Background: an optimization exercise with open tools, aiming at small area. Do not read the settings as production practice.
RTL that was checked went through simulation tests only; none was proved equivalent to the original.
The series may have gaps, and a smaller design here may also do less where the tests do not look.
Only the layout flow was run in runs 6 and 7; the RTL was not checked for function there.

run_1/density.png
The die is cut into 32 by 32 equal tiles; dark blue is low, red is high, 0 to 100% covered.
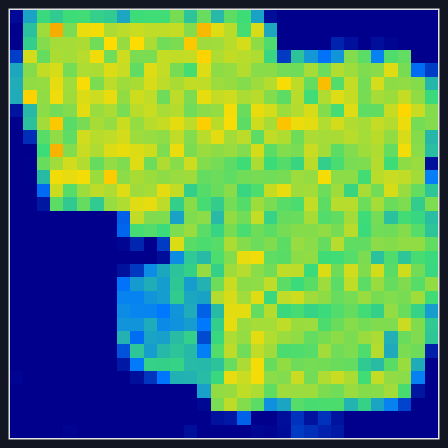
run_1/wire_density.png
Scale bar: 200 microns. The die is cut into 32 by 32 equal tiles; dark blue is low, red is high, scaled to the fullest tile. Values are wire area over tile area, all layers added.
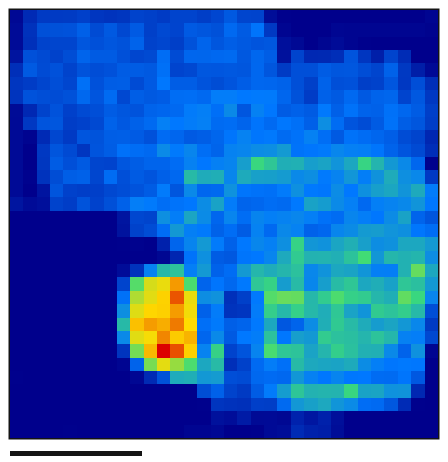
run_1/final_clocks.png
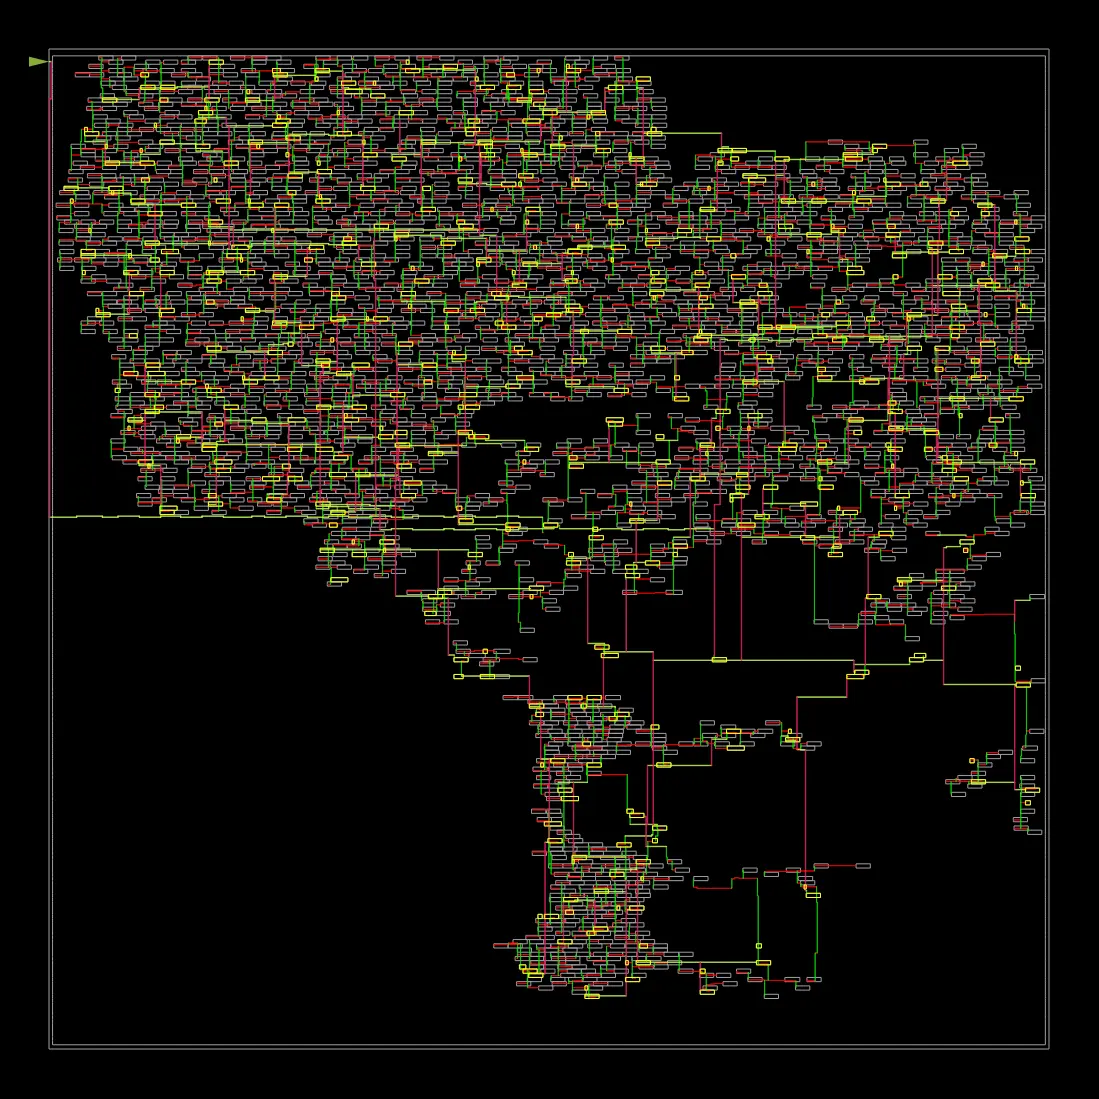
==> design/flow/run.sh <==
#!/bin/bash
# synth_recipe.tcl (not shown) runs the flow's synth.tcl, then flattens the netlist and writes it again
# the make line also repeats each setting of config.mk as NAME=value (left out here)
make -C /OpenROAD-flow-scripts/flow DESIGN_CONFIG=/design/flow/config.mk WORK_HOME=/design/flow/orfs CLKGATE_MAP_FILE= SYNTH_SCRIPT=/design/flow/synth_recipe.tcl finish
==> design/flow/config.mk <==
export PLATFORM = sky130hd
export DESIGN_NAME = polar_costas
export DESIGN_NICKNAME = polar_costas
export VERILOG_FILES = /design/flow/design.v
export SDC_FILE = /design/flow/constraint.sdc
export NUM_CORES = 4
export LEC_CHECK = 0
export CAP_MARGIN = 20
export CORE_MARGIN = 2
export CORE_UTILIZATION = 40
export SLEW_MARGIN = 20
==> design/flow/constraint.sdc <==
create_clock -name core_clock -period 10.0 [get_ports {aclk}]
set_input_delay 2.0000 -clock core_clock [delete_from_list [all_inputs] [get_ports {aclk}]]
set_output_delay 2.0000 -clock core_clock [all_outputs]
set_load 0.01 [all_outputs]
==> design/flow/design.v <==
module nco_sin_rom (
  input      [7:0]  addr,
  output reg [14:0] data
);
always @(*) begin
  case (addr)
    8'd0: data = 15'd101;
    8'd1: data = 15'd302;
    8'd2: data = 15'd503;
    8'd3: data = 15'd704;
    8'd4: data = 15'd905;
    8'd5: data = 15'd1106;
    8'd6: data = 15'd1307;
    8'd7: data = 15'd1507;
    8'd8: data = 15'd1708;
    8'd9: data = 15'd1909;
    8'd10: data = 15'd2110;
    8'd11: data = 15'd2310;
    8'd12: data = 15'd2511;
    8'd13: data = 15'd2711;
    8'd14: data = 15'd2911;
    8'd15: data = 15'd3112;
    8'd16: data = 15'd3312;
    8'd17: data = 15'd3512;
    8'd18: data = 15'd3712;
    8'd19: data = 15'd3911;
    8'd20: data = 15'd4111;
    8'd21: data = 15'd4310;
    8'd22: data = 15'd4509;
    8'd23: data = 15'd4708;
    8'd24: data = 15'd4907;
    8'd25: data = 15'd5106;
    8'd26: data = 15'd5305;
    8'd27: data = 15'd5503;
    8'd28: data = 15'd5701;
    8'd29: data = 15'd5899;
    8'd30: data = 15'd6096;
    8'd31: data = 15'd6294;
    8'd32: data = 15'd6491;
    8'd33: data = 15'd6688;
    8'd34: data = 15'd6885;
    8'd35: data = 15'd7081;
    8'd36: data = 15'd7277;
    8'd37: data = 15'd7473;
    8'd38: data = 15'd7669;
    8'd39: data = 15'd7864;
    8'd40: data = 15'd8059;
    8'd41: data = 15'd8254;
    8'd42: data = 15'd8448;
    8'd43: data = 15'd8642;
    8'd44: data = 15'd8836;
    8'd45: data = 15'd9030;
    8'd46: data = 15'd9223;
    8'd47: data = 15'd9416;
    8'd48: data = 15'd9608;
    8'd49: data = 15'd9800;
    8'd50: data = 15'd9992;
    8'd51: data = 15'd10183;
    8'd52: data = 15'd10374;
    8'd53: data = 15'd10564;
    8'd54: data = 15'd10754;
    8'd55: data = 15'd10944;
    8'd56: data = 15'd11133;
    8'd57: data = 15'd11322;
    8'd58: data = 15'd11511;
    8'd59: data = 15'd11699;
    8'd60: data = 15'd11886;
    8'd61: data = 15'd12074;
    8'd62: data = 15'd12260;
    8'd63: data = 15'd12446;
    8'd64: data = 15'd12632;
    8'd65: data = 15'd12817;
    8'd66: data = 15'd13002;
    8'd67: data = 15'd13187;
    8'd68: data = 15'd13370;
    8'd69: data = 15'd13554;
    8'd70: data = 15'd13736;
    8'd71: data = 15'd13919;
    8'd72: data = 15'd14101;
    8'd73: data = 15'd14282;
    8'd74: data = 15'd14462;
    8'd75: data = 15'd14643;
    8'd76: data = 15'd14822;
    8'd77: data = 15'd15001;
    8'd78: data = 15'd15180;
    8'd79: data = 15'd15358;
    8'd80: data = 15'd15535;
    8'd81: data = 15'd15712;
    8'd82: data = 15'd15888;
    8'd83: data = 15'd16063;
    8'd84: data = 15'd16238;
    8'd85: data = 15'd16413;
    8'd86: data = 15'd16586;
    8'd87: data = 15'd16759;
    8'd88: data = 15'd16932;
    8'd89: data = 15'd17104;
    8'd90: data = 15'd17275;
    8'd91: data = 15'd17445;
    8'd92: data = 15'd17615;
    8'd93: data = 15'd17784;
    8'd94: data = 15'd17953;
    8'd95: data = 15'd18121;
    8'd96: data = 15'd18288;
    8'd97: data = 15'd18454;
    8'd98: data = 15'd18620;
    8'd99: data = 15'd18785;
    8'd100: data = 15'd18950;
    8'd101: data = 15'd19113;
    8'd102: data = 15'd19276;
    8'd103: data = 15'd19438;
    8'd104: data = 15'd19600;
    8'd105: data = 15'd19761;
    8'd106: data = 15'd19921;
    8'd107: data = 15'd20080;
    8'd108: data = 15'd20238;
    8'd109: data = 15'd20396;
    8'd110: data = 15'd20553;
    8'd111: data = 15'd20709;
    8'd112: data = 15'd20865;
    8'd113: data = 15'd21019;
    8'd114: data = 15'd21173;
    8'd115: data = 15'd21326;
    8'd116: data = 15'd21479;
    8'd117: data = 15'd21630;
    8'd118: data = 15'd21781;
    8'd119: data = 15'd21930;
    8'd120: data = 15'd22079;
    8'd121: data = 15'd22227;
    8'd122: data = 15'd22375;
    8'd123: data = 15'd22521;
    8'd124: data = 15'd22667;
    8'd125: data = 15'd22812;
    8'd126: data = 15'd22956;
    8'd127: data = 15'd23099;
    8'd128: data = 15'd23241;
    8'd129: data = 15'd23382;
    8'd130: data = 15'd23522;
    8'd131: data = 15'd23662;
    8'd132: data = 15'd23801;
    8'd133: data = 15'd23938;
    8'd134: data = 15'd24075;
    8'd135: data = 15'd24211;
    8'd136: data = 15'd24346;
    8'd137: data = 15'd24480;
    8'd138: data = 15'd24613;
    8'd139: data = 15'd24746;
    8'd140: data = 15'd24877;
    8'd141: data = 15'd25007;
    8'd142: data = 15'd25137;
    8'd143: data = 15'd25265;
    8'd144: data = 15'd25393;
    8'd145: data = 15'd25519;
    8'd146: data = 15'd25645;
    8'd147: data = 15'd25770;
    8'd148: data = 15'd25893;
    8'd149: data = 15'd26016;
    8'd150: data = 15'd26138;
    8'd151: data = 15'd26259;
    8'd152: data = 15'd26378;
    8'd153: data = 15'd26497;
    8'd154: data = 15'd26615;
    8'd155: data = 15'd26732;
    8'd156: data = 15'd26848;
    8'd157: data = 15'd26962;
    8'd158: data = 15'd27076;
    8'd159: data = 15'd27189;
    8'd160: data = 15'd27300;
    8'd161: data = 15'd27411;
    8'd162: data = 15'd27521;
    8'd163: data = 15'd27629;
    8'd164: data = 15'd27737;
    8'd165: data = 15'd27843;
    8'd166: data = 15'd27949;
    8'd167: data = 15'd28053;
    8'd168: data = 15'd28157;
    8'd169: data = 15'd28259;
    8'd170: data = 15'd28360;
    8'd171: data = 15'd28460;
    8'd172: data = 15'd28560;
    8'd173: data = 15'd28658;
    8'd174: data = 15'd28755;
    8'd175: data = 15'd28850;
    8'd176: data = 15'd28945;
    8'd177: data = 15'd29039;
    8'd178: data = 15'd29131;
    8'd179: data = 15'd29223;
    8'd180: data = 15'd29313;
    8'd181: data = 15'd29403;
    8'd182: data = 15'd29491;
    8'd183: data = 15'd29578;
    8'd184: data = 15'd29664;
    8'd185: data = 15'd29749;
    8'd186: data = 15'd29832;
    8'd187: data = 15'd29915;
    8'd188: data = 15'd29997;
    8'd189: data = 15'd30077;
    8'd190: data = 15'd30156;
    8'd191: data = 15'd30234;
    8'd192: data = 15'd30311;
    8'd193: data = 15'd30387;
    8'd194: data = 15'd30462;
    8'd195: data = 15'd30535;
    8'd196: data = 15'd30607;
    8'd197: data = 15'd30679;
    8'd198: data = 15'd30749;
    8'd199: data = 15'd30818;
    8'd200: data = 15'd30885;
    8'd201: data = 15'd30952;
    8'd202: data = 15'd31017;
    8'd203: data = 15'd31082;
    8'd204: data = 15'd31145;
    8'd205: data = 15'd31206;
    8'd206: data = 15'd31267;
    8'd207: data = 15'd31327;
    8'd208: data = 15'd31385;
    8'd209: data = 15'd31442;
    8'd210: data = 15'd31498;
    8'd211: data = 15'd31553;
    8'd212: data = 15'd31607;
    8'd213: data = 15'd31659;
    8'd214: data = 15'd31710;
    8'd215: data = 15'd31760;
    8'd216: data = 15'd31809;
    8'd217: data = 15'd31857;
    8'd218: data = 15'd31903;
    8'd219: data = 15'd31949;
    8'd220: data = 15'd31993;
    8'd221: data = 15'd32036;
    8'd222: data = 15'd32077;
    8'd223: data = 15'd32118;
    8'd224: data = 15'd32157;
    8'd225: data = 15'd32195;
    8'd226: data = 15'd32232;
    8'd227: data = 15'd32267;
    8'd228: data = 15'd32302;
    8'd229: data = 15'd32335;
    8'd230: data = 15'd32367;
    8'd231: data = 15'd32397;
    8'd232: data = 15'd32427;
    8'd233: data = 15'd32455;
    8'd234: data = 15'd32482;
    8'd235: data = 15'd32508;
    8'd236: data = 15'd32533;
    8'd237: data = 15'd32556;
    8'd238: data = 15'd32578;
    8'd239: data = 15'd32599;
    8'd240: data = 15'd32619;
    8'd241: data = 15'd32637;
    8'd242: data = 15'd32655;
    8'd243: data = 15'd32671;
    8'd244: data = 15'd32685;
    8'd245: data = 15'd32699;
    8'd246: data = 15'd32711;
    8'd247: data = 15'd32722;
    8'd248: data = 15'd32732;
    8'd249: data = 15'd32741;
    8'd250: data = 15'd32748;
    8'd251: data = 15'd32755;
    8'd252: data = 15'd32759;
    8'd253: data = 15'd32763;
    8'd254: data = 15'd32766;
    8'd255: data = 15'd32767;
    default: data = 15'd0;
  endcase
end
endmodule
module nco (
  input         aclk,
  input         aresetn,
  input         s_axis_phase_tvalid,
  input  [31:0] s_axis_phase_tdata,    
  output        m_axis_data_tvalid,
  output [31:0] m_axis_data_tdata      
);
reg [29:0] acc;
reg [7:0]  vld;
reg [31:0] dly0, dly1, dly2, dly3, dly4, dly5, dly6;
wire [9:0] ang   = acc[29:20];
wire [1:0] quad  = ang[9:8];
wire [7:0] idx   = ang[7:0];
wire [14:0] t_i, t_ni;
nco_sin_rom rom_a (.addr(idx),  .data(t_i));
nco_sin_rom rom_b (.addr(~idx), .data(t_ni));
reg signed [15:0] sin_v, cos_v;
always @(*) begin
  case (quad)
    2'd0: begin sin_v =  {1'b0, t_i};  cos_v =  {1'b0, t_ni}; end
    2'd1: begin sin_v =  {1'b0, t_ni}; cos_v = -{1'b0, t_i};  end
    2'd2: begin sin_v = -{1'b0, t_i};  cos_v = -{1'b0, t_ni}; end
    default: begin sin_v = -{1'b0, t_ni}; cos_v = {1'b0, t_i}; end
  endcase
end
always @(posedge aclk or negedge aresetn) begin
  if (!aresetn) begin
    acc  <= 30'd0;
    vld  <= 8'd0;
    dly0 <= 32'd0;
    dly1 <= 32'd0;
    dly2 <= 32'd0;
    dly3 <= 32'd0;
    dly4 <= 32'd0;
    dly5 <= 32'd0;
    dly6 <= 32'd0;
  end
  else begin
    vld <= {vld[6:0], s_axis_phase_tvalid};
    if (s_axis_phase_tvalid)
      acc <= acc + s_axis_phase_tdata[29:0];
    dly0 <= {sin_v, cos_v};
    dly1 <= dly0;
    dly2 <= dly1;
    dly3 <= dly2;
    dly4 <= dly3;
    dly5 <= dly4;
    dly6 <= dly5;
  end
end
assign m_axis_data_tvalid = vld[7];
assign m_axis_data_tdata  = dly6;
endmodule
module cmpy_0 (
  input         aclk,
  input         aresetn,
  input         s_axis_a_tvalid,
  input  [31:0] s_axis_a_tdata,      
  input         s_axis_b_tvalid,
  input  [31:0] s_axis_b_tdata,      
  output        m_axis_dout_tvalid,
  output [79:0] m_axis_dout_tdata    
);
reg v1, v2, v3, v4;
reg signed [15:0] ar, ai, br, bi;
reg signed [31:0] p_rr, p_ii, p_ri, p_ir;
reg signed [32:0] re_s, im_s;
reg signed [32:0] re_o, im_o;
wire both = s_axis_a_tvalid & s_axis_b_tvalid;
always @(posedge aclk or negedge aresetn) begin
  if (!aresetn) begin
    v1 <= 1'b0; v2 <= 1'b0; v3 <= 1'b0; v4 <= 1'b0;
    ar <= 16'd0; ai <= 16'd0; br <= 16'd0; bi <= 16'd0;
    p_rr <= 32'd0; p_ii <= 32'd0; p_ri <= 32'd0; p_ir <= 32'd0;
    re_s <= 33'd0; im_s <= 33'd0;
    re_o <= 33'd0; im_o <= 33'd0;
  end
  else begin
    v1 <= both;
    v2 <= v1;
    v3 <= v2;
    v4 <= v3;
    if (both) begin
      ar <= s_axis_a_tdata[15:0];
      ai <= s_axis_a_tdata[31:16];
      br <= s_axis_b_tdata[15:0];
      bi <= s_axis_b_tdata[31:16];
    end
    if (v1) begin
      p_rr <= ar * br;
      p_ii <= ai * bi;
      p_ri <= ar * bi;
      p_ir <= ai * br;
    end
    if (v2) begin
      re_s <= {p_rr[31], p_rr} - {p_ii[31], p_ii};
      im_s <= {p_ri[31], p_ri} + {p_ir[31], p_ir};
    end
    if (v3) begin
      re_o <= re_s;
      im_o <= im_s;
    end
  end
end
assign m_axis_dout_tvalid = v4;
assign m_axis_dout_tdata  = {{7{im_o[32]}}, im_o, {7{re_o[32]}}, re_o};
endmodule
module loop_filter
#(
	parameter AVE_DATA_NUM = 64,
	parameter AVE_DATA_BIT = 6
)
(
   input rst_n,
   input clk,
   input signed [33:0] pd,                 
   input               pd_valid,
   output signed [34:0] dout,      
   output reg           dout_valid
);
reg [33:0] data_reg [AVE_DATA_NUM-1:0];
reg [7:0]temp_i;
always @ (posedge clk or negedge rst_n)
if(!rst_n)
	for (temp_i=0; temp_i<AVE_DATA_NUM; temp_i=temp_i+1)
		data_reg[temp_i] <= 'd0;
else
begin
	if (pd_valid)
		data_reg[0] <= pd;
	else
		data_reg[0] <= data_reg[0];
	for (temp_i=0; temp_i<AVE_DATA_NUM-1; temp_i=temp_i+1) begin
		if (pd_valid)
			data_reg[temp_i+1] <= data_reg[temp_i];
		else
			data_reg[temp_i+1] <= data_reg[temp_i+1];
	end
end
reg signed [40:0] sum;    
always @ (posedge clk or negedge rst_n)
if (!rst_n) begin
	sum <= 'd0;
	dout_valid <= 1'b0;
end
else
	if (pd_valid) begin
		sum <= sum + {{7{pd[33]}}, pd} - {{7{data_reg[AVE_DATA_NUM-1][33]}}, data_reg[AVE_DATA_NUM-1]};  
		dout_valid <= 1;
	end
	else begin
		sum <= sum;
		dout_valid <= 0;
	end
assign dout = sum[40:6];  
endmodule
module polar_costas (
  input aclk,
  input aresetn,
  input signed [15:0] s_axis_i_tdata,
  input               s_axis_i_tvalid,
  output              s_axis_i_tready,
  input signed [15:0] s_axis_q_tdata,
  input               s_axis_q_tvalid,
  output              s_axis_q_tready,
  output signed [15:0] m_axis_i_sync_tdata,
  output 		  m_axis_i_sync_tvalid,
  input		  m_axis_i_sync_tready,
  output signed [15:0] m_axis_q_sync_tdata,
  output 		  m_axis_q_sync_tvalid,
  input		  m_axis_q_sync_tready
);
wire [31:0] nco_out_tdata;
wire        nco_out_tvalid;
wire [79:0] mixer_out_tdata; 
wire        mixer_out_tvalid;
wire signed [33:0] phase_detect;
wire [31:0] phase_offset_tdata;
wire        phase_offset_tvalid;
wire [15:0] nco_out_i, nco_out_q;
assign nco_out_q = nco_out_tdata[31:16];
assign nco_out_i = nco_out_tdata[15:0];
nco nco (
  .aclk(aclk),                                 
  .aresetn(aresetn),                           
  .s_axis_phase_tvalid(s_axis_i_tvalid),   
  .s_axis_phase_tdata(phase_offset_tdata),     
  .m_axis_data_tvalid(nco_out_tvalid),     
  .m_axis_data_tdata(nco_out_tdata)       
);
cmpy_0 cmpy (
  .aclk(aclk),                               
  .aresetn(aresetn),                         
  .s_axis_a_tvalid(nco_out_tvalid),         
  .s_axis_a_tdata(nco_out_tdata),           
  .s_axis_b_tvalid(s_axis_i_tvalid && s_axis_q_tvalid),         
  .s_axis_b_tdata({s_axis_q_tdata, s_axis_i_tdata}),           
  .m_axis_dout_tvalid(mixer_out_tvalid),   
  .m_axis_dout_tdata(mixer_out_tdata)      
);
reg signed [32:0] before_LF_plus;
reg signed [32:0] before_LF_minus;
reg               phase_detect_valid;
wire signed [32:0] mixer_out_i;
wire signed [32:0] mixer_out_q;
assign mixer_out_i = mixer_out_tdata[32:0];
assign mixer_out_q = mixer_out_tdata[72:40];
assign m_axis_i_sync_tdata = mixer_out_i[32:17];
assign m_axis_q_sync_tdata = mixer_out_q[32:17];
assign m_axis_i_sync_tvalid = mixer_out_tvalid;
assign m_axis_q_sync_tvalid = mixer_out_tvalid;
always @(posedge aclk or negedge aresetn) begin
  if(!aresetn) begin
    before_LF_plus <= 0;
    before_LF_minus <= 0;
    phase_detect_valid <= 0;
  end
  else begin
    phase_detect_valid <= mixer_out_tvalid;    
    if (mixer_out_i[32]) begin
      before_LF_plus <= -mixer_out_q;
    end
    else begin
      before_LF_plus <= mixer_out_q;
    end
    if (mixer_out_q[32]) begin
      before_LF_minus <= -mixer_out_i;
    end
    else begin
      before_LF_minus <= mixer_out_i;
    end
  end
end
assign phase_detect = {before_LF_plus[32], before_LF_plus} - {before_LF_minus[32], before_LF_minus};   
wire signed [34:0] loop_filter_out;
wire               loop_filter_out_valid;
loop_filter lp
(
   .rst_n(aresetn),
   .clk(aclk),
   .pd(phase_detect),                 
   .pd_valid(phase_detect_valid),
   .dout(loop_filter_out),  
   .dout_valid(loop_filter_out_valid)
);
wire signed [34:0] K_loop_filter;
assign K_loop_filter = { {8{loop_filter_out[34]}}, loop_filter_out[34:8] };   
reg signed [38:0] pacc;    
always @(posedge aclk or negedge aresetn) begin
  if(!aresetn) pacc <= 39'h1;
  else begin
    if(loop_filter_out_valid) pacc <= pacc + {{4{K_loop_filter[34]}}, K_loop_filter};
    else pacc <= pacc;
  end
end
reg signed [38:0] pacc_abs;   
always @(*) begin
  if (pacc[38]) pacc_abs = +pacc;
  else pacc_abs = -pacc;
end
assign phase_offset_tdata = { {2'b0}, pacc_abs[29:0] };   
assign phase_offset_tvalid = loop_filter_out_valid;
assign s_axis_i_tready = 1'b1;
assign s_axis_q_tready = 1'b1;
endmodule
==> impl_metrics.yaml, run 1 <==
status:
  status: "complete, no violations"
global_route:
  grt_util_met3_pct: 2.105
  grt.total_usage_pct: 17.18
  busiest_layer: "met2"
  overflow: 0
  grt_max_degree: 190
  antenna_found_initial: 13
  grt_pass1_wl_mm: 578.5
  grt_pass1_vias: 101500
  met1_usage_pct: 23.97
  use_met2_pct: 27.39
floorplanning:
  initial_utilization_pct: 40.24
  core-area_sq_um: 410200
  die_area_sq_um: 417800
  die_h_microns: 646.4
  tap_cells: 5451
  ios: 74
  dieWidth_microns: 646.4
  std_cell_rows: 235
sta:
  tightest_slew_ns: 1.098
  rsz0062_at_grt: "no"
  clock.fmax_mhz: 129.7
  post-route-period-util_pct: 77.12
  hold_viol: 0
  setup_viol: 0
  drv_slew: 0
  skew_ns: 0.06963
  setup_slack_ns: 2.288
  slew_headroom_pct: 25.85
  hold_ws_ns: 0.3199
  tns_ns: 0
  period_needed_ns: 7.712
worst_setup_path:
  cpPeakStageDelay_ns: 0.97
  crit_end: "cmpy.p_rr[30]$_DFFE_PN0P_"
  critical_path_buf_inv_count: 4
  crit_required_ns: 10.78
  end_kind: "register"
  worst_ep_arrival_time_ns: 8.49
  worstPathMaxFanout: 20
  path_delay_family: "adder cells"
  crit_path_frequent_cell: "fa_1"
  critical_path.startpoint_type: "register"
  r2r_end: "cmpy.p_rr[30]$_DFFE_PN0P_"
  timing.critical_path.from: "cmpy.br[9]$_DFFE_PN0P_"
  reg2regPathDepth: 21
  r2r_setup_slack_ns: 2.29
  cp.depth: 21
  criticalPathCategory: "reg -> reg"
  cpMaxStageDelayCell: "dfrtp_1"
  cp_cell_sequence: "buf_4 -> nand2_1 -> fa_1 -> inv_1 -> fa_1 -> inv_1 -> fa_1 -> inv_1 -> fa_1 -> fa_1 -> fa_1 -> ha_1 -> a2111o_1 -> nor3b_1 -> o211ai_1 -> nand2_1 -> o21ai_0 -> o41ai_1 -> o21ai_0 -> xor2_1 -> mux2_2"
  r2r_start: "cmpy.br[9]$_DFFE_PN0P_"
synth:
  synthTopCellsByCount: "2913 x dfrtp_1, 2464 x mux2_2, 1480 x inv_1"
  ys.flop_type: "dfrtp_1"
  yosys-top-cells-area: "dfrtp_1 44%, mux2_2 17%, fa_1 13%"
  synth-seq-cells: 2914
  synth_enable_flop_cells: 0
  async_flop_share_pct: 100.0
  synth_most_common_cell: "dfrtp_1"
  yosysSeqAreaShare_pct: 44.18
  syn_inst: 13590
  netlist.area_leader.share_pct: 44.17
  syn_avg_cell_area_sq_um: 12.14
  synth.distinct_cells: 102
  yosys_warnings: 6
  netlist_area_sq_um: 165000
  yosys.area.top_type: "dfrtp_1"
layout:
  fin_util_pct: 44.30
  signal_buffers: 235
  nFillCells: 37660
  area_growth_pct: 10.11
  multiInputGateArea_sq_um: 83570
  nMultiInputCombCells: 8465
  final-instance-count-excl-fill: 19110
  ff_latch_area_sq_um: 72970
  nonClkBufAreaFrac_pct: 1.233
  nFlopsAndLatches: 2914
  layout_common_cells: "2884 x dfrtp_1, 2464 x mux2_2, 1479 x inv_1, 1096 x fa_1, 788 x nand2_1"
  clockBufferCount: 420
  drive_gt1_share_pct: 24.21
  sh_seq_area_pct: 40.15
  final_area_sq_um: 181700
  largestClassByArea: "multi-input gates"
  multi_input_area_share_pct: 45.99
  nets: 15120
  largest_reg_flops: 2176
  final_common_cell: "dfrtp_1"
  nNonClkInverters: 1482
  clkCellAreaFrac_pct: 5.799
  antenna_cells: 10
detailed_routing:
  wl_met3_mm: 16.23
  top_layer: "met5"
  via_per_inst: 5.129
  routed_wl_mm: 351.9
  ant_nets: 0
  drc_errors: 0
  m1WireLength_mm: 159.2
  vias: 98020
  drt_pass1_iterations: 6
  wl_per_cell_microns: 18.41
  met2_length_mm: 161.5
  first_iter_violations: 7044
run:
  cap_violations: 0
clock_network:
  h-tree-depth: 5
  clkLatencyLatePin_ns: 0.92
  cts_setup_buffers: 0
  cts_buffer_depth: 4
  cts_tree: "done"
  cts_resized: 0
  hold_buffers: 0
  cts.clk_slew.worst_paths_ns: 0.07
  cts_root_buf: "clkbuf_16"
  numCtsBuffers: 310
worst_hold_path:
  worst_hold_path.endpoint: "nco.dly1[15]$_DFF_PN0_"
  hold_class: "reg -> reg"
  min_from: "nco.dly0[15]$_DFF_PN0_"
  whs_path_depth: 0
place:
  gp_congestion: 0.9388
  dp.cells: 18550
  place_area_sq_um: 171100
  dp_hpwl_mm: 244.1
  dp_slack_ns: 2.526
  port_buffers: 69
## Picture notes: density.png
mean over tiles: 42%
tiles over 75% full: 1.3%
emptiest ninth of the die: bottom left
nearly empty tiles: 24%
fullest tile: 81%

## Picture notes: wire_density.png
fullest tile: 0.68
emptiest ninth of the die: bottom left
mean over tiles: 0.14

## Picture notes: final_clocks.png
Sink Count: 2914

==> run 1: cells by family after synthesis <==
family                     synth area share (%)
buffers and inverters                     5.197
adders and majority gates                 17.66
muxes                                     18.01
AOI/OAI and AO/OA                         5.883
other                                  0.002272
xor gates and xnor gates                  2.237
and+or+nand+nor                           6.833
DFF                                       44.18
==> run 1: worst register-to-register path: stages, from the launching register on <==
cell and delay (ns):
dfrtp_1 0.97, buf_4 0.37, nand2_1 0.10, fa_1 0.52, inv_1 0.05, fa_1 0.51
inv_1 0.06, fa_1 0.52, inv_1 0.05, fa_1 0.38, fa_1 0.53, fa_1 0.41
ha_1 0.39, a2111o_1 0.47, nor3b_1 0.31, o211ai_1 0.27, nand2_1 0.13, o21ai_0 0.17
o41ai_1 0.67, o21ai_0 0.24, xor2_1 0.19, mux2_2 0.27
run_1/met2.png
Scale bar: 200 microns.
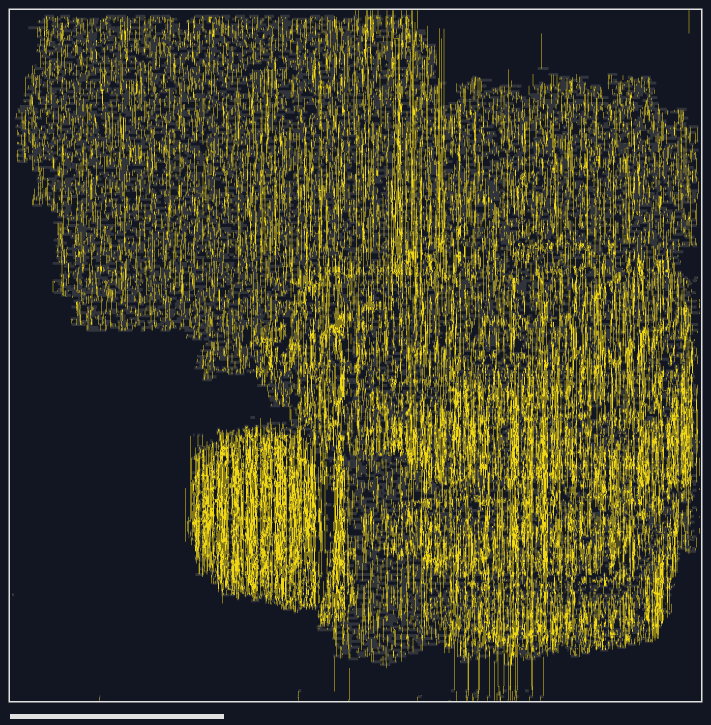

--- run 2 (changed files replaced; the others as in run 1) ---
==> design/flow/design.v <==
module nco_sin_rom (
  input      [6:0]  addr,
  output reg [29:0] data
);
always @(*) begin
  case (addr)
    7'd0: data = {15'd32767, 15'd101};
    7'd1: data = {15'd32766, 15'd302};
    7'd2: data = {15'd32763, 15'd503};
    7'd3: data = {15'd32759, 15'd704};
    7'd4: data = {15'd32755, 15'd905};
    7'd5: data = {15'd32748, 15'd1106};
    7'd6: data = {15'd32741, 15'd1307};
    7'd7: data = {15'd32732, 15'd1507};
    7'd8: data = {15'd32722, 15'd1708};
    7'd9: data = {15'd32711, 15'd1909};
    7'd10: data = {15'd32699, 15'd2110};
    7'd11: data = {15'd32685, 15'd2310};
    7'd12: data = {15'd32671, 15'd2511};
    7'd13: data = {15'd32655, 15'd2711};
    7'd14: data = {15'd32637, 15'd2911};
    7'd15: data = {15'd32619, 15'd3112};
    7'd16: data = {15'd32599, 15'd3312};
    7'd17: data = {15'd32578, 15'd3512};
    7'd18: data = {15'd32556, 15'd3712};
    7'd19: data = {15'd32533, 15'd3911};
    7'd20: data = {15'd32508, 15'd4111};
    7'd21: data = {15'd32482, 15'd4310};
    7'd22: data = {15'd32455, 15'd4509};
    7'd23: data = {15'd32427, 15'd4708};
    7'd24: data = {15'd32397, 15'd4907};
    7'd25: data = {15'd32367, 15'd5106};
    7'd26: data = {15'd32335, 15'd5305};
    7'd27: data = {15'd32302, 15'd5503};
    7'd28: data = {15'd32267, 15'd5701};
    7'd29: data = {15'd32232, 15'd5899};
    7'd30: data = {15'd32195, 15'd6096};
    7'd31: data = {15'd32157, 15'd6294};
    7'd32: data = {15'd32118, 15'd6491};
    7'd33: data = {15'd32077, 15'd6688};
    7'd34: data = {15'd32036, 15'd6885};
    7'd35: data = {15'd31993, 15'd7081};
    7'd36: data = {15'd31949, 15'd7277};
    7'd37: data = {15'd31903, 15'd7473};
    7'd38: data = {15'd31857, 15'd7669};
    7'd39: data = {15'd31809, 15'd7864};
    7'd40: data = {15'd31760, 15'd8059};
    7'd41: data = {15'd31710, 15'd8254};
    7'd42: data = {15'd31659, 15'd8448};
    7'd43: data = {15'd31607, 15'd8642};
    7'd44: data = {15'd31553, 15'd8836};
    7'd45: data = {15'd31498, 15'd9030};
    7'd46: data = {15'd31442, 15'd9223};
    7'd47: data = {15'd31385, 15'd9416};
    7'd48: data = {15'd31327, 15'd9608};
    7'd49: data = {15'd31267, 15'd9800};
    7'd50: data = {15'd31206, 15'd9992};
    7'd51: data = {15'd31145, 15'd10183};
    7'd52: data = {15'd31082, 15'd10374};
    7'd53: data = {15'd31017, 15'd10564};
    7'd54: data = {15'd30952, 15'd10754};
    7'd55: data = {15'd30885, 15'd10944};
    7'd56: data = {15'd30818, 15'd11133};
    7'd57: data = {15'd30749, 15'd11322};
    7'd58: data = {15'd30679, 15'd11511};
    7'd59: data = {15'd30607, 15'd11699};
    7'd60: data = {15'd30535, 15'd11886};
    7'd61: data = {15'd30462, 15'd12074};
    7'd62: data = {15'd30387, 15'd12260};
    7'd63: data = {15'd30311, 15'd12446};
    7'd64: data = {15'd30234, 15'd12632};
    7'd65: data = {15'd30156, 15'd12817};
    7'd66: data = {15'd30077, 15'd13002};
    7'd67: data = {15'd29997, 15'd13187};
    7'd68: data = {15'd29915, 15'd13370};
    7'd69: data = {15'd29832, 15'd13554};
    7'd70: data = {15'd29749, 15'd13736};
    7'd71: data = {15'd29664, 15'd13919};
    7'd72: data = {15'd29578, 15'd14101};
    7'd73: data = {15'd29491, 15'd14282};
    7'd74: data = {15'd29403, 15'd14462};
    7'd75: data = {15'd29313, 15'd14643};
    7'd76: data = {15'd29223, 15'd14822};
    7'd77: data = {15'd29131, 15'd15001};
    7'd78: data = {15'd29039, 15'd15180};
    7'd79: data = {15'd28945, 15'd15358};
    7'd80: data = {15'd28850, 15'd15535};
    7'd81: data = {15'd28755, 15'd15712};
    7'd82: data = {15'd28658, 15'd15888};
    7'd83: data = {15'd28560, 15'd16063};
    7'd84: data = {15'd28460, 15'd16238};
    7'd85: data = {15'd28360, 15'd16413};
    7'd86: data = {15'd28259, 15'd16586};
    7'd87: data = {15'd28157, 15'd16759};
    7'd88: data = {15'd28053, 15'd16932};
    7'd89: data = {15'd27949, 15'd17104};
    7'd90: data = {15'd27843, 15'd17275};
    7'd91: data = {15'd27737, 15'd17445};
    7'd92: data = {15'd27629, 15'd17615};
    7'd93: data = {15'd27521, 15'd17784};
    7'd94: data = {15'd27411, 15'd17953};
    7'd95: data = {15'd27300, 15'd18121};
    7'd96: data = {15'd27189, 15'd18288};
    7'd97: data = {15'd27076, 15'd18454};
    7'd98: data = {15'd26962, 15'd18620};
    7'd99: data = {15'd26848, 15'd18785};
    7'd100: data = {15'd26732, 15'd18950};
    7'd101: data = {15'd26615, 15'd19113};
    7'd102: data = {15'd26497, 15'd19276};
    7'd103: data = {15'd26378, 15'd19438};
    7'd104: data = {15'd26259, 15'd19600};
    7'd105: data = {15'd26138, 15'd19761};
    7'd106: data = {15'd26016, 15'd19921};
    7'd107: data = {15'd25893, 15'd20080};
    7'd108: data = {15'd25770, 15'd20238};
    7'd109: data = {15'd25645, 15'd20396};
    7'd110: data = {15'd25519, 15'd20553};
    7'd111: data = {15'd25393, 15'd20709};
    7'd112: data = {15'd25265, 15'd20865};
    7'd113: data = {15'd25137, 15'd21019};
    7'd114: data = {15'd25007, 15'd21173};
    7'd115: data = {15'd24877, 15'd21326};
    7'd116: data = {15'd24746, 15'd21479};
    7'd117: data = {15'd24613, 15'd21630};
    7'd118: data = {15'd24480, 15'd21781};
    7'd119: data = {15'd24346, 15'd21930};
    7'd120: data = {15'd24211, 15'd22079};
    7'd121: data = {15'd24075, 15'd22227};
    7'd122: data = {15'd23938, 15'd22375};
    7'd123: data = {15'd23801, 15'd22521};
    7'd124: data = {15'd23662, 15'd22667};
    7'd125: data = {15'd23522, 15'd22812};
    7'd126: data = {15'd23382, 15'd22956};
    7'd127: data = {15'd23241, 15'd23099};
    default: data = 30'd0;
  endcase
end
endmodule
module nco (
  input         aclk,
  input         aresetn,
  input         s_axis_phase_tvalid,
  input  [38:0] pacc,
  output [9:0]  phase,                  
  output        m_axis_data_tvalid      
);
reg [29:0] acc;
reg [7:0]  vld;
reg [69:0] phd;
wire        inv  = ~pacc[38];
wire [29:0] incx = (pacc[29:0] ^ {30{inv}}) & {30{s_axis_phase_tvalid}};
wire        cin  = inv & s_axis_phase_tvalid;
wire [30:0] accs = {acc, 1'b1} + {incx, cin};
always @(posedge aclk or negedge aresetn) begin
  if (!aresetn) begin
    acc <= 30'd0;
    vld <= 8'd0;
  end
  else begin
    acc <= accs[30:1];
    vld <= {vld[6:0], s_axis_phase_tvalid};
  end
end
always @(posedge aclk)
  phd <= {phd[59:0], acc[29:20]};
assign phase = phd[69:60];
assign m_axis_data_tvalid = vld[7];
endmodule
module cmpy_0 (
  input         aclk,
  input  [9:0]  phase,
  input  [31:0] s_axis_b_tdata,      
  output reg signed [31:0] re_o,
  output reg signed [31:0] im_o
);
reg [41:0] s1, s2, s3;
always @(posedge aclk) begin
  s1 <= {s_axis_b_tdata, phase};
  s2 <= s1;
  s3 <= s2;
end
wire [1:0] quad = s3[9:8];
wire [7:0] idx  = s3[7:0];
wire signed [15:0] br = s3[25:10];
wire signed [15:0] bi = s3[41:26];
wire [29:0] tp;
nco_sin_rom rom (.addr(idx[7] ? ~idx[6:0] : idx[6:0]), .data(tp));
wire [14:0] tb_ = idx[7] ? tp[29:15] : tp[14:0];
wire [14:0] ta_ = idx[7] ? tp[14:0] : tp[29:15];
reg signed [15:0] sin_v, cos_v;
always @(*) begin
  case (quad)
    2'd0: begin sin_v =  {1'b0, tb_}; cos_v =  {1'b0, ta_}; end
    2'd1: begin sin_v =  {1'b0, ta_}; cos_v = -{1'b0, tb_}; end
    2'd2: begin sin_v = -{1'b0, tb_}; cos_v = -{1'b0, ta_}; end
    default: begin sin_v = -{1'b0, ta_}; cos_v = {1'b0, tb_}; end
  endcase
end
always @(posedge aclk) begin
  re_o <= cos_v * br - sin_v * bi;
  im_o <= cos_v * bi + sin_v * br;
end
endmodule
module loop_filter (
  input               rst_n,
  input               clk,
  input signed [31:0] pd,
  input               pd_valid,
  output reg signed [37:0] sum,
  output reg          dout_valid
);
reg [2047:0] dl;
reg [6:0]    cnt;
wire         full = cnt[6];
wire signed [31:0] old = full ? dl[2047:2016] : 32'd0;
always @(posedge clk)
  if (pd_valid) dl <= {dl[2015:0], pd};
always @(posedge clk or negedge rst_n)
  if (!rst_n) begin
    cnt <= 7'd0;
    sum <= 38'd0;
    dout_valid <= 1'b0;
  end
  else begin
    dout_valid <= pd_valid;
    if (pd_valid) begin
      if (!full) cnt <= cnt + 7'd1;
      sum <= sum + pd - old;
    end
  end
endmodule
module polar_costas (
  input aclk,
  input aresetn,
  input signed [15:0] s_axis_i_tdata,
  input               s_axis_i_tvalid,
  output              s_axis_i_tready,
  input signed [15:0] s_axis_q_tdata,
  input               s_axis_q_tvalid,
  output              s_axis_q_tready,
  output signed [15:0] m_axis_i_sync_tdata,
  output               m_axis_i_sync_tvalid,
  input                m_axis_i_sync_tready,
  output signed [15:0] m_axis_q_sync_tdata,
  output               m_axis_q_sync_tvalid,
  input                m_axis_q_sync_tready
);
reg signed [38:0] pacc;
wire [9:0] phase;
wire       nco_valid;
nco nco (
  .aclk(aclk),
  .aresetn(aresetn),
  .s_axis_phase_tvalid(s_axis_i_tvalid),
  .pacc(pacc),
  .phase(phase),
  .m_axis_data_tvalid(nco_valid)
);
reg v1, v2, v3, v4, pd_valid;
wire both = nco_valid & s_axis_i_tvalid & s_axis_q_tvalid;
always @(posedge aclk or negedge aresetn)
  if (!aresetn) begin
    v1 <= 1'b0; v2 <= 1'b0; v3 <= 1'b0; v4 <= 1'b0; pd_valid <= 1'b0;
  end
  else begin
    v1 <= both; v2 <= v1; v3 <= v2; v4 <= v3; pd_valid <= v4;
  end
wire signed [31:0] re, im;
cmpy_0 cmpy (
  .aclk(aclk),
  .phase(phase),
  .s_axis_b_tdata({s_axis_q_tdata, s_axis_i_tdata}),
  .re_o(re),
  .im_o(im)
);
assign m_axis_i_sync_tdata = {re[31], re[31:17]};
assign m_axis_q_sync_tdata = {im[31], im[31:17]};
assign m_axis_i_sync_tvalid = v4;
assign m_axis_q_sync_tvalid = v4;
reg signed [31:0] pd;
wire signed [31:0] pd_plus  = re[31] ? -im : im;
wire signed [31:0] pd_minus = im[31] ? -re : re;
always @(posedge aclk)
  pd <= pd_plus - pd_minus;
wire signed [37:0] sum;
wire               lf_valid;
loop_filter lp (
  .rst_n(aresetn),
  .clk(aclk),
  .pd(pd),
  .pd_valid(pd_valid),
  .sum(sum),
  .dout_valid(lf_valid)
);
always @(posedge aclk or negedge aresetn)
  if (!aresetn) pacc <= 39'h1;
  else if (lf_valid) pacc <= pacc + {{15{sum[37]}}, sum[37:14]};
assign s_axis_i_tready = 1'b1;
assign s_axis_q_tready = 1'b1;
endmodule
==> design/flow/config.mk <==
export PLATFORM = sky130hd
export DESIGN_NAME = polar_costas
export DESIGN_NICKNAME = polar_costas
export VERILOG_FILES = /design/flow/design.v
export SDC_FILE = /design/flow/constraint.sdc
export NUM_CORES = 4
export LEC_CHECK = 0
export ABC_AREA = 1
export CAP_MARGIN = 20
export CORE_MARGIN = 2
export CORE_UTILIZATION = 40
export SLEW_MARGIN = 20
run_2/met2.png
Scale bar: 200 microns.
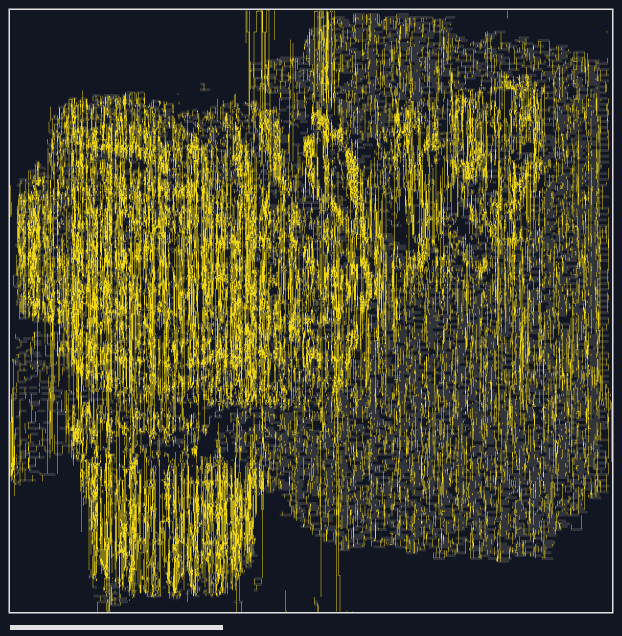
main direction: vertical
wire length on this layer: 150 mm

run_2/final_congestion.png
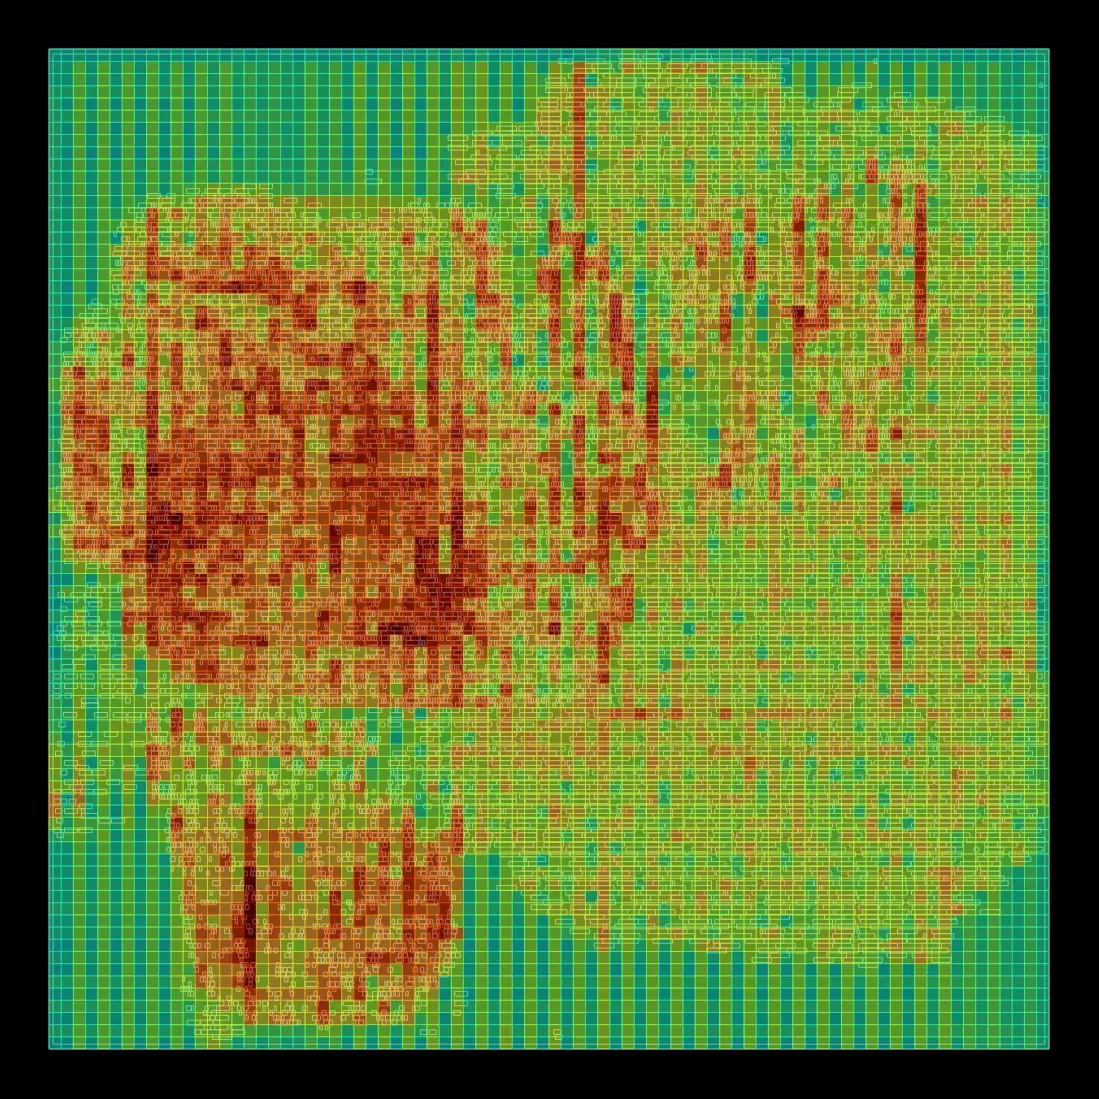
Post-Route Utilization: 46.31%
GR met2 Demand/Resource: 32.70%

run_2/final_clocks.png
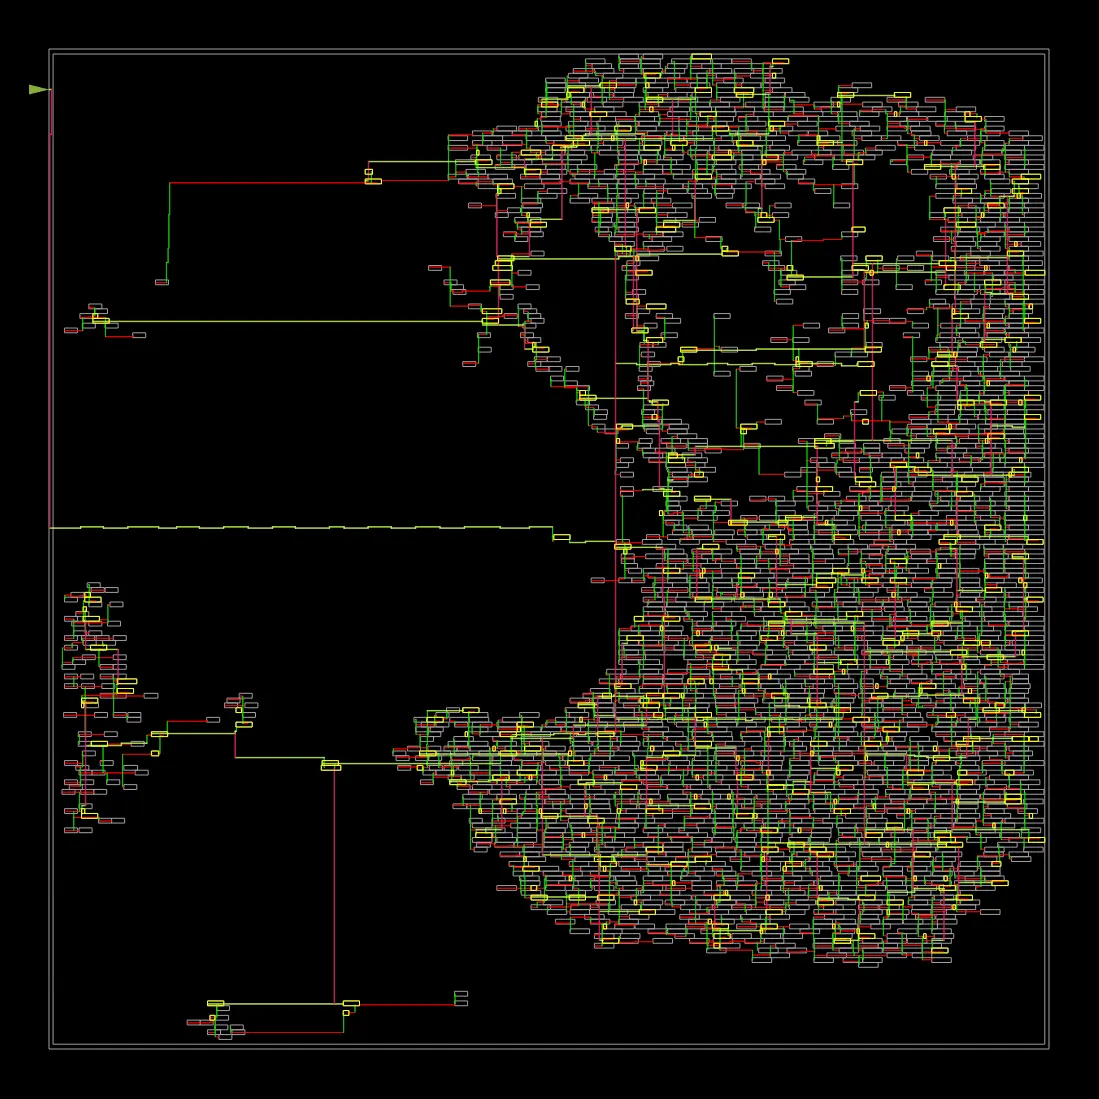
Sink Count: 2468
final worst clock skew: 0.09752 ns
Clk Latency, worst-skew pair: 0.91 ns

run_2/density.png
The die is cut into 28 by 28 equal tiles; dark blue is low, red is high, 0 to 100% covered.
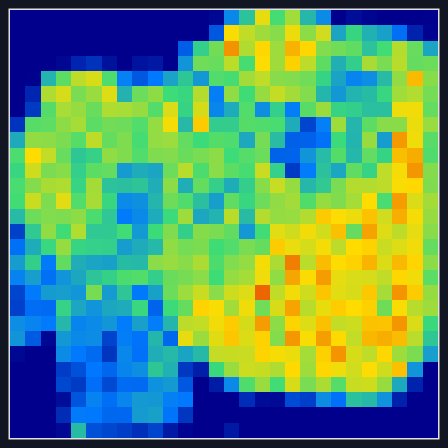
emptiest ninth of the die: bottom left
mean over tiles: 44%
nearly empty tiles: 15%

==> run 2 against run 1 <==
  * Design area is 20% lower
  * Non-clock buffer count is 608 higher
  * First-iteration DRC count is 15% lower
  * Cell count is 21% lower
  * Worst hold slack worse by 0.040 ns
  * Clock skew is 0.028 ns higher
  * Fmax is 20% lower
  * Clock-buffer cell count is 91 lower
  * Global-route usage is 3.0 points higher
  * Via count is 25% lower
==> impl_metrics.yaml, run 2 <==
detailed_routing:
  routed_wl_mm: 322.0
  drt_pass1_iterations: 6
  vias: 73910
  top_layer: "met5"
  wl_per_cell_microns: 21.29
  first_iter_violations: 6004
  wl_met3_mm: 17.02
  m1WireLength_mm: 137.7
  ant_nets: 0
  via_per_inst: 4.887
floorplanning:
  dieWidth_microns: 565.9
  ios: 74
  initial_utilization_pct: 40.16
  die_area_sq_um: 320200
  die_h_microns: 565.9
  std_cell_rows: 206
  tap_cells: 4160
  core-area_sq_um: 314500
synth:
  ys.flop_type: "edfxtp_1"
  netlist.area_leader.share_pct: 48.70
  yosys.area_share.simple_pct: 8.971
  async_flop_share_pct: 5.186
  syn_avg_cell_area_sq_um: 12.68
  netlist_area_sq_um: 126300
  synth.distinct_cells: 59
  yosys.area.top_type: "edfxtp_1"
  yosysSeqAreaShare_pct: 55.86
  synthTopCellsByCount: "2048 x edfxtp_1, 1789 x inv_1, 1221 x nand2_1"
  synth_most_common_cell: "edfxtp_1"
  synthXorXnorAreaFrac_pct: 2.038
  syn_inst: 9958
  synthAdderAreaFrac_pct: 23.38
  synth.mux.area_fraction_pct: 0
  synth_enable_flop_cells: 2048
  synth-compound-area-share_pct: 3.115
  synth-seq-cells: 2468
worst_setup_path:
  cpPeakStageDelay_ns: 0.64
  end_kind: "register"
  criticalPathCategory: "reg -> reg"
  crit_required_ns: 10.74
  path_delay_family: "adder cells"
  critical_path.startpoint_type: "register"
  cpMaxStageDelayCell: "fa_2"
  worst_ep_arrival_time_ns: 10.40
  critical_path_buf_inv_count: 13
  worstPathMaxFanout: 10
layout:
  nMultiInputCombCells: 5364
  largestClassByArea: "flip-flops and latches"
  clockBufferCount: 329
  signal_buffers: 843
  nNonClkInverters: 1832
  nFlopsAndLatches: 2468
  sh_seq_area_pct: 48.46
  layout_common_cells: "2048 x edfxtp_1, 1787 x inv_1, 1174 x nand2_1, 1174 x fa_1, 890 x nor2_1"
  largest_reg_flops: 2048
  multiInputGateArea_sq_um: 48040
  nets: 12430
  final_area_sq_um: 145600
  multi_input_area_share_pct: 32.99
  nFillCells: 28140
  final_common_cell: "edfxtp_1"
  nonClkBufAreaFrac_pct: 4.912
  clkCellAreaFrac_pct: 5.310
  area_growth_pct: 15.30
  ff_latch_area_sq_um: 70570
  antenna_cells: 9
status:
  status: "complete, no violations"
global_route:
  grt_pass1_wl_mm: 486.0
  grt.total_usage_pct: 20.17
  met1_usage_pct: 27.03
  grt_max_degree: 201
  grt_util_met3_pct: 2.920
  antenna_found_initial: 7
  grt_pass1_vias: 78370
  overflow: 0
place:
  gp_congestion: 0.9517
  dp_hpwl_mm: 240.9
  dp_slack_ns: -0.1867
  port_buffers: 69
  place_area_sq_um: 136700
sta:
  slew_headroom_pct: 25.01
  clock.fmax_mhz: 103.5
  drv_slew: 0
  tightest_slew_ns: 1.125
  post-route-period-util_pct: 96.59
  setup_viol: 0
  setup_slack_ns: 0.3409
  hold_viol: 0
  period_needed_ns: 9.659
clock_network:
  cts.clk_slew.worst_paths_ns: 0.06
  cts_root_buf: "clkbuf_16"
  cts_resized: 11
  cts_buffer_depth: 4
  cts_tree: "done"
  numCtsBuffers: 240
  hold_buffers: 0
  h-tree-depth: 4
  cts_setup_buffers: 0
run:
  cap_violations: 0
worst_hold_path:
  hold_class: "reg -> reg"
[run 2: final timing paths]
| path | start | endpoint | slack (ns) | depth (start not counted) |
|---|---|---|---|---|
| worst max-delay path | cmpy.s3[7]$_DFF_P_ | cmpy.im_o[31]$_DFF_P_ | 0.34 | 47 |
| worst min-delay path | nco.phd[49]$_DFF_P_ | nco.phd[59]$_DFF_P_ | 0.28 | 0 |
| worst max register to register | cmpy.s3[7]$_DFF_P_ | cmpy.im_o[31]$_DFF_P_ | 0.34 | 47 |
| worst min register to register | nco.phd[49]$_DFF_P_ | nco.phd[59]$_DFF_P_ | 0.28 | 0 |
| max in group asynchronous | aresetn | lp.sum[20]$_DFFE_PN0P_ | 7.12 | 3 |
| min in group asynchronous | aresetn | v4$_DFF_PN0_ | 0.93 | 1 |
[run 2: stage by stage]
stage	util, %	hold slack [ns]	instances	TNS (ns)
floorplan	-	0.3096	9959	-9497.06
global placement	43.47	0.3132	14630	-1.164
detailed placement	43.47	0.3121	14630	-0.8200
CTS	45.94	0.2660	15080	0
global route	46.30	0.2830	15120	-0.09076
finish	46.31	0.2803	15130	0
run_2/wire_density.png
Scale bar: 200 microns. The die is cut into 28 by 28 equal tiles; dark blue is low, red is high, scaled to the fullest tile. Values are wire area over tile area, all layers added.
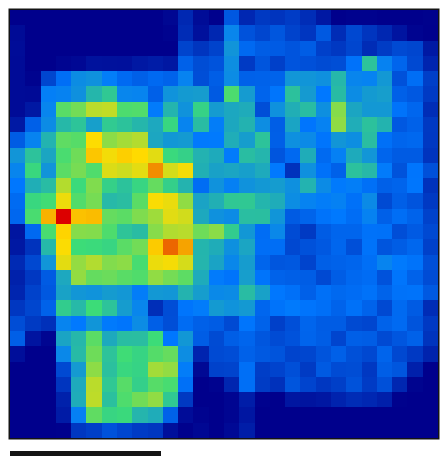

## Run 3: large edit since run 2, in outline
design/flow/design.v: 300 -> 2359 lines; modules unchanged: 4
  cmpy_0: edited, 35 -> 15 lines
  cmpy_mix: new, 2079 lines
==> module cmpy_0 as of run 3 <==
module cmpy_0 (
  input         aclk,
  input  [9:0]  phase,
  input  [31:0] s_axis_b_tdata,      
  output signed [31:0] re_o,
  output signed [31:0] im_o
);
reg [41:0] s1, s2, s3;
always @(posedge aclk) begin
  s1 <= {s_axis_b_tdata, phase};
  s2 <= s1;
  s3 <= s2;
end
cmpy_mix mix (.clk(aclk), .ph(s3[9:0]), .br(s3[25:10]), .bi(s3[41:26]), .re(re_o), .im(im_o));
endmodule
run_3/wire_density.png
Scale bar: 200 microns. The die is cut into 27 by 27 equal tiles; dark blue is low, red is high, scaled to the fullest tile. Values are wire area over tile area, all layers added.
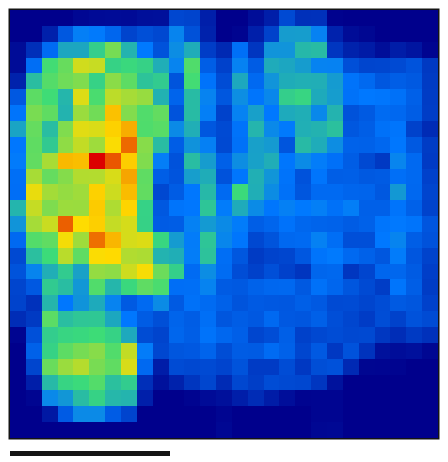
emptiest ninth of the die: bottom right
mean over tiles: 0.18
tiles over half the peak: 16%
nearly empty tiles: 14%
densest ninth of the die: left middle

run_3/final_congestion.png
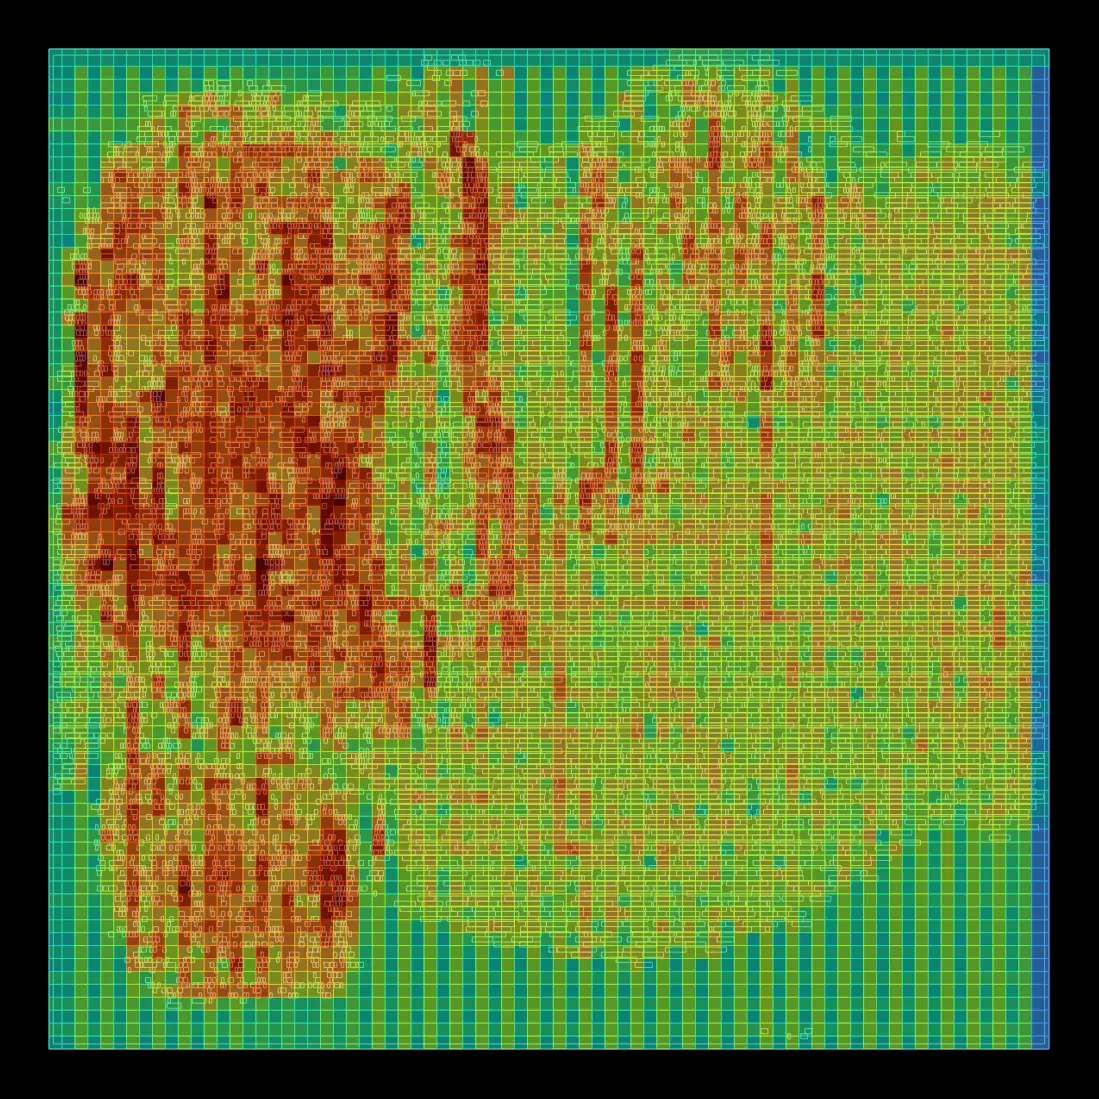
Post-Route Utilization: 46.70%
GR met3 Demand/Resource: 3.007%
overall global routing resource usage: 21.49%
met1 Usage GRT: 29.00%
busiest grt layer: met2

==> run 3 against run 2 <==
  * Still clean
  * Routed wire length is 4.1% lower
  * First-iteration DRC count is 12% higher
  * Critical endpoint is now cmpy.mix.re[31]$_DFF_P_
==> impl_metrics.yaml, run 3 <==
synth:
  netlist.area_leader.share_pct: 54.81
  synthAdderAreaFrac_pct: 12.08
  synth_top_family_by_area: "adder cells"
  yosysSeqAreaShare_pct: 62.87
  synth.distinct_cells: 57
  yosys.area.top_type: "edfxtp_1"
  ys.flop_type: "edfxtp_1"
  synth_enable_flop_cells: 2048
  syn_avg_cell_area_sq_um: 12.42
  netlist_area_sq_um: 112200
  synth.mux.area_fraction_pct: 0
  async_flop_share_pct: 5.186
  yosys_warnings: 6
  synth-seq-cells: 2468
  yosys.area_share.simple_pct: 10.65
  synth-compound-area-share_pct: 5.324
  synthXorXnorAreaFrac_pct: 4.253
  yosys-top-cells-area: "edfxtp_1 55%, fa_1 9.0%, nand2_1 6.1%"
  syn_inst: 9032
layout:
  drive_gt1_share_pct: 12.72
  nets: 10550
  layout_common_cells: "2048 x edfxtp_1, 1817 x nand2_1, 899 x inv_1, 724 x buf_4, 598 x nand3_1"
  final-instance-count-excl-fill: 13650
  final_common_cell: "edfxtp_1"
  largest_reg_flops: 2048
  area_growth_pct: 16.17
floorplanning:
  die_area_sq_um: 284800
  core-area_sq_um: 279100
  dieWidth_microns: 533.6
  std_cell_rows: 194
  ios: 74
  die_h_microns: 533.6
place:
  dp.cells: 13210
  gp_congestion: 1.006
  port_buffers: 69
  dp_hpwl_mm: 222.0
sta:
  rsz0062_at_grt: "no"
  slew_headroom_pct: 19.54
  hold_ws_ns: 0.2745
  tightest_slew_ns: 1.199
  clock.fmax_mhz: 105.2
  drv_slew: 0
  skew_ns: 0.1004
  hold_viol: 0
  tns_ns: 0
  setup_viol: 0
  post-route-period-util_pct: 95.07
  period_needed_ns: 9.507
  setup_slack_ns: 0.4926
worst_setup_path:
  reg2regPathDepth: 48
  worstPathMaxFanout: 5
  path_delay_family: "adder cells"
  cpMaxStageDelayCell: "fa_1"
  r2r_setup_slack_ns: 0.49
  critical_path.startpoint_type: "register"
  crit_path_frequent_cell: "nand2_1"
  cpPeakStageDelay_ns: 0.59
  critical_path_buf_inv_count: 10
  cp.depth: 48
  end_kind: "register"
  worst_ep_arrival_time_ns: 10.29
  crit_required_ns: 10.78
clock_network:
  h-tree-depth: 4
  cts.clk_slew.worst_paths_ns: 0.06
  cts_root_buf: "clkbuf_16"
  cts_resized: 0
  numCtsBuffers: 238
  cts_setup_buffers: 0
  hold_buffers: 0
  cts_sinks: 2468
  clkLatencyLatePin_ns: 0.90
  cts_tree: "done"
global_route:
  grt_pass1_wl_mm: 455.9
  grt_pass1_vias: 70630
  overflow: 0
  antenna_found_initial: 7
  use_met2_pct: 34.68
  grt_max_degree: 205
detailed_routing:
  drc_errors: 0
  ant_nets: 0
  via_per_inst: 5.120
  vias: 69880
  drt_pass1_iterations: 6
  wl_per_cell_microns: 22.62
worst_hold_path:
  whs_path_depth: 0
  hold_class: "reg -> reg"
run:
  cap_violations: 0
status:
  status: "complete, no violations"
run_3/density.png
The die is cut into 27 by 27 equal tiles; dark blue is low, red is high, 0 to 100% covered.
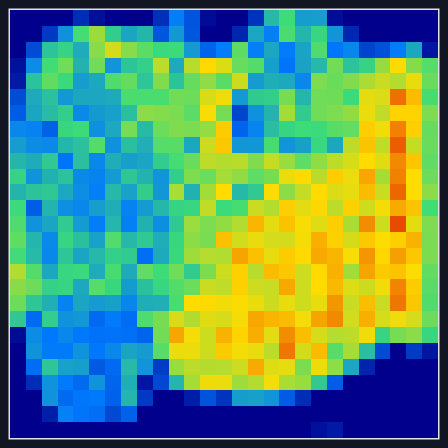
fullest tile: 92%
nearly empty tiles: 13%
emptiest ninth of the die: bottom left
mean over tiles: 44%
densest ninth of the die: right middle
tiles over 75% full: 12%

run_3/final_clocks.png
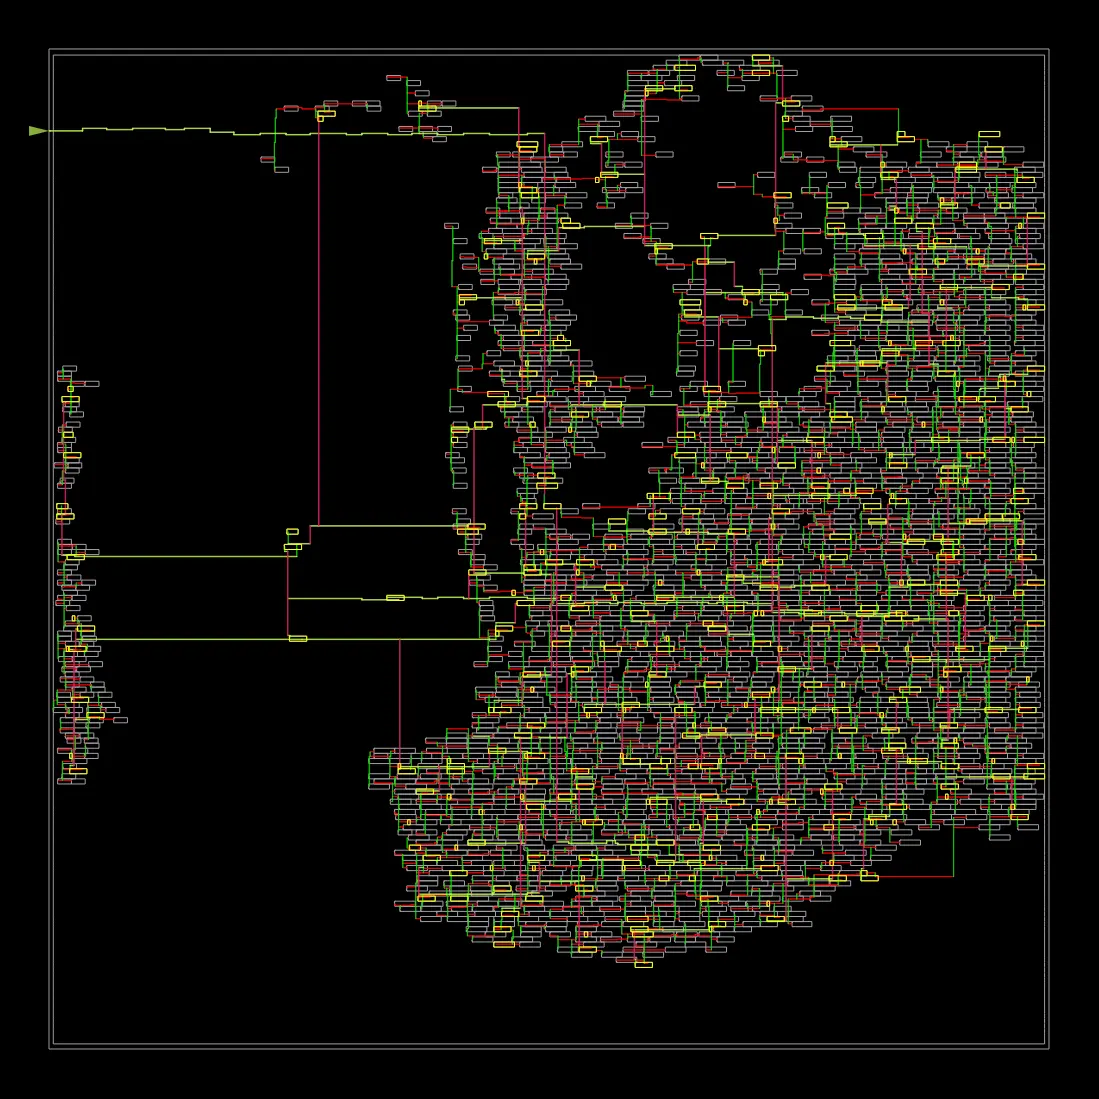
Layout clock buffers: 327

## run 3: area by class of cell
cell class                      count  area (sq um)
Sequential cell                  2468         70550
Clock buffer                      327          6734
Tap cell                         3724          4659
Timing Repair Buffer              855          7342
Clock inverter                    108          1201
Inverter                          932          3503
Multi-Input combinational cell   5235         36360
Fill cell                       24950        148800
Antenna cell                        1         2.502
## run 3: worst paths after layout
path	start	end
max in group asynchronous	aresetn	pacc[32]$_DFFE_PN0P_
min in group asynchronous	aresetn	v3$_DFF_PN0_
max	cmpy.s3[1]$_DFF_P_	cmpy.mix.re[31]$_DFF_P_
min reg2reg	nco.phd[0]$_DFF_P_	nco.phd[10]$_DFF_P_
max reg2reg	cmpy.s3[1]$_DFF_P_	cmpy.mix.re[31]$_DFF_P_
min	nco.phd[0]$_DFF_P_	nco.phd[10]$_DFF_P_
## run 3: per-stage QoR
stage | util (%) | instance area (sq um)
after floorplan | - | 112200
after global placement | 43.85 | 122400
after detailed placement | 43.85 | 122400
after CTS | 46.69 | 130300
after global routing | 46.70 | 130400
final | 46.70 | 130400
## run 3: per-layer routing
metal  share of wire, %  routed length [microns]
met4                4.9                    15110
met1                 43                   131300
met2                 47                   143900
met3                6.0                    18370
met5             0.0074                       23
==> run 3 -> run 4 <==
--- a/design/flow/config.mk
+++ b/design/flow/config.mk
@@ -10,3 +10,5 @@
 export CORE_MARGIN = 2
-export CORE_UTILIZATION = 40
+export CORE_UTILIZATION = 60
+export CTS_BUF_LIST = sky130_fd_sc_hd__clkbuf_4 sky130_fd_sc_hd__clkbuf_8
+export GPL_TIMING_DRIVEN = 0
 export SLEW_MARGIN = 20
==> run 4 against run 3 <==
  * The flow now stops in global routing (5_1_grt)
  * Area after synthesis stayed put
  * Synthesized cell count unchanged
==> impl_metrics.yaml, run 4 <==
synth:
  yosys_warnings: 6
  synth_most_common_cell: "edfxtp_1"
  async_flop_share_pct: 5.186
  netlist.area_leader.share_pct: 54.81
  ys.flop_type: "edfxtp_1"
  synthTopCellsByCount: "2048 x edfxtp_1, 1821 x nand2_1, 902 x inv_1"
  yosysSeqAreaShare_pct: 62.87
  synthAdderAreaFrac_pct: 12.08
  netlist_area_sq_um: 112200
  synth_enable_flop_cells: 2048
  synth-seq-cells: 2468
  yosys.area_share.simple_pct: 10.65
  syn_avg_cell_area_sq_um: 12.42
  synth.distinct_cells: 57
  synthXorXnorAreaFrac_pct: 4.253
  syn_inst: 9032
  synth_top_family_by_area: "adder cells"
  yosys-top-cells-area: "edfxtp_1 55%, fa_1 9.0%, nand2_1 6.1%"
  synth-compound-area-share_pct: 5.324
  yosys.area.top_type: "edfxtp_1"
  synth.mux.area_fraction_pct: 0
clock_network:
  h-tree-depth: 5
  cts_buffer_depth: 4
  numCtsBuffers: 372
  cts_sinks: 2468
  hold_buffers: 0
  cts_root_buf: "clkbuf_8"
status:
  tool.error: "[ERROR GRT-0116] Global routing finished with congestion. Check the congestion regions in the DRC Viewer."
  stop_stage: "global routing (5_1_grt)"
  status: "did not finish"
place:
  dp.cells: 11620
  port_buffers: 69
  gp_congestion: 1.088
  dp_slack_ns: -1.776
  dp_hpwl_mm: 340.7
global_route:
  grt_max_degree: 90
floorplanning:
  std_cell_rows: 158
  initial_utilization_pct: 60.45
  ios: 74
  die_h_microns: 436.5
  dieWidth_microns: 436.5
-- run 4: cell counts after synthesis --
No cell type changed its count.
-- run 4: worst max path at each step --
stage / slack, ns / startpoint / to / cells after the start
CTS: 0.007 / cmpy.s3[2]$_DFF_P_ / cmpy.mix.im[31]$_DFF_P_ / 40
detailed placement: -1.78 / cmpy.s3[7]$_DFF_P_ / cmpy.mix.re[31]$_DFF_P_ / 40
global placement: -8.95 / pd_valid$_DFF_PN0_ / lp.cnt[5]$_DFFE_PN0P_ / 7
floorplan: -5.36 / pd_valid$_DFF_PN0_ / lp.cnt[5]$_DFFE_PN0P_ / 7
-- run 4: repair_timing --
item / in CTS
setup buffers: 9
setup endpoints to repair: 42
pin swaps: 6
cloned: 0
gates resized for setup: 94
-- run 4: through the flow --
step           util (%)  setup TNS, ns  area [sq um]
2_1_floorplan         -       -9537.04        112200
3_3_place_gp      62.50              -        116000
3_5_place_dp      63.07         -42.69        117100
4_1_cts           67.29              0        124900
==> run 4 -> run 5 <==
--- a/design/flow/design.v
+++ b/design/flow/design.v
@@ -175,19 +175,24 @@
 );
-reg [41:0] s1, s2, s3;
+reg [41:0] s1, s2;
+reg [31:0] s3;
+reg [14:0] cm3, sm3;
+reg        nc3, ns3;
+wire [1:0]  quad = s2[9:8];
+wire [7:0]  idx  = s2[7:0];
+wire [29:0] tp;
+nco_sin_rom rom (.addr(idx[7] ? ~idx[6:0] : idx[6:0]), .data(tp));
+wire        swp = idx[7] ^ quad[0];
 always @(posedge aclk) begin
-  s1 <= {s_axis_b_tdata, phase};
-  s2 <= s1;
-  s3 <= s2;
+  s1  <= {s_axis_b_tdata, phase};
+  s2  <= s1;
+  s3  <= s2[41:10];
+  cm3 <= swp ? tp[14:0] : tp[29:15];    
+  sm3 <= swp ? tp[29:15] : tp[14:0];    
+  nc3 <= quad[1] ^ quad[0];             
+  ns3 <= quad[1];                       
 end
-cmpy_mix mix (.clk(aclk), .ph(s3[9:0]), .br(s3[25:10]), .bi(s3[41:26]), .re(re_o), .im(im_o));
+cmpy_mix mix (.clk(aclk), .cm(cm3), .sm(sm3), .nc(nc3), .ns(ns3),
+              .br(s3[15:0]), .bi(s3[31:16]), .re(re_o), .im(im_o));
 endmodule
-module cmpy_mix(input clk, input [9:0] ph, input signed [15:0] br, bi, output reg signed [31:0] re, im);
-wire [1:0] quad = ph[9:8]; wire [7:0] idx = ph[7:0];
-wire [29:0] tp;
-nco_sin_rom rom (.addr(idx[7] ? ~idx[6:0] : idx[6:0]), .data(tp));
-wire swp = idx[7] ^ quad[0];
-wire [14:0] cm = swp ? tp[14:0] : tp[29:15];    
-wire [14:0] sm = swp ? tp[29:15] : tp[14:0];    
-wire nc = quad[1] ^ quad[0];                      
-wire ns = quad[1];                                
+module cmpy_mix(input clk, input [14:0] cm, input [14:0] sm, input nc, input ns, input signed [15:0] br, bi, output reg signed [31:0] re, im);
 wire cm_one0 = cm[0] ^ 1'b0;
--- a/design/flow/config.mk
+++ b/design/flow/config.mk
@@ -10,5 +10,3 @@
 export CORE_MARGIN = 2
-export CORE_UTILIZATION = 60
-export CTS_BUF_LIST = sky130_fd_sc_hd__clkbuf_4 sky130_fd_sc_hd__clkbuf_8
-export GPL_TIMING_DRIVEN = 0
+export CORE_UTILIZATION = 40
 export SLEW_MARGIN = 20
run_5/wire_density.png
Scale bar: 200 microns. The die is cut into 27 by 27 equal tiles; dark blue is low, red is high, scaled to the fullest tile. Values are wire area over tile area, all layers added.
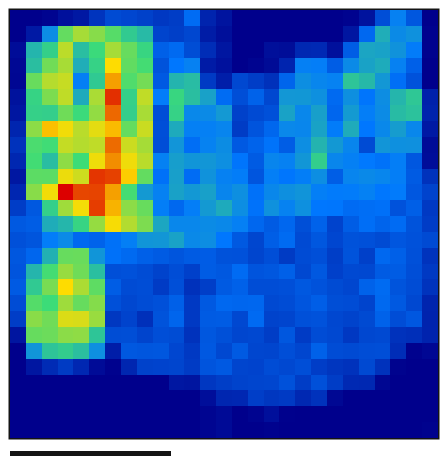
fullest tile: 0.68
mean over tiles: 0.16
nearly empty tiles: 17%
tiles over half the peak: 13%
emptiest ninth of the die: bottom right

run_5/density.png
The die is cut into 27 by 27 equal tiles; dark blue is low, red is high, 0 to 100% covered.
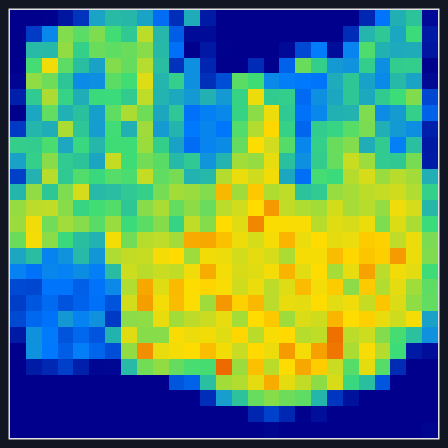
emptiest ninth of the die: bottom left
nearly empty tiles: 17%
fullest tile: 88%
tiles over 75% full: 7.0%

==> run 5 against run 4 <==
  * Now clean on timing, DRC and antenna
  * Area after synthesis is 0.40% lower
  * Synthesized cell count down 5.1%
==> impl_metrics.yaml, run 5 <==
place:
  port_buffers: 69
  dp_hpwl_mm: 181.6
  dp.cells: 12120
  place_area_sq_um: 116600
  gp_congestion: 0.8920
clock_network:
  cts_setup_buffers: 0
  numCtsBuffers: 246
  cts_root_buf: "clkbuf_16"
  hold_buffers: 0
  cts_tree: "done"
  cts_resized: 0
  h-tree-depth: 4
  cts_buffer_depth: 4
  cts.clk_slew.worst_paths_ns: 0.06
sta:
  setup_slack_ns: 2.764
  hold_ws_ns: 0.2787
  post-route-period-util_pct: 72.36
  skew_ns: 0.09504
  period_needed_ns: 7.236
detailed_routing:
  top_layer: "met5"
  vias: 64950
  m1WireLength_mm: 118.3
  drt_pass1_iterations: 8
  routed_wl_mm: 277.5
  wl_met3_mm: 18.33
worst_setup_path:
  end_kind: "register"
  crit_required_ns: 10.77
  crit_end: "cmpy.mix.re[31]$_DFF_P_"
  worstPathMaxFanout: 22
  critical_path_buf_inv_count: 5
  crit_path_frequent_cell: "fa_1"
  worst_ep_arrival_time_ns: 8.01
  critical_path.startpoint_type: "register"
  cpPeakStageDelay_ns: 0.52
  r2r_setup_slack_ns: 2.76
  r2r_start: "cmpy.nc3$_DFF_P_"
  criticalPathCategory: "reg -> reg"
  path_delay_family: "adder cells"
  timing.critical_path.from: "cmpy.nc3$_DFF_P_"
synth:
  netlist.area_leader.share_pct: 55.03
  ys.flop_type: "edfxtp_1"
  yosys.area.top_type: "edfxtp_1"
  synth-seq-cells: 2490
  yosys-top-cells-area: "edfxtp_1 55%, fa_1 9.1%, dfxtp_1 5.6%"
  syn_avg_cell_area_sq_um: 13.04
  synth_enable_flop_cells: 2048
  yosysSeqAreaShare_pct: 63.52
  synthTopCellsByCount: "2048 x edfxtp_1, 1281 x nand2_1, 924 x inv_1"
floorplanning:
  die_area_sq_um: 283600
  ios: 74
  initial_utilization_pct: 40.11
  tap_cells: 3724
  std_cell_rows: 194
layout:
  largest_reg_flops: 2048
  sh_seq_area_pct: 56.84
  clkCellAreaFrac_pct: 6.622
  ff_latch_area_sq_um: 71000
  antenna_cells: 0
  multiInputGateArea_sq_um: 35680
  nNonClkInverters: 954
  nets: 9461
  area_growth_pct: 11.76
  drive_gt1_share_pct: 7.111
  nonClkBufAreaFrac_pct: 1.371
  nFillCells: 25100
  layout_common_cells: "2048 x edfxtp_1, 1268 x nand2_1, 908 x inv_1, 669 x xor2_1, 506 x fa_1"
  multi_input_area_share_pct: 28.57
  largestClassByArea: "flip-flops and latches"
  clockBufferCount: 302
worst_hold_path:
  worst_hold_path.endpoint: "nco.phd[10]$_DFF_P_"
  hold_class: "reg -> reg"
  whs_path_depth: 0
global_route:
  grt.total_usage_pct: 19.34
  met1_usage_pct: 25.95
  overflow: 0
  grt_pass1_wl_mm: 418.5
  grt_pass1_vias: 67190
status:
  status: "complete, no violations"
run_5/met2.png
Scale bar: 200 microns.
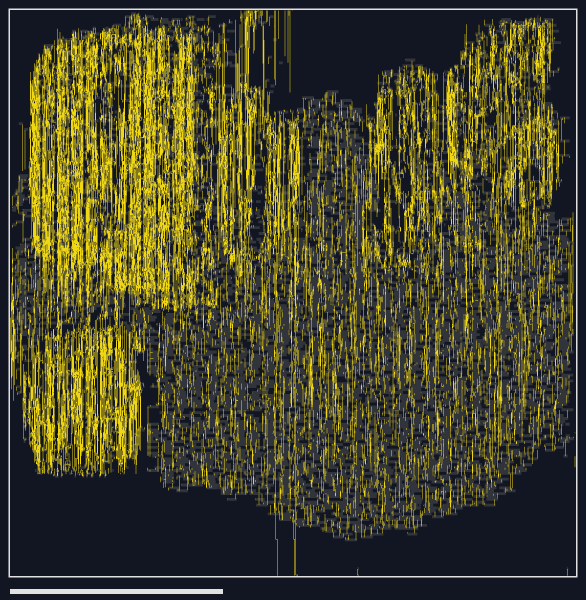
nets with wire on the layer: 7999
longest straight run: 206 microns
share of all routed wire: 46%
wire length on this layer: 128 mm
main direction: vertical

run_5/final_congestion.png
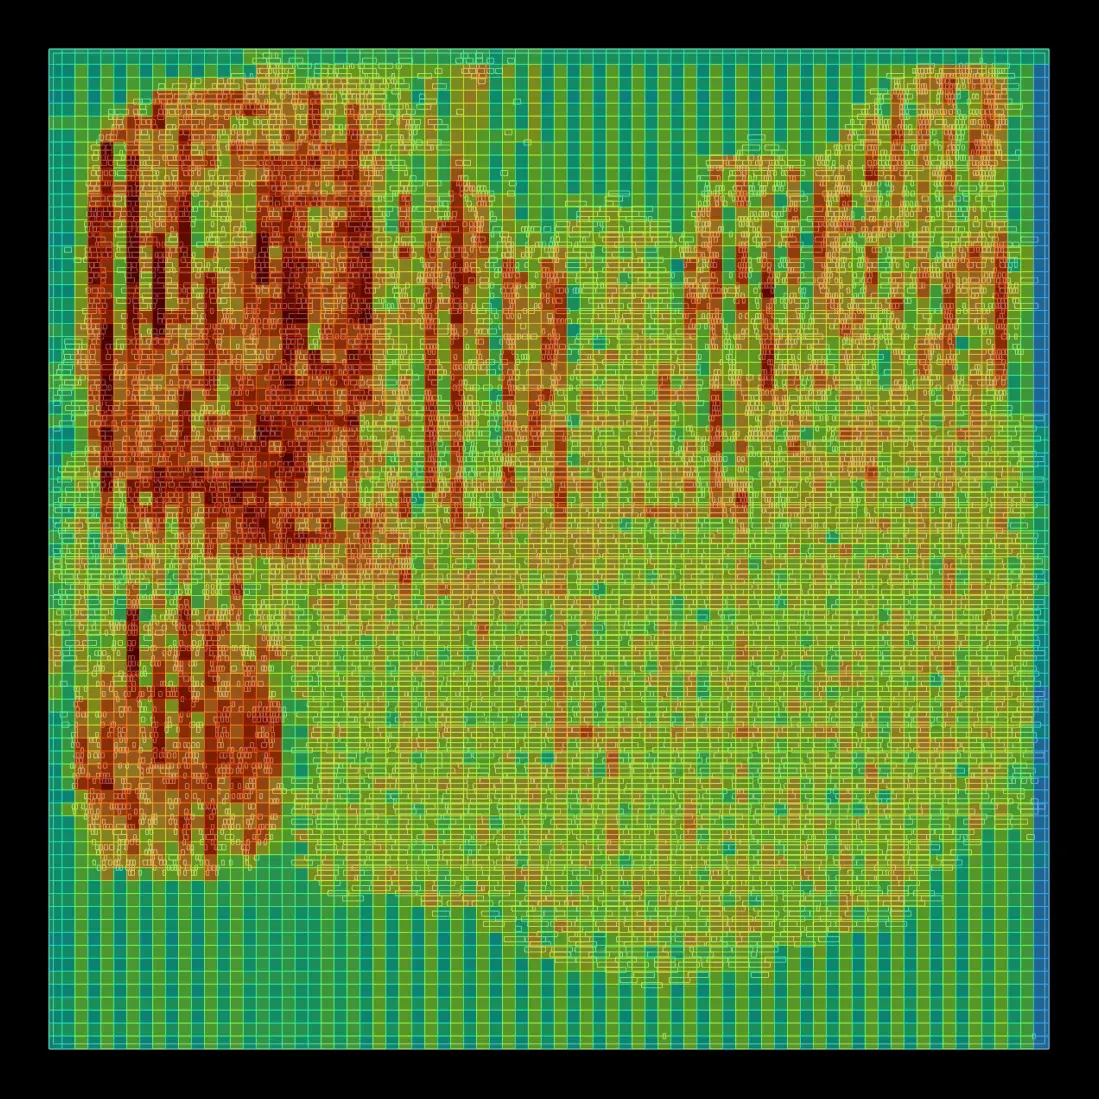
GR met2 Demand/Resource: 30.70%
Post-Route Utilization: 44.82%
Avg WL per Cell: 22.08 microns

run 5: cell count changes after synthesis, moves of 23 or more:
cell / previous run / this run
o21ai_1: 90 / 31
xor2_1: 436 / 672
clkbuf_1: 193 / 221
buf_2: 132 / 60
a31oi_1: 43 / 9
o211ai_1: 32 / 9
nand2_1: 1821 / 1281
nand3_1: 598 / 356
o22ai_1: 301 / 490
nor2_1: 312 / 356
run 5: cell families (layout without fill, tap and decap cells):
family                   count (synthesis)  after routing  synth area share [%]
buffers and inverters                 1315           1591                 4.775
AO/OA/AOI/OAI                         1080           1080                 5.569
other                                    1              2              0.003355
XOR/XNOR                               746            746                 6.008
AND/OR/NAND/NOR                       2156           2156                 7.997
adder cells (fa/ha/maj)                778            778                 12.11
flip-flops                            2490           2490                 63.52
multiplexers                             2              2               0.01791
run_5/final_clocks.png
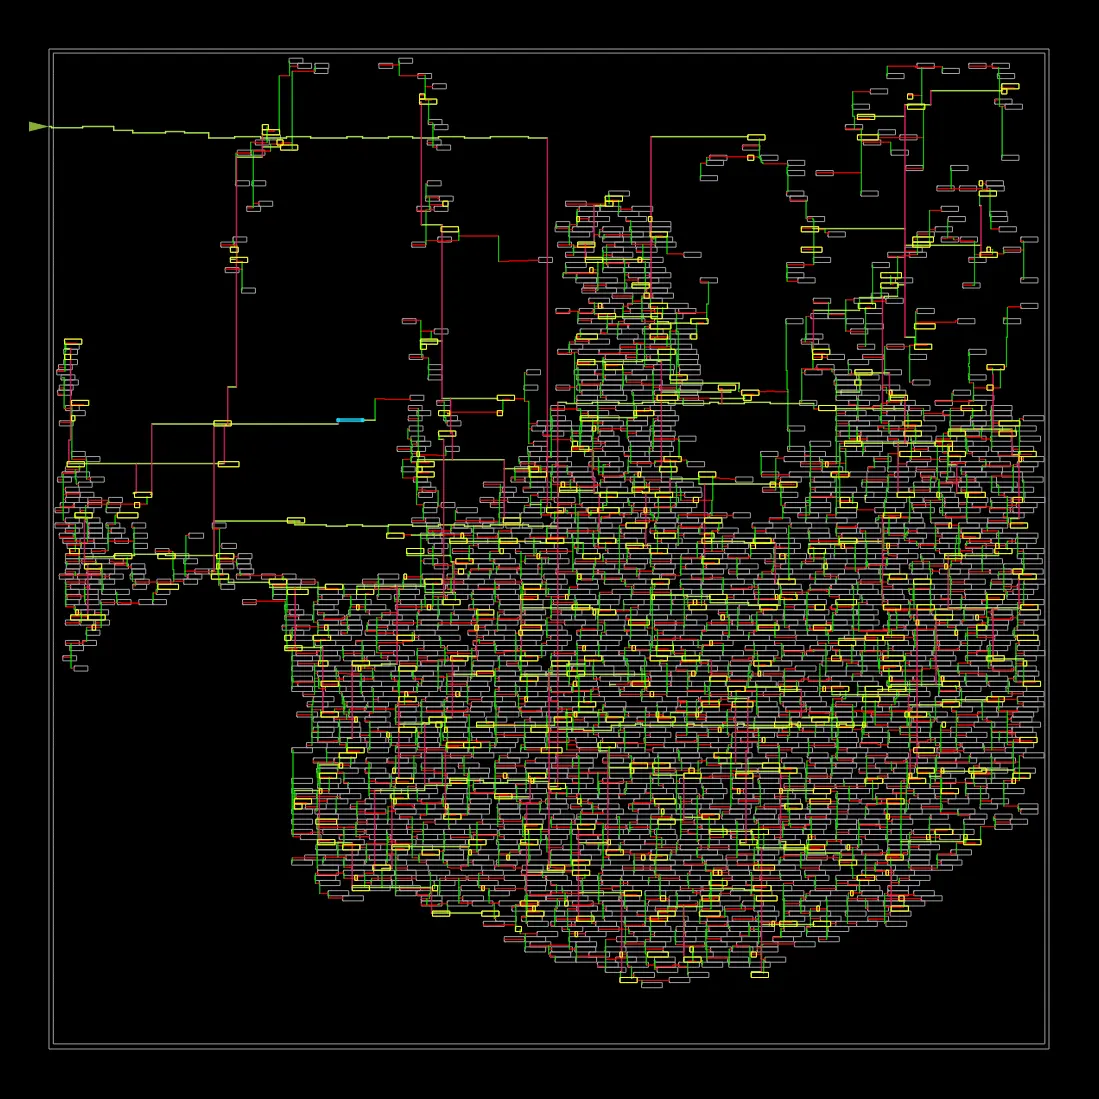

==> run 5 -> run 6 <==
--- a/design/flow/design.v
+++ b/design/flow/design.v
@@ -2272,4 +2272,3 @@
   input               pd_valid,
-  output reg signed [37:0] sum,
-  output reg          dout_valid
+  output reg signed [37:0] sum
 );
@@ -2278,3 +2277,3 @@
 wire         full = cnt[6];
-wire signed [31:0] old = full ? dl[2047:2016] : 32'd0;
+wire signed [31:0] old = (full & pd_valid) ? dl[2047:2016] : 32'd0;
 always @(posedge clk)
@@ -2285,10 +2284,6 @@
     sum <= 38'd0;
-    dout_valid <= 1'b0;
   end
   else begin
-    dout_valid <= pd_valid;
-    if (pd_valid) begin
-      if (!full) cnt <= cnt + 7'd1;
-      sum <= sum + pd - old;
-    end
+    if (pd_valid & ~full) cnt <= cnt + 7'd1;
+    sum <= sum + pd - old;
   end
@@ -2343,9 +2338,7 @@
 assign m_axis_q_sync_tvalid = v4;
-reg signed [31:0] pd;
-wire signed [31:0] pd_plus  = re[31] ? -im : im;
-wire signed [31:0] pd_minus = im[31] ? -re : re;
-always @(posedge aclk)
-  pd <= pd_plus - pd_minus;
+wire        pr = re[31];
+wire        pm = im[31];
+wire [31:0] pd = (im ^ {32{pr}}) + (re ^ {32{~pm}}) + {31'd0, pr} + {31'd0, ~pm};
+wire [31:0] pd_in = pd & {32{v4}};
 wire signed [37:0] sum;
-wire               lf_valid;
 loop_filter lp (
@@ -2353,10 +2346,16 @@
   .clk(aclk),
-  .pd(pd),
-  .pd_valid(pd_valid),
-  .sum(sum),
-  .dout_valid(lf_valid)
+  .pd(pd_in),
+  .pd_valid(v4),
+  .sum(sum)
 );
+reg signed [23:0] k_d;
 always @(posedge aclk or negedge aresetn)
-  if (!aresetn) pacc <= 39'h1;
-  else if (lf_valid) pacc <= pacc + {{15{sum[37]}}, sum[37:14]};
+  if (!aresetn) begin
+    k_d  <= 24'd0;
+    pacc <= 39'h1;
+  end
+  else begin
+    k_d  <= pd_valid ? sum[37:14] : 24'd0;
+    pacc <= pacc + {{15{k_d[23]}}, k_d};
+  end
 assign s_axis_i_tready = 1'b1;
--- a/design/flow/config.mk
+++ b/design/flow/config.mk
@@ -11,2 +11,3 @@
 export CORE_UTILIZATION = 40
+export CTS_BUF_LIST = sky130_fd_sc_hd__clkbuf_4 sky130_fd_sc_hd__clkbuf_8
 export SLEW_MARGIN = 20
run_6/final_clocks.png
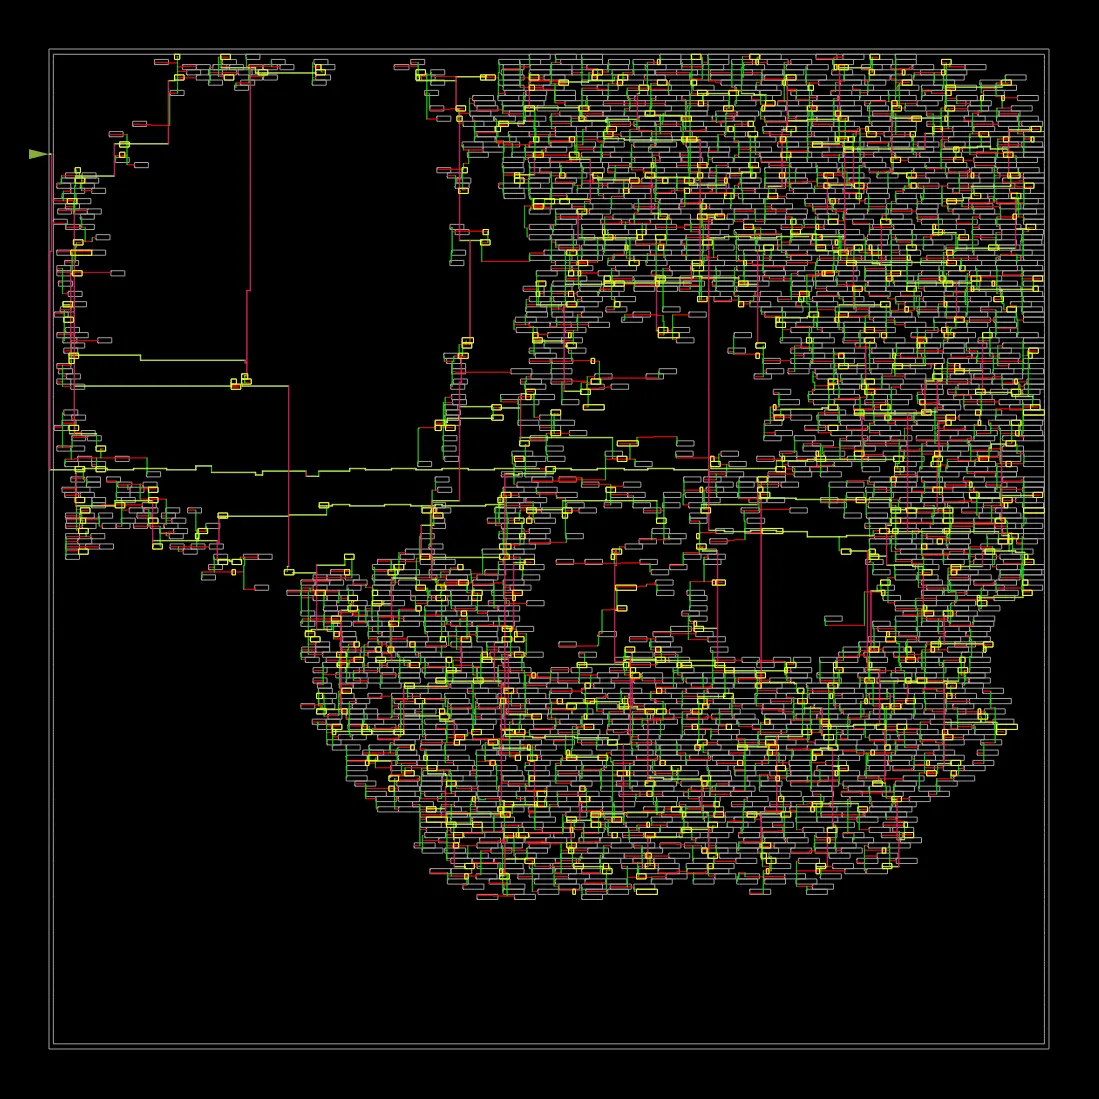
Layout clock buffers: 537
Clk Latency, worst-skew pair: 0.94 ns
final worst clock skew: 0.08387 ns
number of buffers created by CTS: 375

run_6/met2.png
Scale bar: 200 microns.
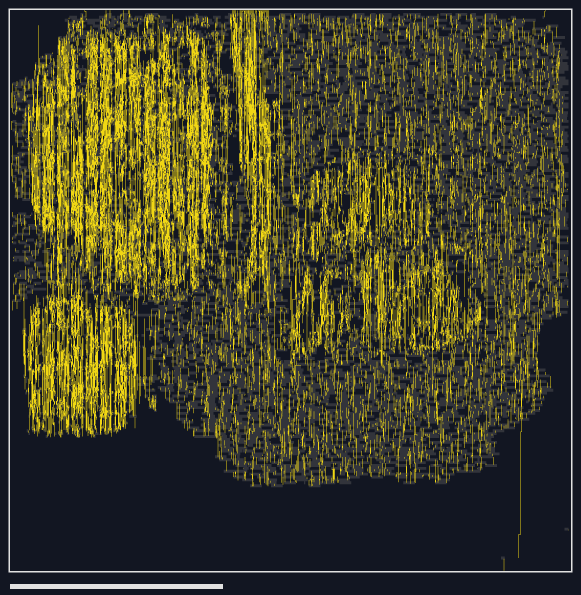
main direction: vertical
nets with wire on the layer: 7732
share of all routed wire: 43%
longest straight run: 114 microns

==> run 6 against run 5 <==
  * Worst hold slack better by 0.012 ns
  * Still clean
  * First-iteration DRC count up 0.83%
  * Register-to-register slack worse by 0.11 ns
==> impl_metrics.yaml, run 6 <==
global_route:
  busiest_layer: "met2"
  grt_pass1_wl_mm: 389.3
  antenna_found_initial: 7
  grt.total_usage_pct: 18.19
  grt_pass1_vias: 63900
  met1_usage_pct: 25.86
  grt_util_met3_pct: 4.172
  overflow: 0
  grt_max_degree: 187
  use_met2_pct: 26.72
worst_setup_path:
  end_kind: "register"
  r2r_start: "cmpy.sm3[7]$_DFF_P_"
  reg2regPathDepth: 25
  crit_end: "cmpy.mix.im[31]$_DFF_P_"
  cp.depth: 25
  path_delay_family: "adder cells"
  r2r_setup_slack_ns: 2.66
  worstPathMaxFanout: 34
  criticalPathCategory: "reg -> reg"
  crit_path_frequent_cell: "nand2_1"
  critical_path_buf_inv_count: 2
  worst_ep_arrival_time_ns: 8.16
  critical_path.startpoint_type: "register"
  timing.critical_path.from: "cmpy.sm3[7]$_DFF_P_"
  r2r_end: "cmpy.mix.im[31]$_DFF_P_"
  cpMaxStageDelayCell: "fa_1"
  cpPeakStageDelay_ns: 0.60
  crit_required_ns: 10.82
clock_network:
  cts_resized: 0
  cts.clk_slew.worst_paths_ns: 0.06
  hold_buffers: 0
  cts_buffer_depth: 4
  h-tree-depth: 5
  cts_root_buf: "clkbuf_8"
  cts_setup_buffers: 0
  cts_tree: "done"
  cts_sinks: 2481
synth:
  synth_most_common_cell: "edfxtp_1"
  async_flop_share_pct: 6.086
  ys.flop_type: "edfxtp_1"
  syn_avg_cell_area_sq_um: 13.78
  synthTopCellsByCount: "2048 x edfxtp_1, 835 x nand2_1, 809 x inv_1"
  yosys_warnings: 6
  syn_inst: 7961
  synth-seq-cells: 2481
  synth_enable_flop_cells: 2048
  netlist.area_leader.share_pct: 56.05
  yosys-top-cells-area: "edfxtp_1 56%, fa_1 9.2%, xor2_1 5.2%"
  yosysSeqAreaShare_pct: 64.64
  netlist_area_sq_um: 109700
  yosys.area.top_type: "edfxtp_1"
  synth.distinct_cells: 61
floorplanning:
  core-area_sq_um: 273100
  initial_utilization_pct: 40.17
  dieWidth_microns: 527.7
  std_cell_rows: 192
  die_area_sq_um: 278500
  ios: 74
  die_h_microns: 527.7
sta:
  tns_ns: 0
  slew_headroom_pct: 26.20
  tightest_slew_ns: 1.103
  hold_viol: 0
  post-route-period-util_pct: 73.42
  setup_slack_ns: 2.658
  hold_ws_ns: 0.2907
  rsz0062_at_grt: "no"
  drv_slew: 0
  clock.fmax_mhz: 136.2
  setup_viol: 0
  period_needed_ns: 7.342
worst_hold_path:
  hold_class: "reg -> reg"
  whs_path_depth: 0
  min_from: "cmpy.s2[35]$_DFF_P_"
  worst_hold_path.endpoint: "cmpy.s3[25]$_DFF_P_"
layout:
  nets: 9042
  final_area_sq_um: 122200
  area_growth_pct: 11.40
  nFillCells: 24300
  fin_util_pct: 44.75
  final_common_cell: "edfxtp_1"
  largest_reg_flops: 2048
  drive_gt1_share_pct: 10.04
  layout_common_cells: "2048 x edfxtp_1, 825 x nand2_1, 804 x inv_1, 653 x xor2_1, 506 x fa_1"
  final-instance-count-excl-fill: 12090
place:
  dp_slack_ns: 2.679
  port_buffers: 69
  place_area_sq_um: 114600
  dp.cells: 11410
  dp_hpwl_mm: 164.6
  gp_congestion: 0.8951
detailed_routing:
  top_layer: "met5"
  routed_wl_mm: 256.1
  first_iter_violations: 5939
  wl_per_cell_microns: 21.18
  ant_nets: 0
  m1WireLength_mm: 115.2
  wl_met3_mm: 19.41
  via_per_inst: 5.138
  met2_length_mm: 110.4
  drc_errors: 0
  drt_pass1_iterations: 6
  vias: 62140
status:
  status: "complete, no violations"
run:
  cap_violations: 0
run_6/hierarchy.png
Other sequential cells in the stronger grey, the rest of the logic in the fainter grey.
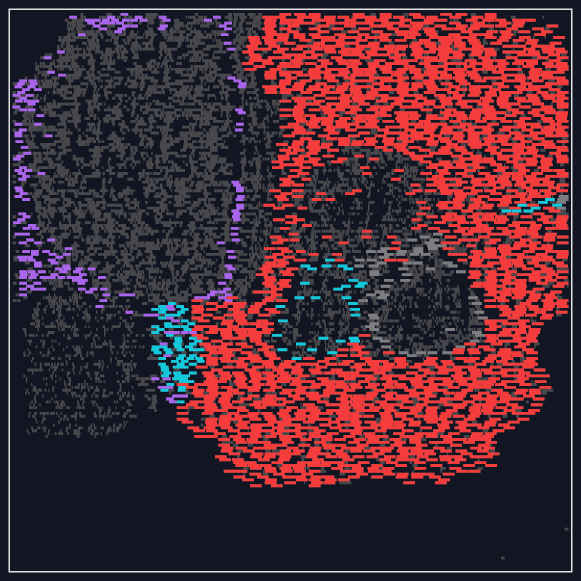
legend:
  `nco`:
    colour: cyan
    sequential_cells: 108
  `cmpy`:
    colour: purple
    sequential_cells: 212
  `lp`:
    colour: red
    sequential_cells: 2093
not coloured: 68

run_6/density.png
The die is cut into 26 by 26 equal tiles; dark blue is low, red is high, 0 to 100% covered.
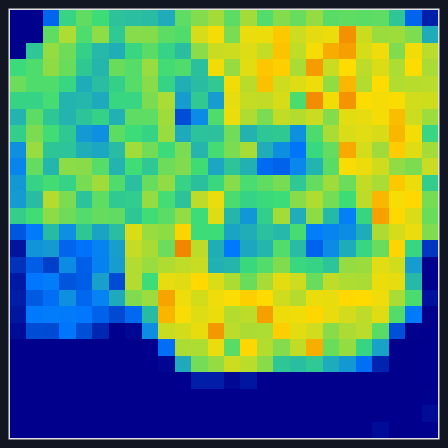
nearly empty tiles: 20%
densest ninth of the die: top right
emptiest ninth of the die: bottom left
tiles over 75% full: 5.6%
fullest tile: 85%
mean over tiles: 42%

[run 6: cell types whose count changed in the layout (fill, tap and decap cells not counted), moves of 104 or more]
cell,change
clkbuf_16,-248
inv_1,-104
clkbuf_8,+388
nand3_1,-130
clkbuf_4,+136
nand2_1,-443
[run 6: area by class of cell]
class                   instances  area (sq um)  share of cell area [%]
flip-flops and latches       2481         70930                   58.03
multi-input cells            4297         34290                   28.05
clock buffers                 537          6540                   5.351
well taps                    3589          4491                   3.674
inverters                     842          3161                   2.586
repair buffers                202          1764                   1.443
clock inverters               143          1047                  0.8568
diodes                          3         7.507                0.006142
[run 6: logic make-up after synthesis]
| logic type | after synthesis | share of synthesized area [%] |
|---|---|---|
| AOI/OAI and AO/OA | 1178 | 6.292 |
| buffers and inverters | 1184 | 4.347 |
| and+or+nand+nor | 1552 | 5.812 |
| adders and majority gates | 805 | 12.64 |
| muxes | 5 | 0.04675 |
| xor gates and xnor gates | 755 | 6.218 |
| other | 1 | 0.003418 |
| DFF | 2481 | 64.64 |
run_6/final_congestion.png
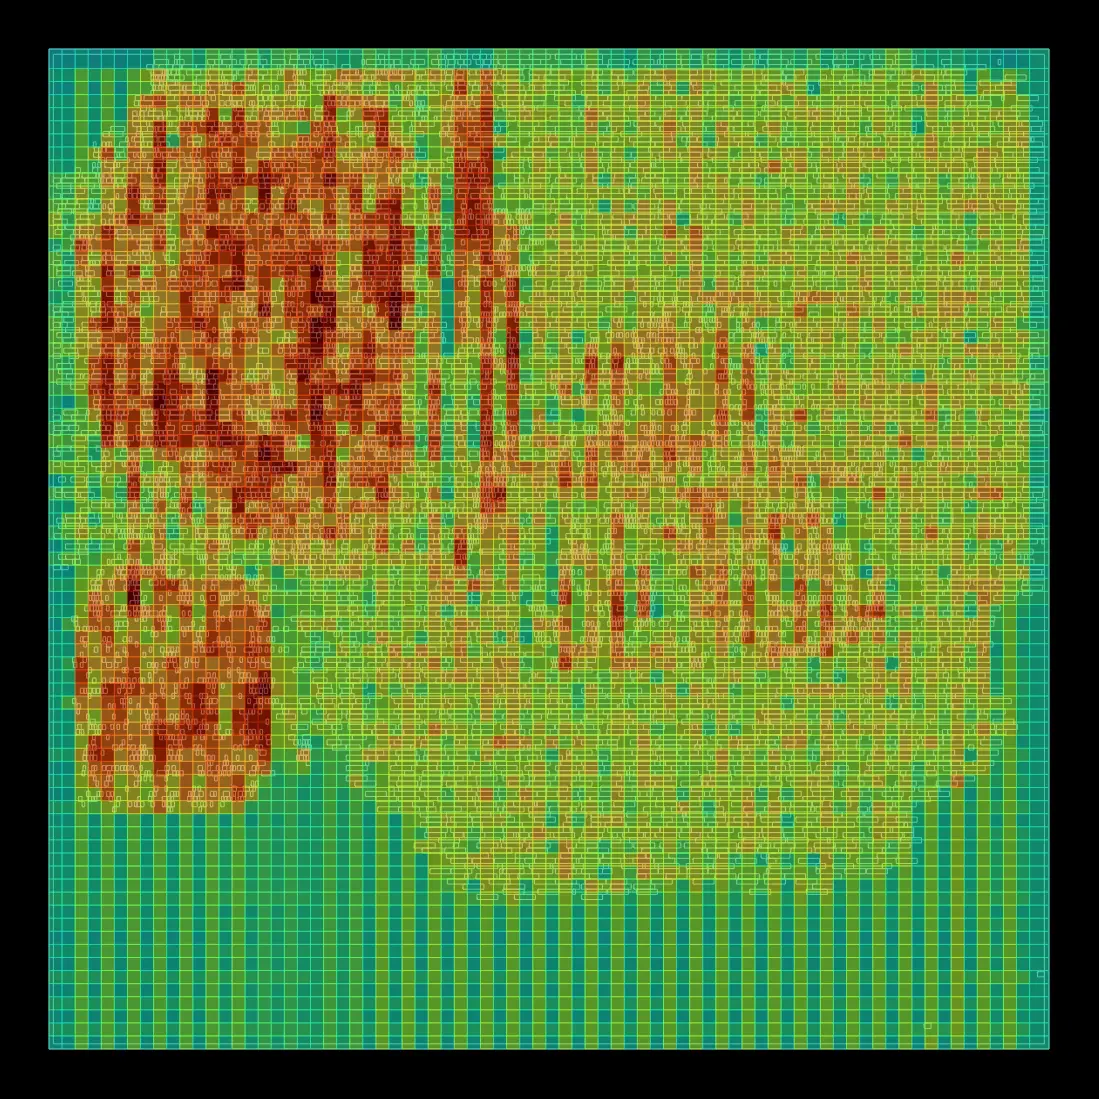

## Run 7: large edit since run 6, in outline
design/flow/design.v: 2363 -> 3520 lines; modules unchanged: 3
  nco: edited, 30 -> 31 lines
  acc_add: new, 196 lines
  pacc_add: new, 287 lines
  sum_add: new, 390 lines
  pd_add: new, 278 lines
  loop_filter: edited, 23 -> 25 lines
  polar_costas: edited, 73 -> 76 lines
==> module polar_costas as of run 7 <==
module polar_costas (
  input aclk,
  input aresetn,
  input signed [15:0] s_axis_i_tdata,
  input               s_axis_i_tvalid,
  output              s_axis_i_tready,
  input signed [15:0] s_axis_q_tdata,
  input               s_axis_q_tvalid,
  output              s_axis_q_tready,
  output signed [15:0] m_axis_i_sync_tdata,
  output               m_axis_i_sync_tvalid,
  input                m_axis_i_sync_tready,
  output signed [15:0] m_axis_q_sync_tdata,
  output               m_axis_q_sync_tvalid,
  input                m_axis_q_sync_tready
);
reg signed [38:0] pacc;
wire [9:0] phase;
wire       nco_valid;
nco nco (
  .aclk(aclk),
  .aresetn(aresetn),
  .s_axis_phase_tvalid(s_axis_i_tvalid),
  .pacc(pacc),
  .phase(phase),
  .m_axis_data_tvalid(nco_valid)
);
reg v1, v2, v3, v4, pd_valid;
wire both = nco_valid & s_axis_i_tvalid & s_axis_q_tvalid;
always @(posedge aclk or negedge aresetn)
  if (!aresetn) begin
    v1 <= 1'b0; v2 <= 1'b0; v3 <= 1'b0; v4 <= 1'b0; pd_valid <= 1'b0;
  end
  else begin
    v1 <= both; v2 <= v1; v3 <= v2; v4 <= v3; pd_valid <= v4;
  end
wire signed [31:0] re, im;
cmpy_0 cmpy (
  .aclk(aclk),
  .phase(phase),
  .s_axis_b_tdata({s_axis_q_tdata, s_axis_i_tdata}),
  .re_o(re),
  .im_o(im)
);
assign m_axis_i_sync_tdata = {re[31], re[31:17]};
assign m_axis_q_sync_tdata = {im[31], im[31:17]};
assign m_axis_i_sync_tvalid = v4;
assign m_axis_q_sync_tvalid = v4;
wire        pr = re[31];
wire        pm = im[31];
wire [31:0] pd;
pd_add pd_adder (.x(im ^ {32{pr}}), .y(re ^ {32{~pm}}), .c0(pr), .c1(~pm), .s(pd));
wire [31:0] pd_in = pd & {32{v4}};
wire signed [37:0] sum;
loop_filter lp (
  .rst_n(aresetn),
  .clk(aclk),
  .pd(pd_in),
  .pd_valid(v4),
  .sum(sum)
);
reg signed [23:0] k_d;
wire [38:0] pacc_n;
pacc_add pacc_adder (.a(pacc), .k(k_d), .s(pacc_n));
always @(posedge aclk or negedge aresetn)
  if (!aresetn) begin
    k_d  <= 24'd0;
    pacc <= 39'h1;
  end
  else begin
    k_d  <= pd_valid ? sum[37:14] : 24'd0;
    pacc <= pacc_n;
  end
assign s_axis_i_tready = 1'b1;
assign s_axis_q_tready = 1'b1;
endmodule
==> module loop_filter as of run 7 <==
module loop_filter (
  input               rst_n,
  input               clk,
  input signed [31:0] pd,
  input               pd_valid,
  output reg signed [37:0] sum
);
reg [2047:0] dl;
reg [6:0]    cnt;
wire         full = cnt[6];
wire signed [31:0] old = (full & pd_valid) ? dl[2047:2016] : 32'd0;
wire [37:0] sum_n;
sum_add sum_adder (.a(sum), .p(pd), .o(old), .s(sum_n));
always @(posedge clk)
  if (pd_valid) dl <= {dl[2015:0], pd};
always @(posedge clk or negedge rst_n)
  if (!rst_n) begin
    cnt <= 7'd0;
    sum <= 38'd0;
  end
  else begin
    if (pd_valid & ~full) cnt <= cnt + 7'd1;
    sum <= sum_n;
  end
endmodule
==> module nco as of run 7 <==
module nco (
  input         aclk,
  input         aresetn,
  input         s_axis_phase_tvalid,
  input  [38:0] pacc,
  output [9:0]  phase,                  
  output        m_axis_data_tvalid      
);
reg [29:0] acc;
reg [7:0]  vld;
reg [69:0] phd;
wire        inv  = ~pacc[38];
wire [29:0] incx = (pacc[29:0] ^ {30{inv}}) & {30{s_axis_phase_tvalid}};
wire        cin  = inv & s_axis_phase_tvalid;
wire [29:0] accs;
acc_add acc_adder (.a(acc), .b(incx), .ci(cin), .s(accs));
always @(posedge aclk or negedge aresetn) begin
  if (!aresetn) begin
    acc <= 30'd0;
    vld <= 8'd0;
  end
  else begin
    acc <= accs;
    vld <= {vld[6:0], s_axis_phase_tvalid};
  end
end
always @(posedge aclk)
  phd <= {phd[59:0], acc[29:20]};
assign phase = phd[69:60];
assign m_axis_data_tvalid = vld[7];
endmodule
--- a/design/flow/config.mk
+++ b/design/flow/config.mk
@@ -10,4 +10,4 @@
 export CORE_MARGIN = 2
 export CORE_UTILIZATION = 40
-export CTS_BUF_LIST = sky130_fd_sc_hd__clkbuf_4 sky130_fd_sc_hd__clkbuf_8
+export GPL_TIMING_DRIVEN = 0
 export SLEW_MARGIN = 20
run_7/final_congestion.png
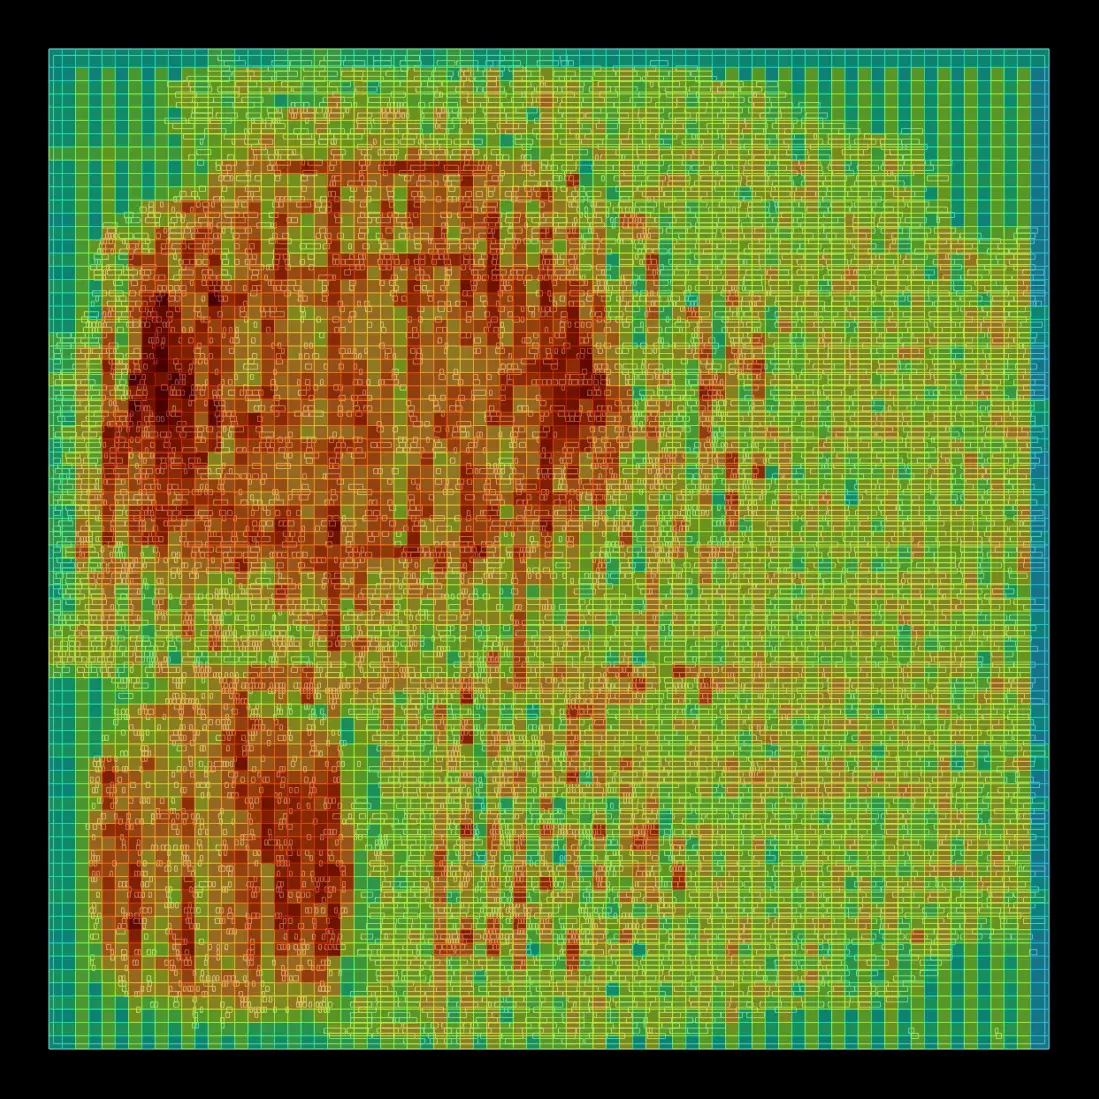
overall global routing resource usage: 22.63%
GR met3 Demand/Resource: 3.453%
Post-Route Utilization: 45.82%
met1 Usage GRT: 32.63%

run_7/hierarchy.png
Other sequential cells in the stronger grey, the rest of the logic in the fainter grey.
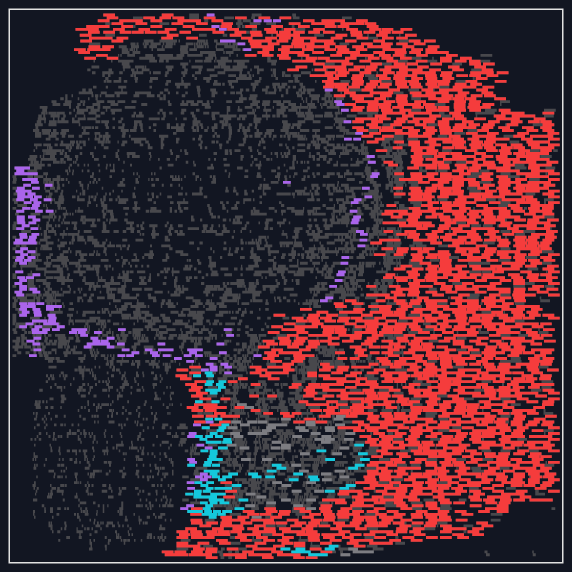
legend:
  `lp`:
    colour: red
    sequential_cells: 2093
  `nco`:
    colour: cyan
    sequential_cells: 108
  `cmpy`:
    colour: purple
    sequential_cells: 212
not coloured: 68

==> run 7 against run 6 <==
  * Non-clock buffer count grew 258
  * Critical path depth up 1
  * Still clean
  * Via count decreased by 6.9%
  * Cell count shrank 7.5%
  * Flip-flop and latch count did not move
  * Worst setup slack worse by 1.5 ns
==> impl_metrics.yaml, run 7 <==
clock_network:
  cts_root_buf: "clkbuf_16"
  h-tree-depth: 4
  cts_setup_buffers: 0
  cts_resized: 0
  hold_buffers: 0
  clkLatencyLatePin_ns: 0.90
  cts_buffer_depth: 4
  cts_tree: "done"
  cts.clk_slew.worst_paths_ns: 0.07
worst_setup_path:
  r2r_end: "cmpy.mix.re[31]$_DFF_P_"
  r2r_setup_slack_ns: 1.16
  crit_end: "cmpy.mix.re[31]$_DFF_P_"
  r2r_start: "cmpy.nc3$_DFF_P_"
  critical_path.startpoint_type: "register"
  reg2regPathDepth: 26
  crit_required_ns: 10.71
  worst_ep_arrival_time_ns: 9.55
  cpMaxStageDelayCell: "xor2_1"
  cpPeakStageDelay_ns: 0.75
  end_kind: "register"
  crit_path_frequent_cell: "nand2_1"
  criticalPathCategory: "reg -> reg"
  timing.critical_path.from: "cmpy.nc3$_DFF_P_"
  worstPathMaxFanout: 10
layout:
  ff_latch_area_sq_um: 70930
  final_area_sq_um: 121500
  nNonClkInverters: 655
  nonClkBufAreaFrac_pct: 2.750
  drive_gt1_share_pct: 8.100
  nFillCells: 23120
  largestClassByArea: "flip-flops and latches"
  multiInputGateArea_sq_um: 31850
  nMultiInputCombCells: 3598
  largest_reg_flops: 2048
  multi_input_area_share_pct: 26.22
  sh_seq_area_pct: 58.39
  final-instance-count-excl-fill: 11190
  layout_common_cells: "2048 x edfxtp_1, 663 x xor2_1, 638 x nand2_1, 618 x inv_1, 561 x fa_1"
  clkCellAreaFrac_pct: 6.939
  antenna_cells: 17
  area_growth_pct: 13.98
  nFlopsAndLatches: 2481
  final_common_cell: "edfxtp_1"
  signal_buffers: 460
  nets: 8369
floorplanning:
  die_area_sq_um: 270600
  core-area_sq_um: 265100
  ios: 74
  die_h_microns: 520.1
  dieWidth_microns: 520.1
  tap_cells: 3533
  initial_utilization_pct: 40.20
  std_cell_rows: 189
detailed_routing:
  first_iter_violations: 5237
  wl_per_cell_microns: 27.45
  drt_pass1_iterations: 5
  via_per_inst: 5.171
  vias: 57880
  ant_nets: 0
  drc_errors: 0
  routed_wl_mm: 307.2
synth:
  syn_inst: 7078
  synthTopCellsByCount: "2048 x edfxtp_1, 664 x xor2_1, 641 x nand2_1"
  netlist_area_sq_um: 106600
  synth-compound-area-share_pct: 4.898
  synth_enable_flop_cells: 2048
  yosys-top-cells-area: "edfxtp_1 58%, fa_1 11%, xor2_1 5.5%"
  yosys.area.top_type: "edfxtp_1"
  synth.distinct_cells: 50
  synth.mux.area_fraction_pct: 0.03992
  synthAdderAreaFrac_pct: 14.47
  syn_avg_cell_area_sq_um: 15.06
  yosysSeqAreaShare_pct: 66.56
  ys.flop_type: "edfxtp_1"
  async_flop_share_pct: 6.086
  synth-seq-cells: 2481
  synthXorXnorAreaFrac_pct: 6.223
  yosys_warnings: 6
  synth_top_family_by_area: "adder cells"
  yosys.area_share.simple_pct: 4.118
  synth_most_common_cell: "edfxtp_1"
  netlist.area_leader.share_pct: 57.71
global_route:
  grt_max_degree: 88
  grt_pass1_vias: 59860
  grt_pass1_wl_mm: 437.1
  antenna_found_initial: 7
  overflow: 0
sta:
  drv_slew: 0
  setup_slack_ns: 1.156
  rsz0062_at_grt: "no"
  setup_viol: 0
  hold_ws_ns: 0.2463
  tightest_slew_ns: 1.289
  tns_ns: 0
  hold_viol: 0
  clock.fmax_mhz: 113.1
  post-route-period-util_pct: 88.44
  period_needed_ns: 8.844
  slew_headroom_pct: 14.09
place:
  port_buffers: 69
  place_area_sq_um: 113000
  dp.cells: 10730
  gp_congestion: 0.9800
  dp_hpwl_mm: 219.5
  dp_slack_ns: 1.024
worst_hold_path:
  hold_class: "reg -> reg"
  min_from: "nco.phd[12]$_DFF_P_"
  whs_path_depth: 0
  worst_hold_path.endpoint: "nco.phd[22]$_DFF_P_"
run:
  cap_violations: 0
status:
  status: "complete, no violations"
run_7/final_clocks.png
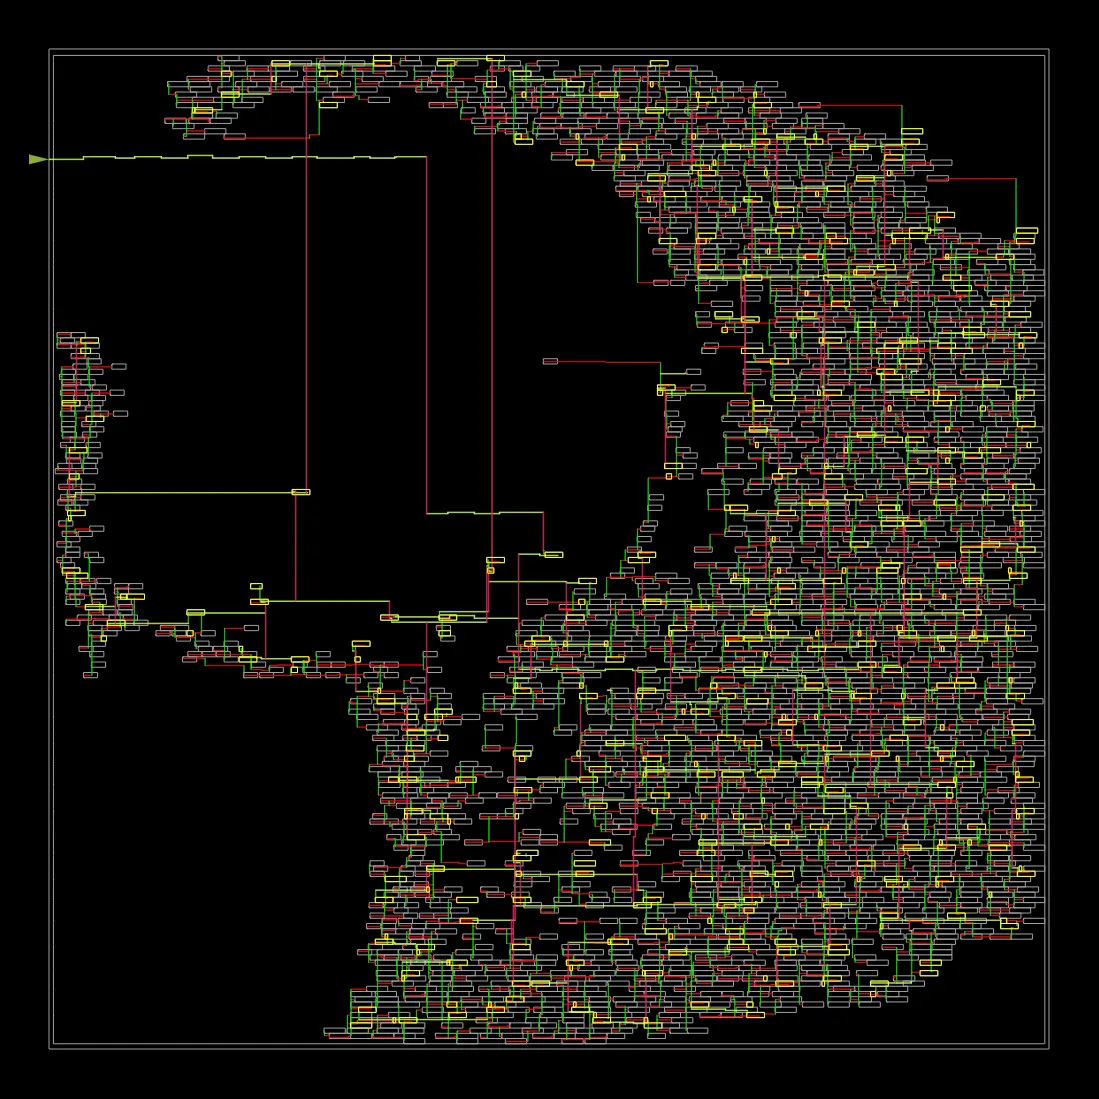
final worst clock skew: 0.1166 ns
Layout clock buffers: 307
Sink Count: 2481
number of buffers created by CTS: 243

run_7/wire_density.png
Scale bar: 200 microns. The die is cut into 26 by 26 equal tiles; dark blue is low, red is high, scaled to the fullest tile. Values are wire area over tile area, all layers added.
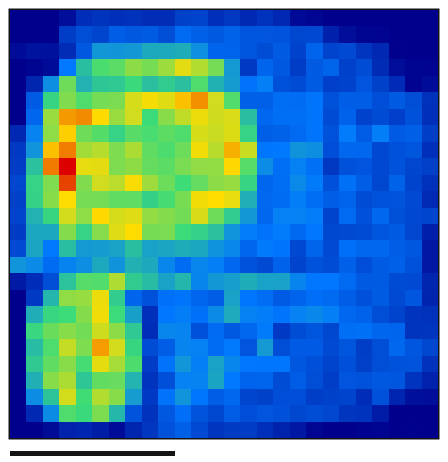
fullest tile: 0.63
densest ninth of the die: left middle
mean over tiles: 0.18
nearly empty tiles: 7.5%
tiles over half the peak: 21%

-- run 7: critical path: cells and delay by family, from the launching register on --
| kind | cells | cell delay [ns] |
|---|---|---|
| AOI/OAI and AO/OA | 1 | 0.14 |
| xor gates and xnor gates | 4 | 1.97 |
| adders and majority gates | 8 | 3.74 |
| buffers and inverters | 4 | 1.35 |
| DFF | 1 | 0.39 |
| and+or+nand+nor | 9 | 1.09 |
-- run 7: per-layer routing --
metal | GRT usage, % | up-vias | wire length [microns]
li1 | - | 25420 | -
met5 | 0 | - | 29
met4 | 10.29 | 4 | 15690
met3 | 3.453 | 556 | 16350
met2 | 33.86 | 1853 | 135000
met1 | 32.63 | 30040 | 140200

## re-timing with driven ports
In the flow no input, the clock included, has a driving cell. The finished layouts below were timed again as built, in two steps.
Step 1: set_driving_cell puts a clkbuf_16 on aclk and a buf_2 on each other input, an assumption about the parent block.
Step 2 moves the port delays by t, midway between the first and last clock arrival at a register: inputs arrive t later, outputs are due t later. That takes back most of the time a late clock gives input paths.
Three values: ideal, step 1, step 2; two values: the first two.
run	t, ns	slack for setup (ns)	hold slack, ns	worst register clock-pin slew, ns
run 1	0.992	2.288 / 2.288 / 2.288	0.320 / 0.320 / 0.320	0.08 / 0.08
run 2	0.970	0.341 / 0.341 / 0.341	0.280 / 0.280 / 0.280	0.08 / 0.08
run 3	0.943	0.493 / 0.493 / 0.493	0.274 / 0.274 / 0.274	0.07 / 0.07
run 5	0.963	2.764 / 2.764 / 2.764	0.279 / 0.279 / 0.279	0.09 / 0.09
run 6	0.995	2.658 / 2.658 / 2.658	0.291 / 0.291 / 0.291	0.07 / 0.07
run 7	0.949	1.156 / 1.156 / 1.156	0.246 / 0.246 / 0.246	0.07 / 0.07
After both steps setup and hold are still met in every run listed.
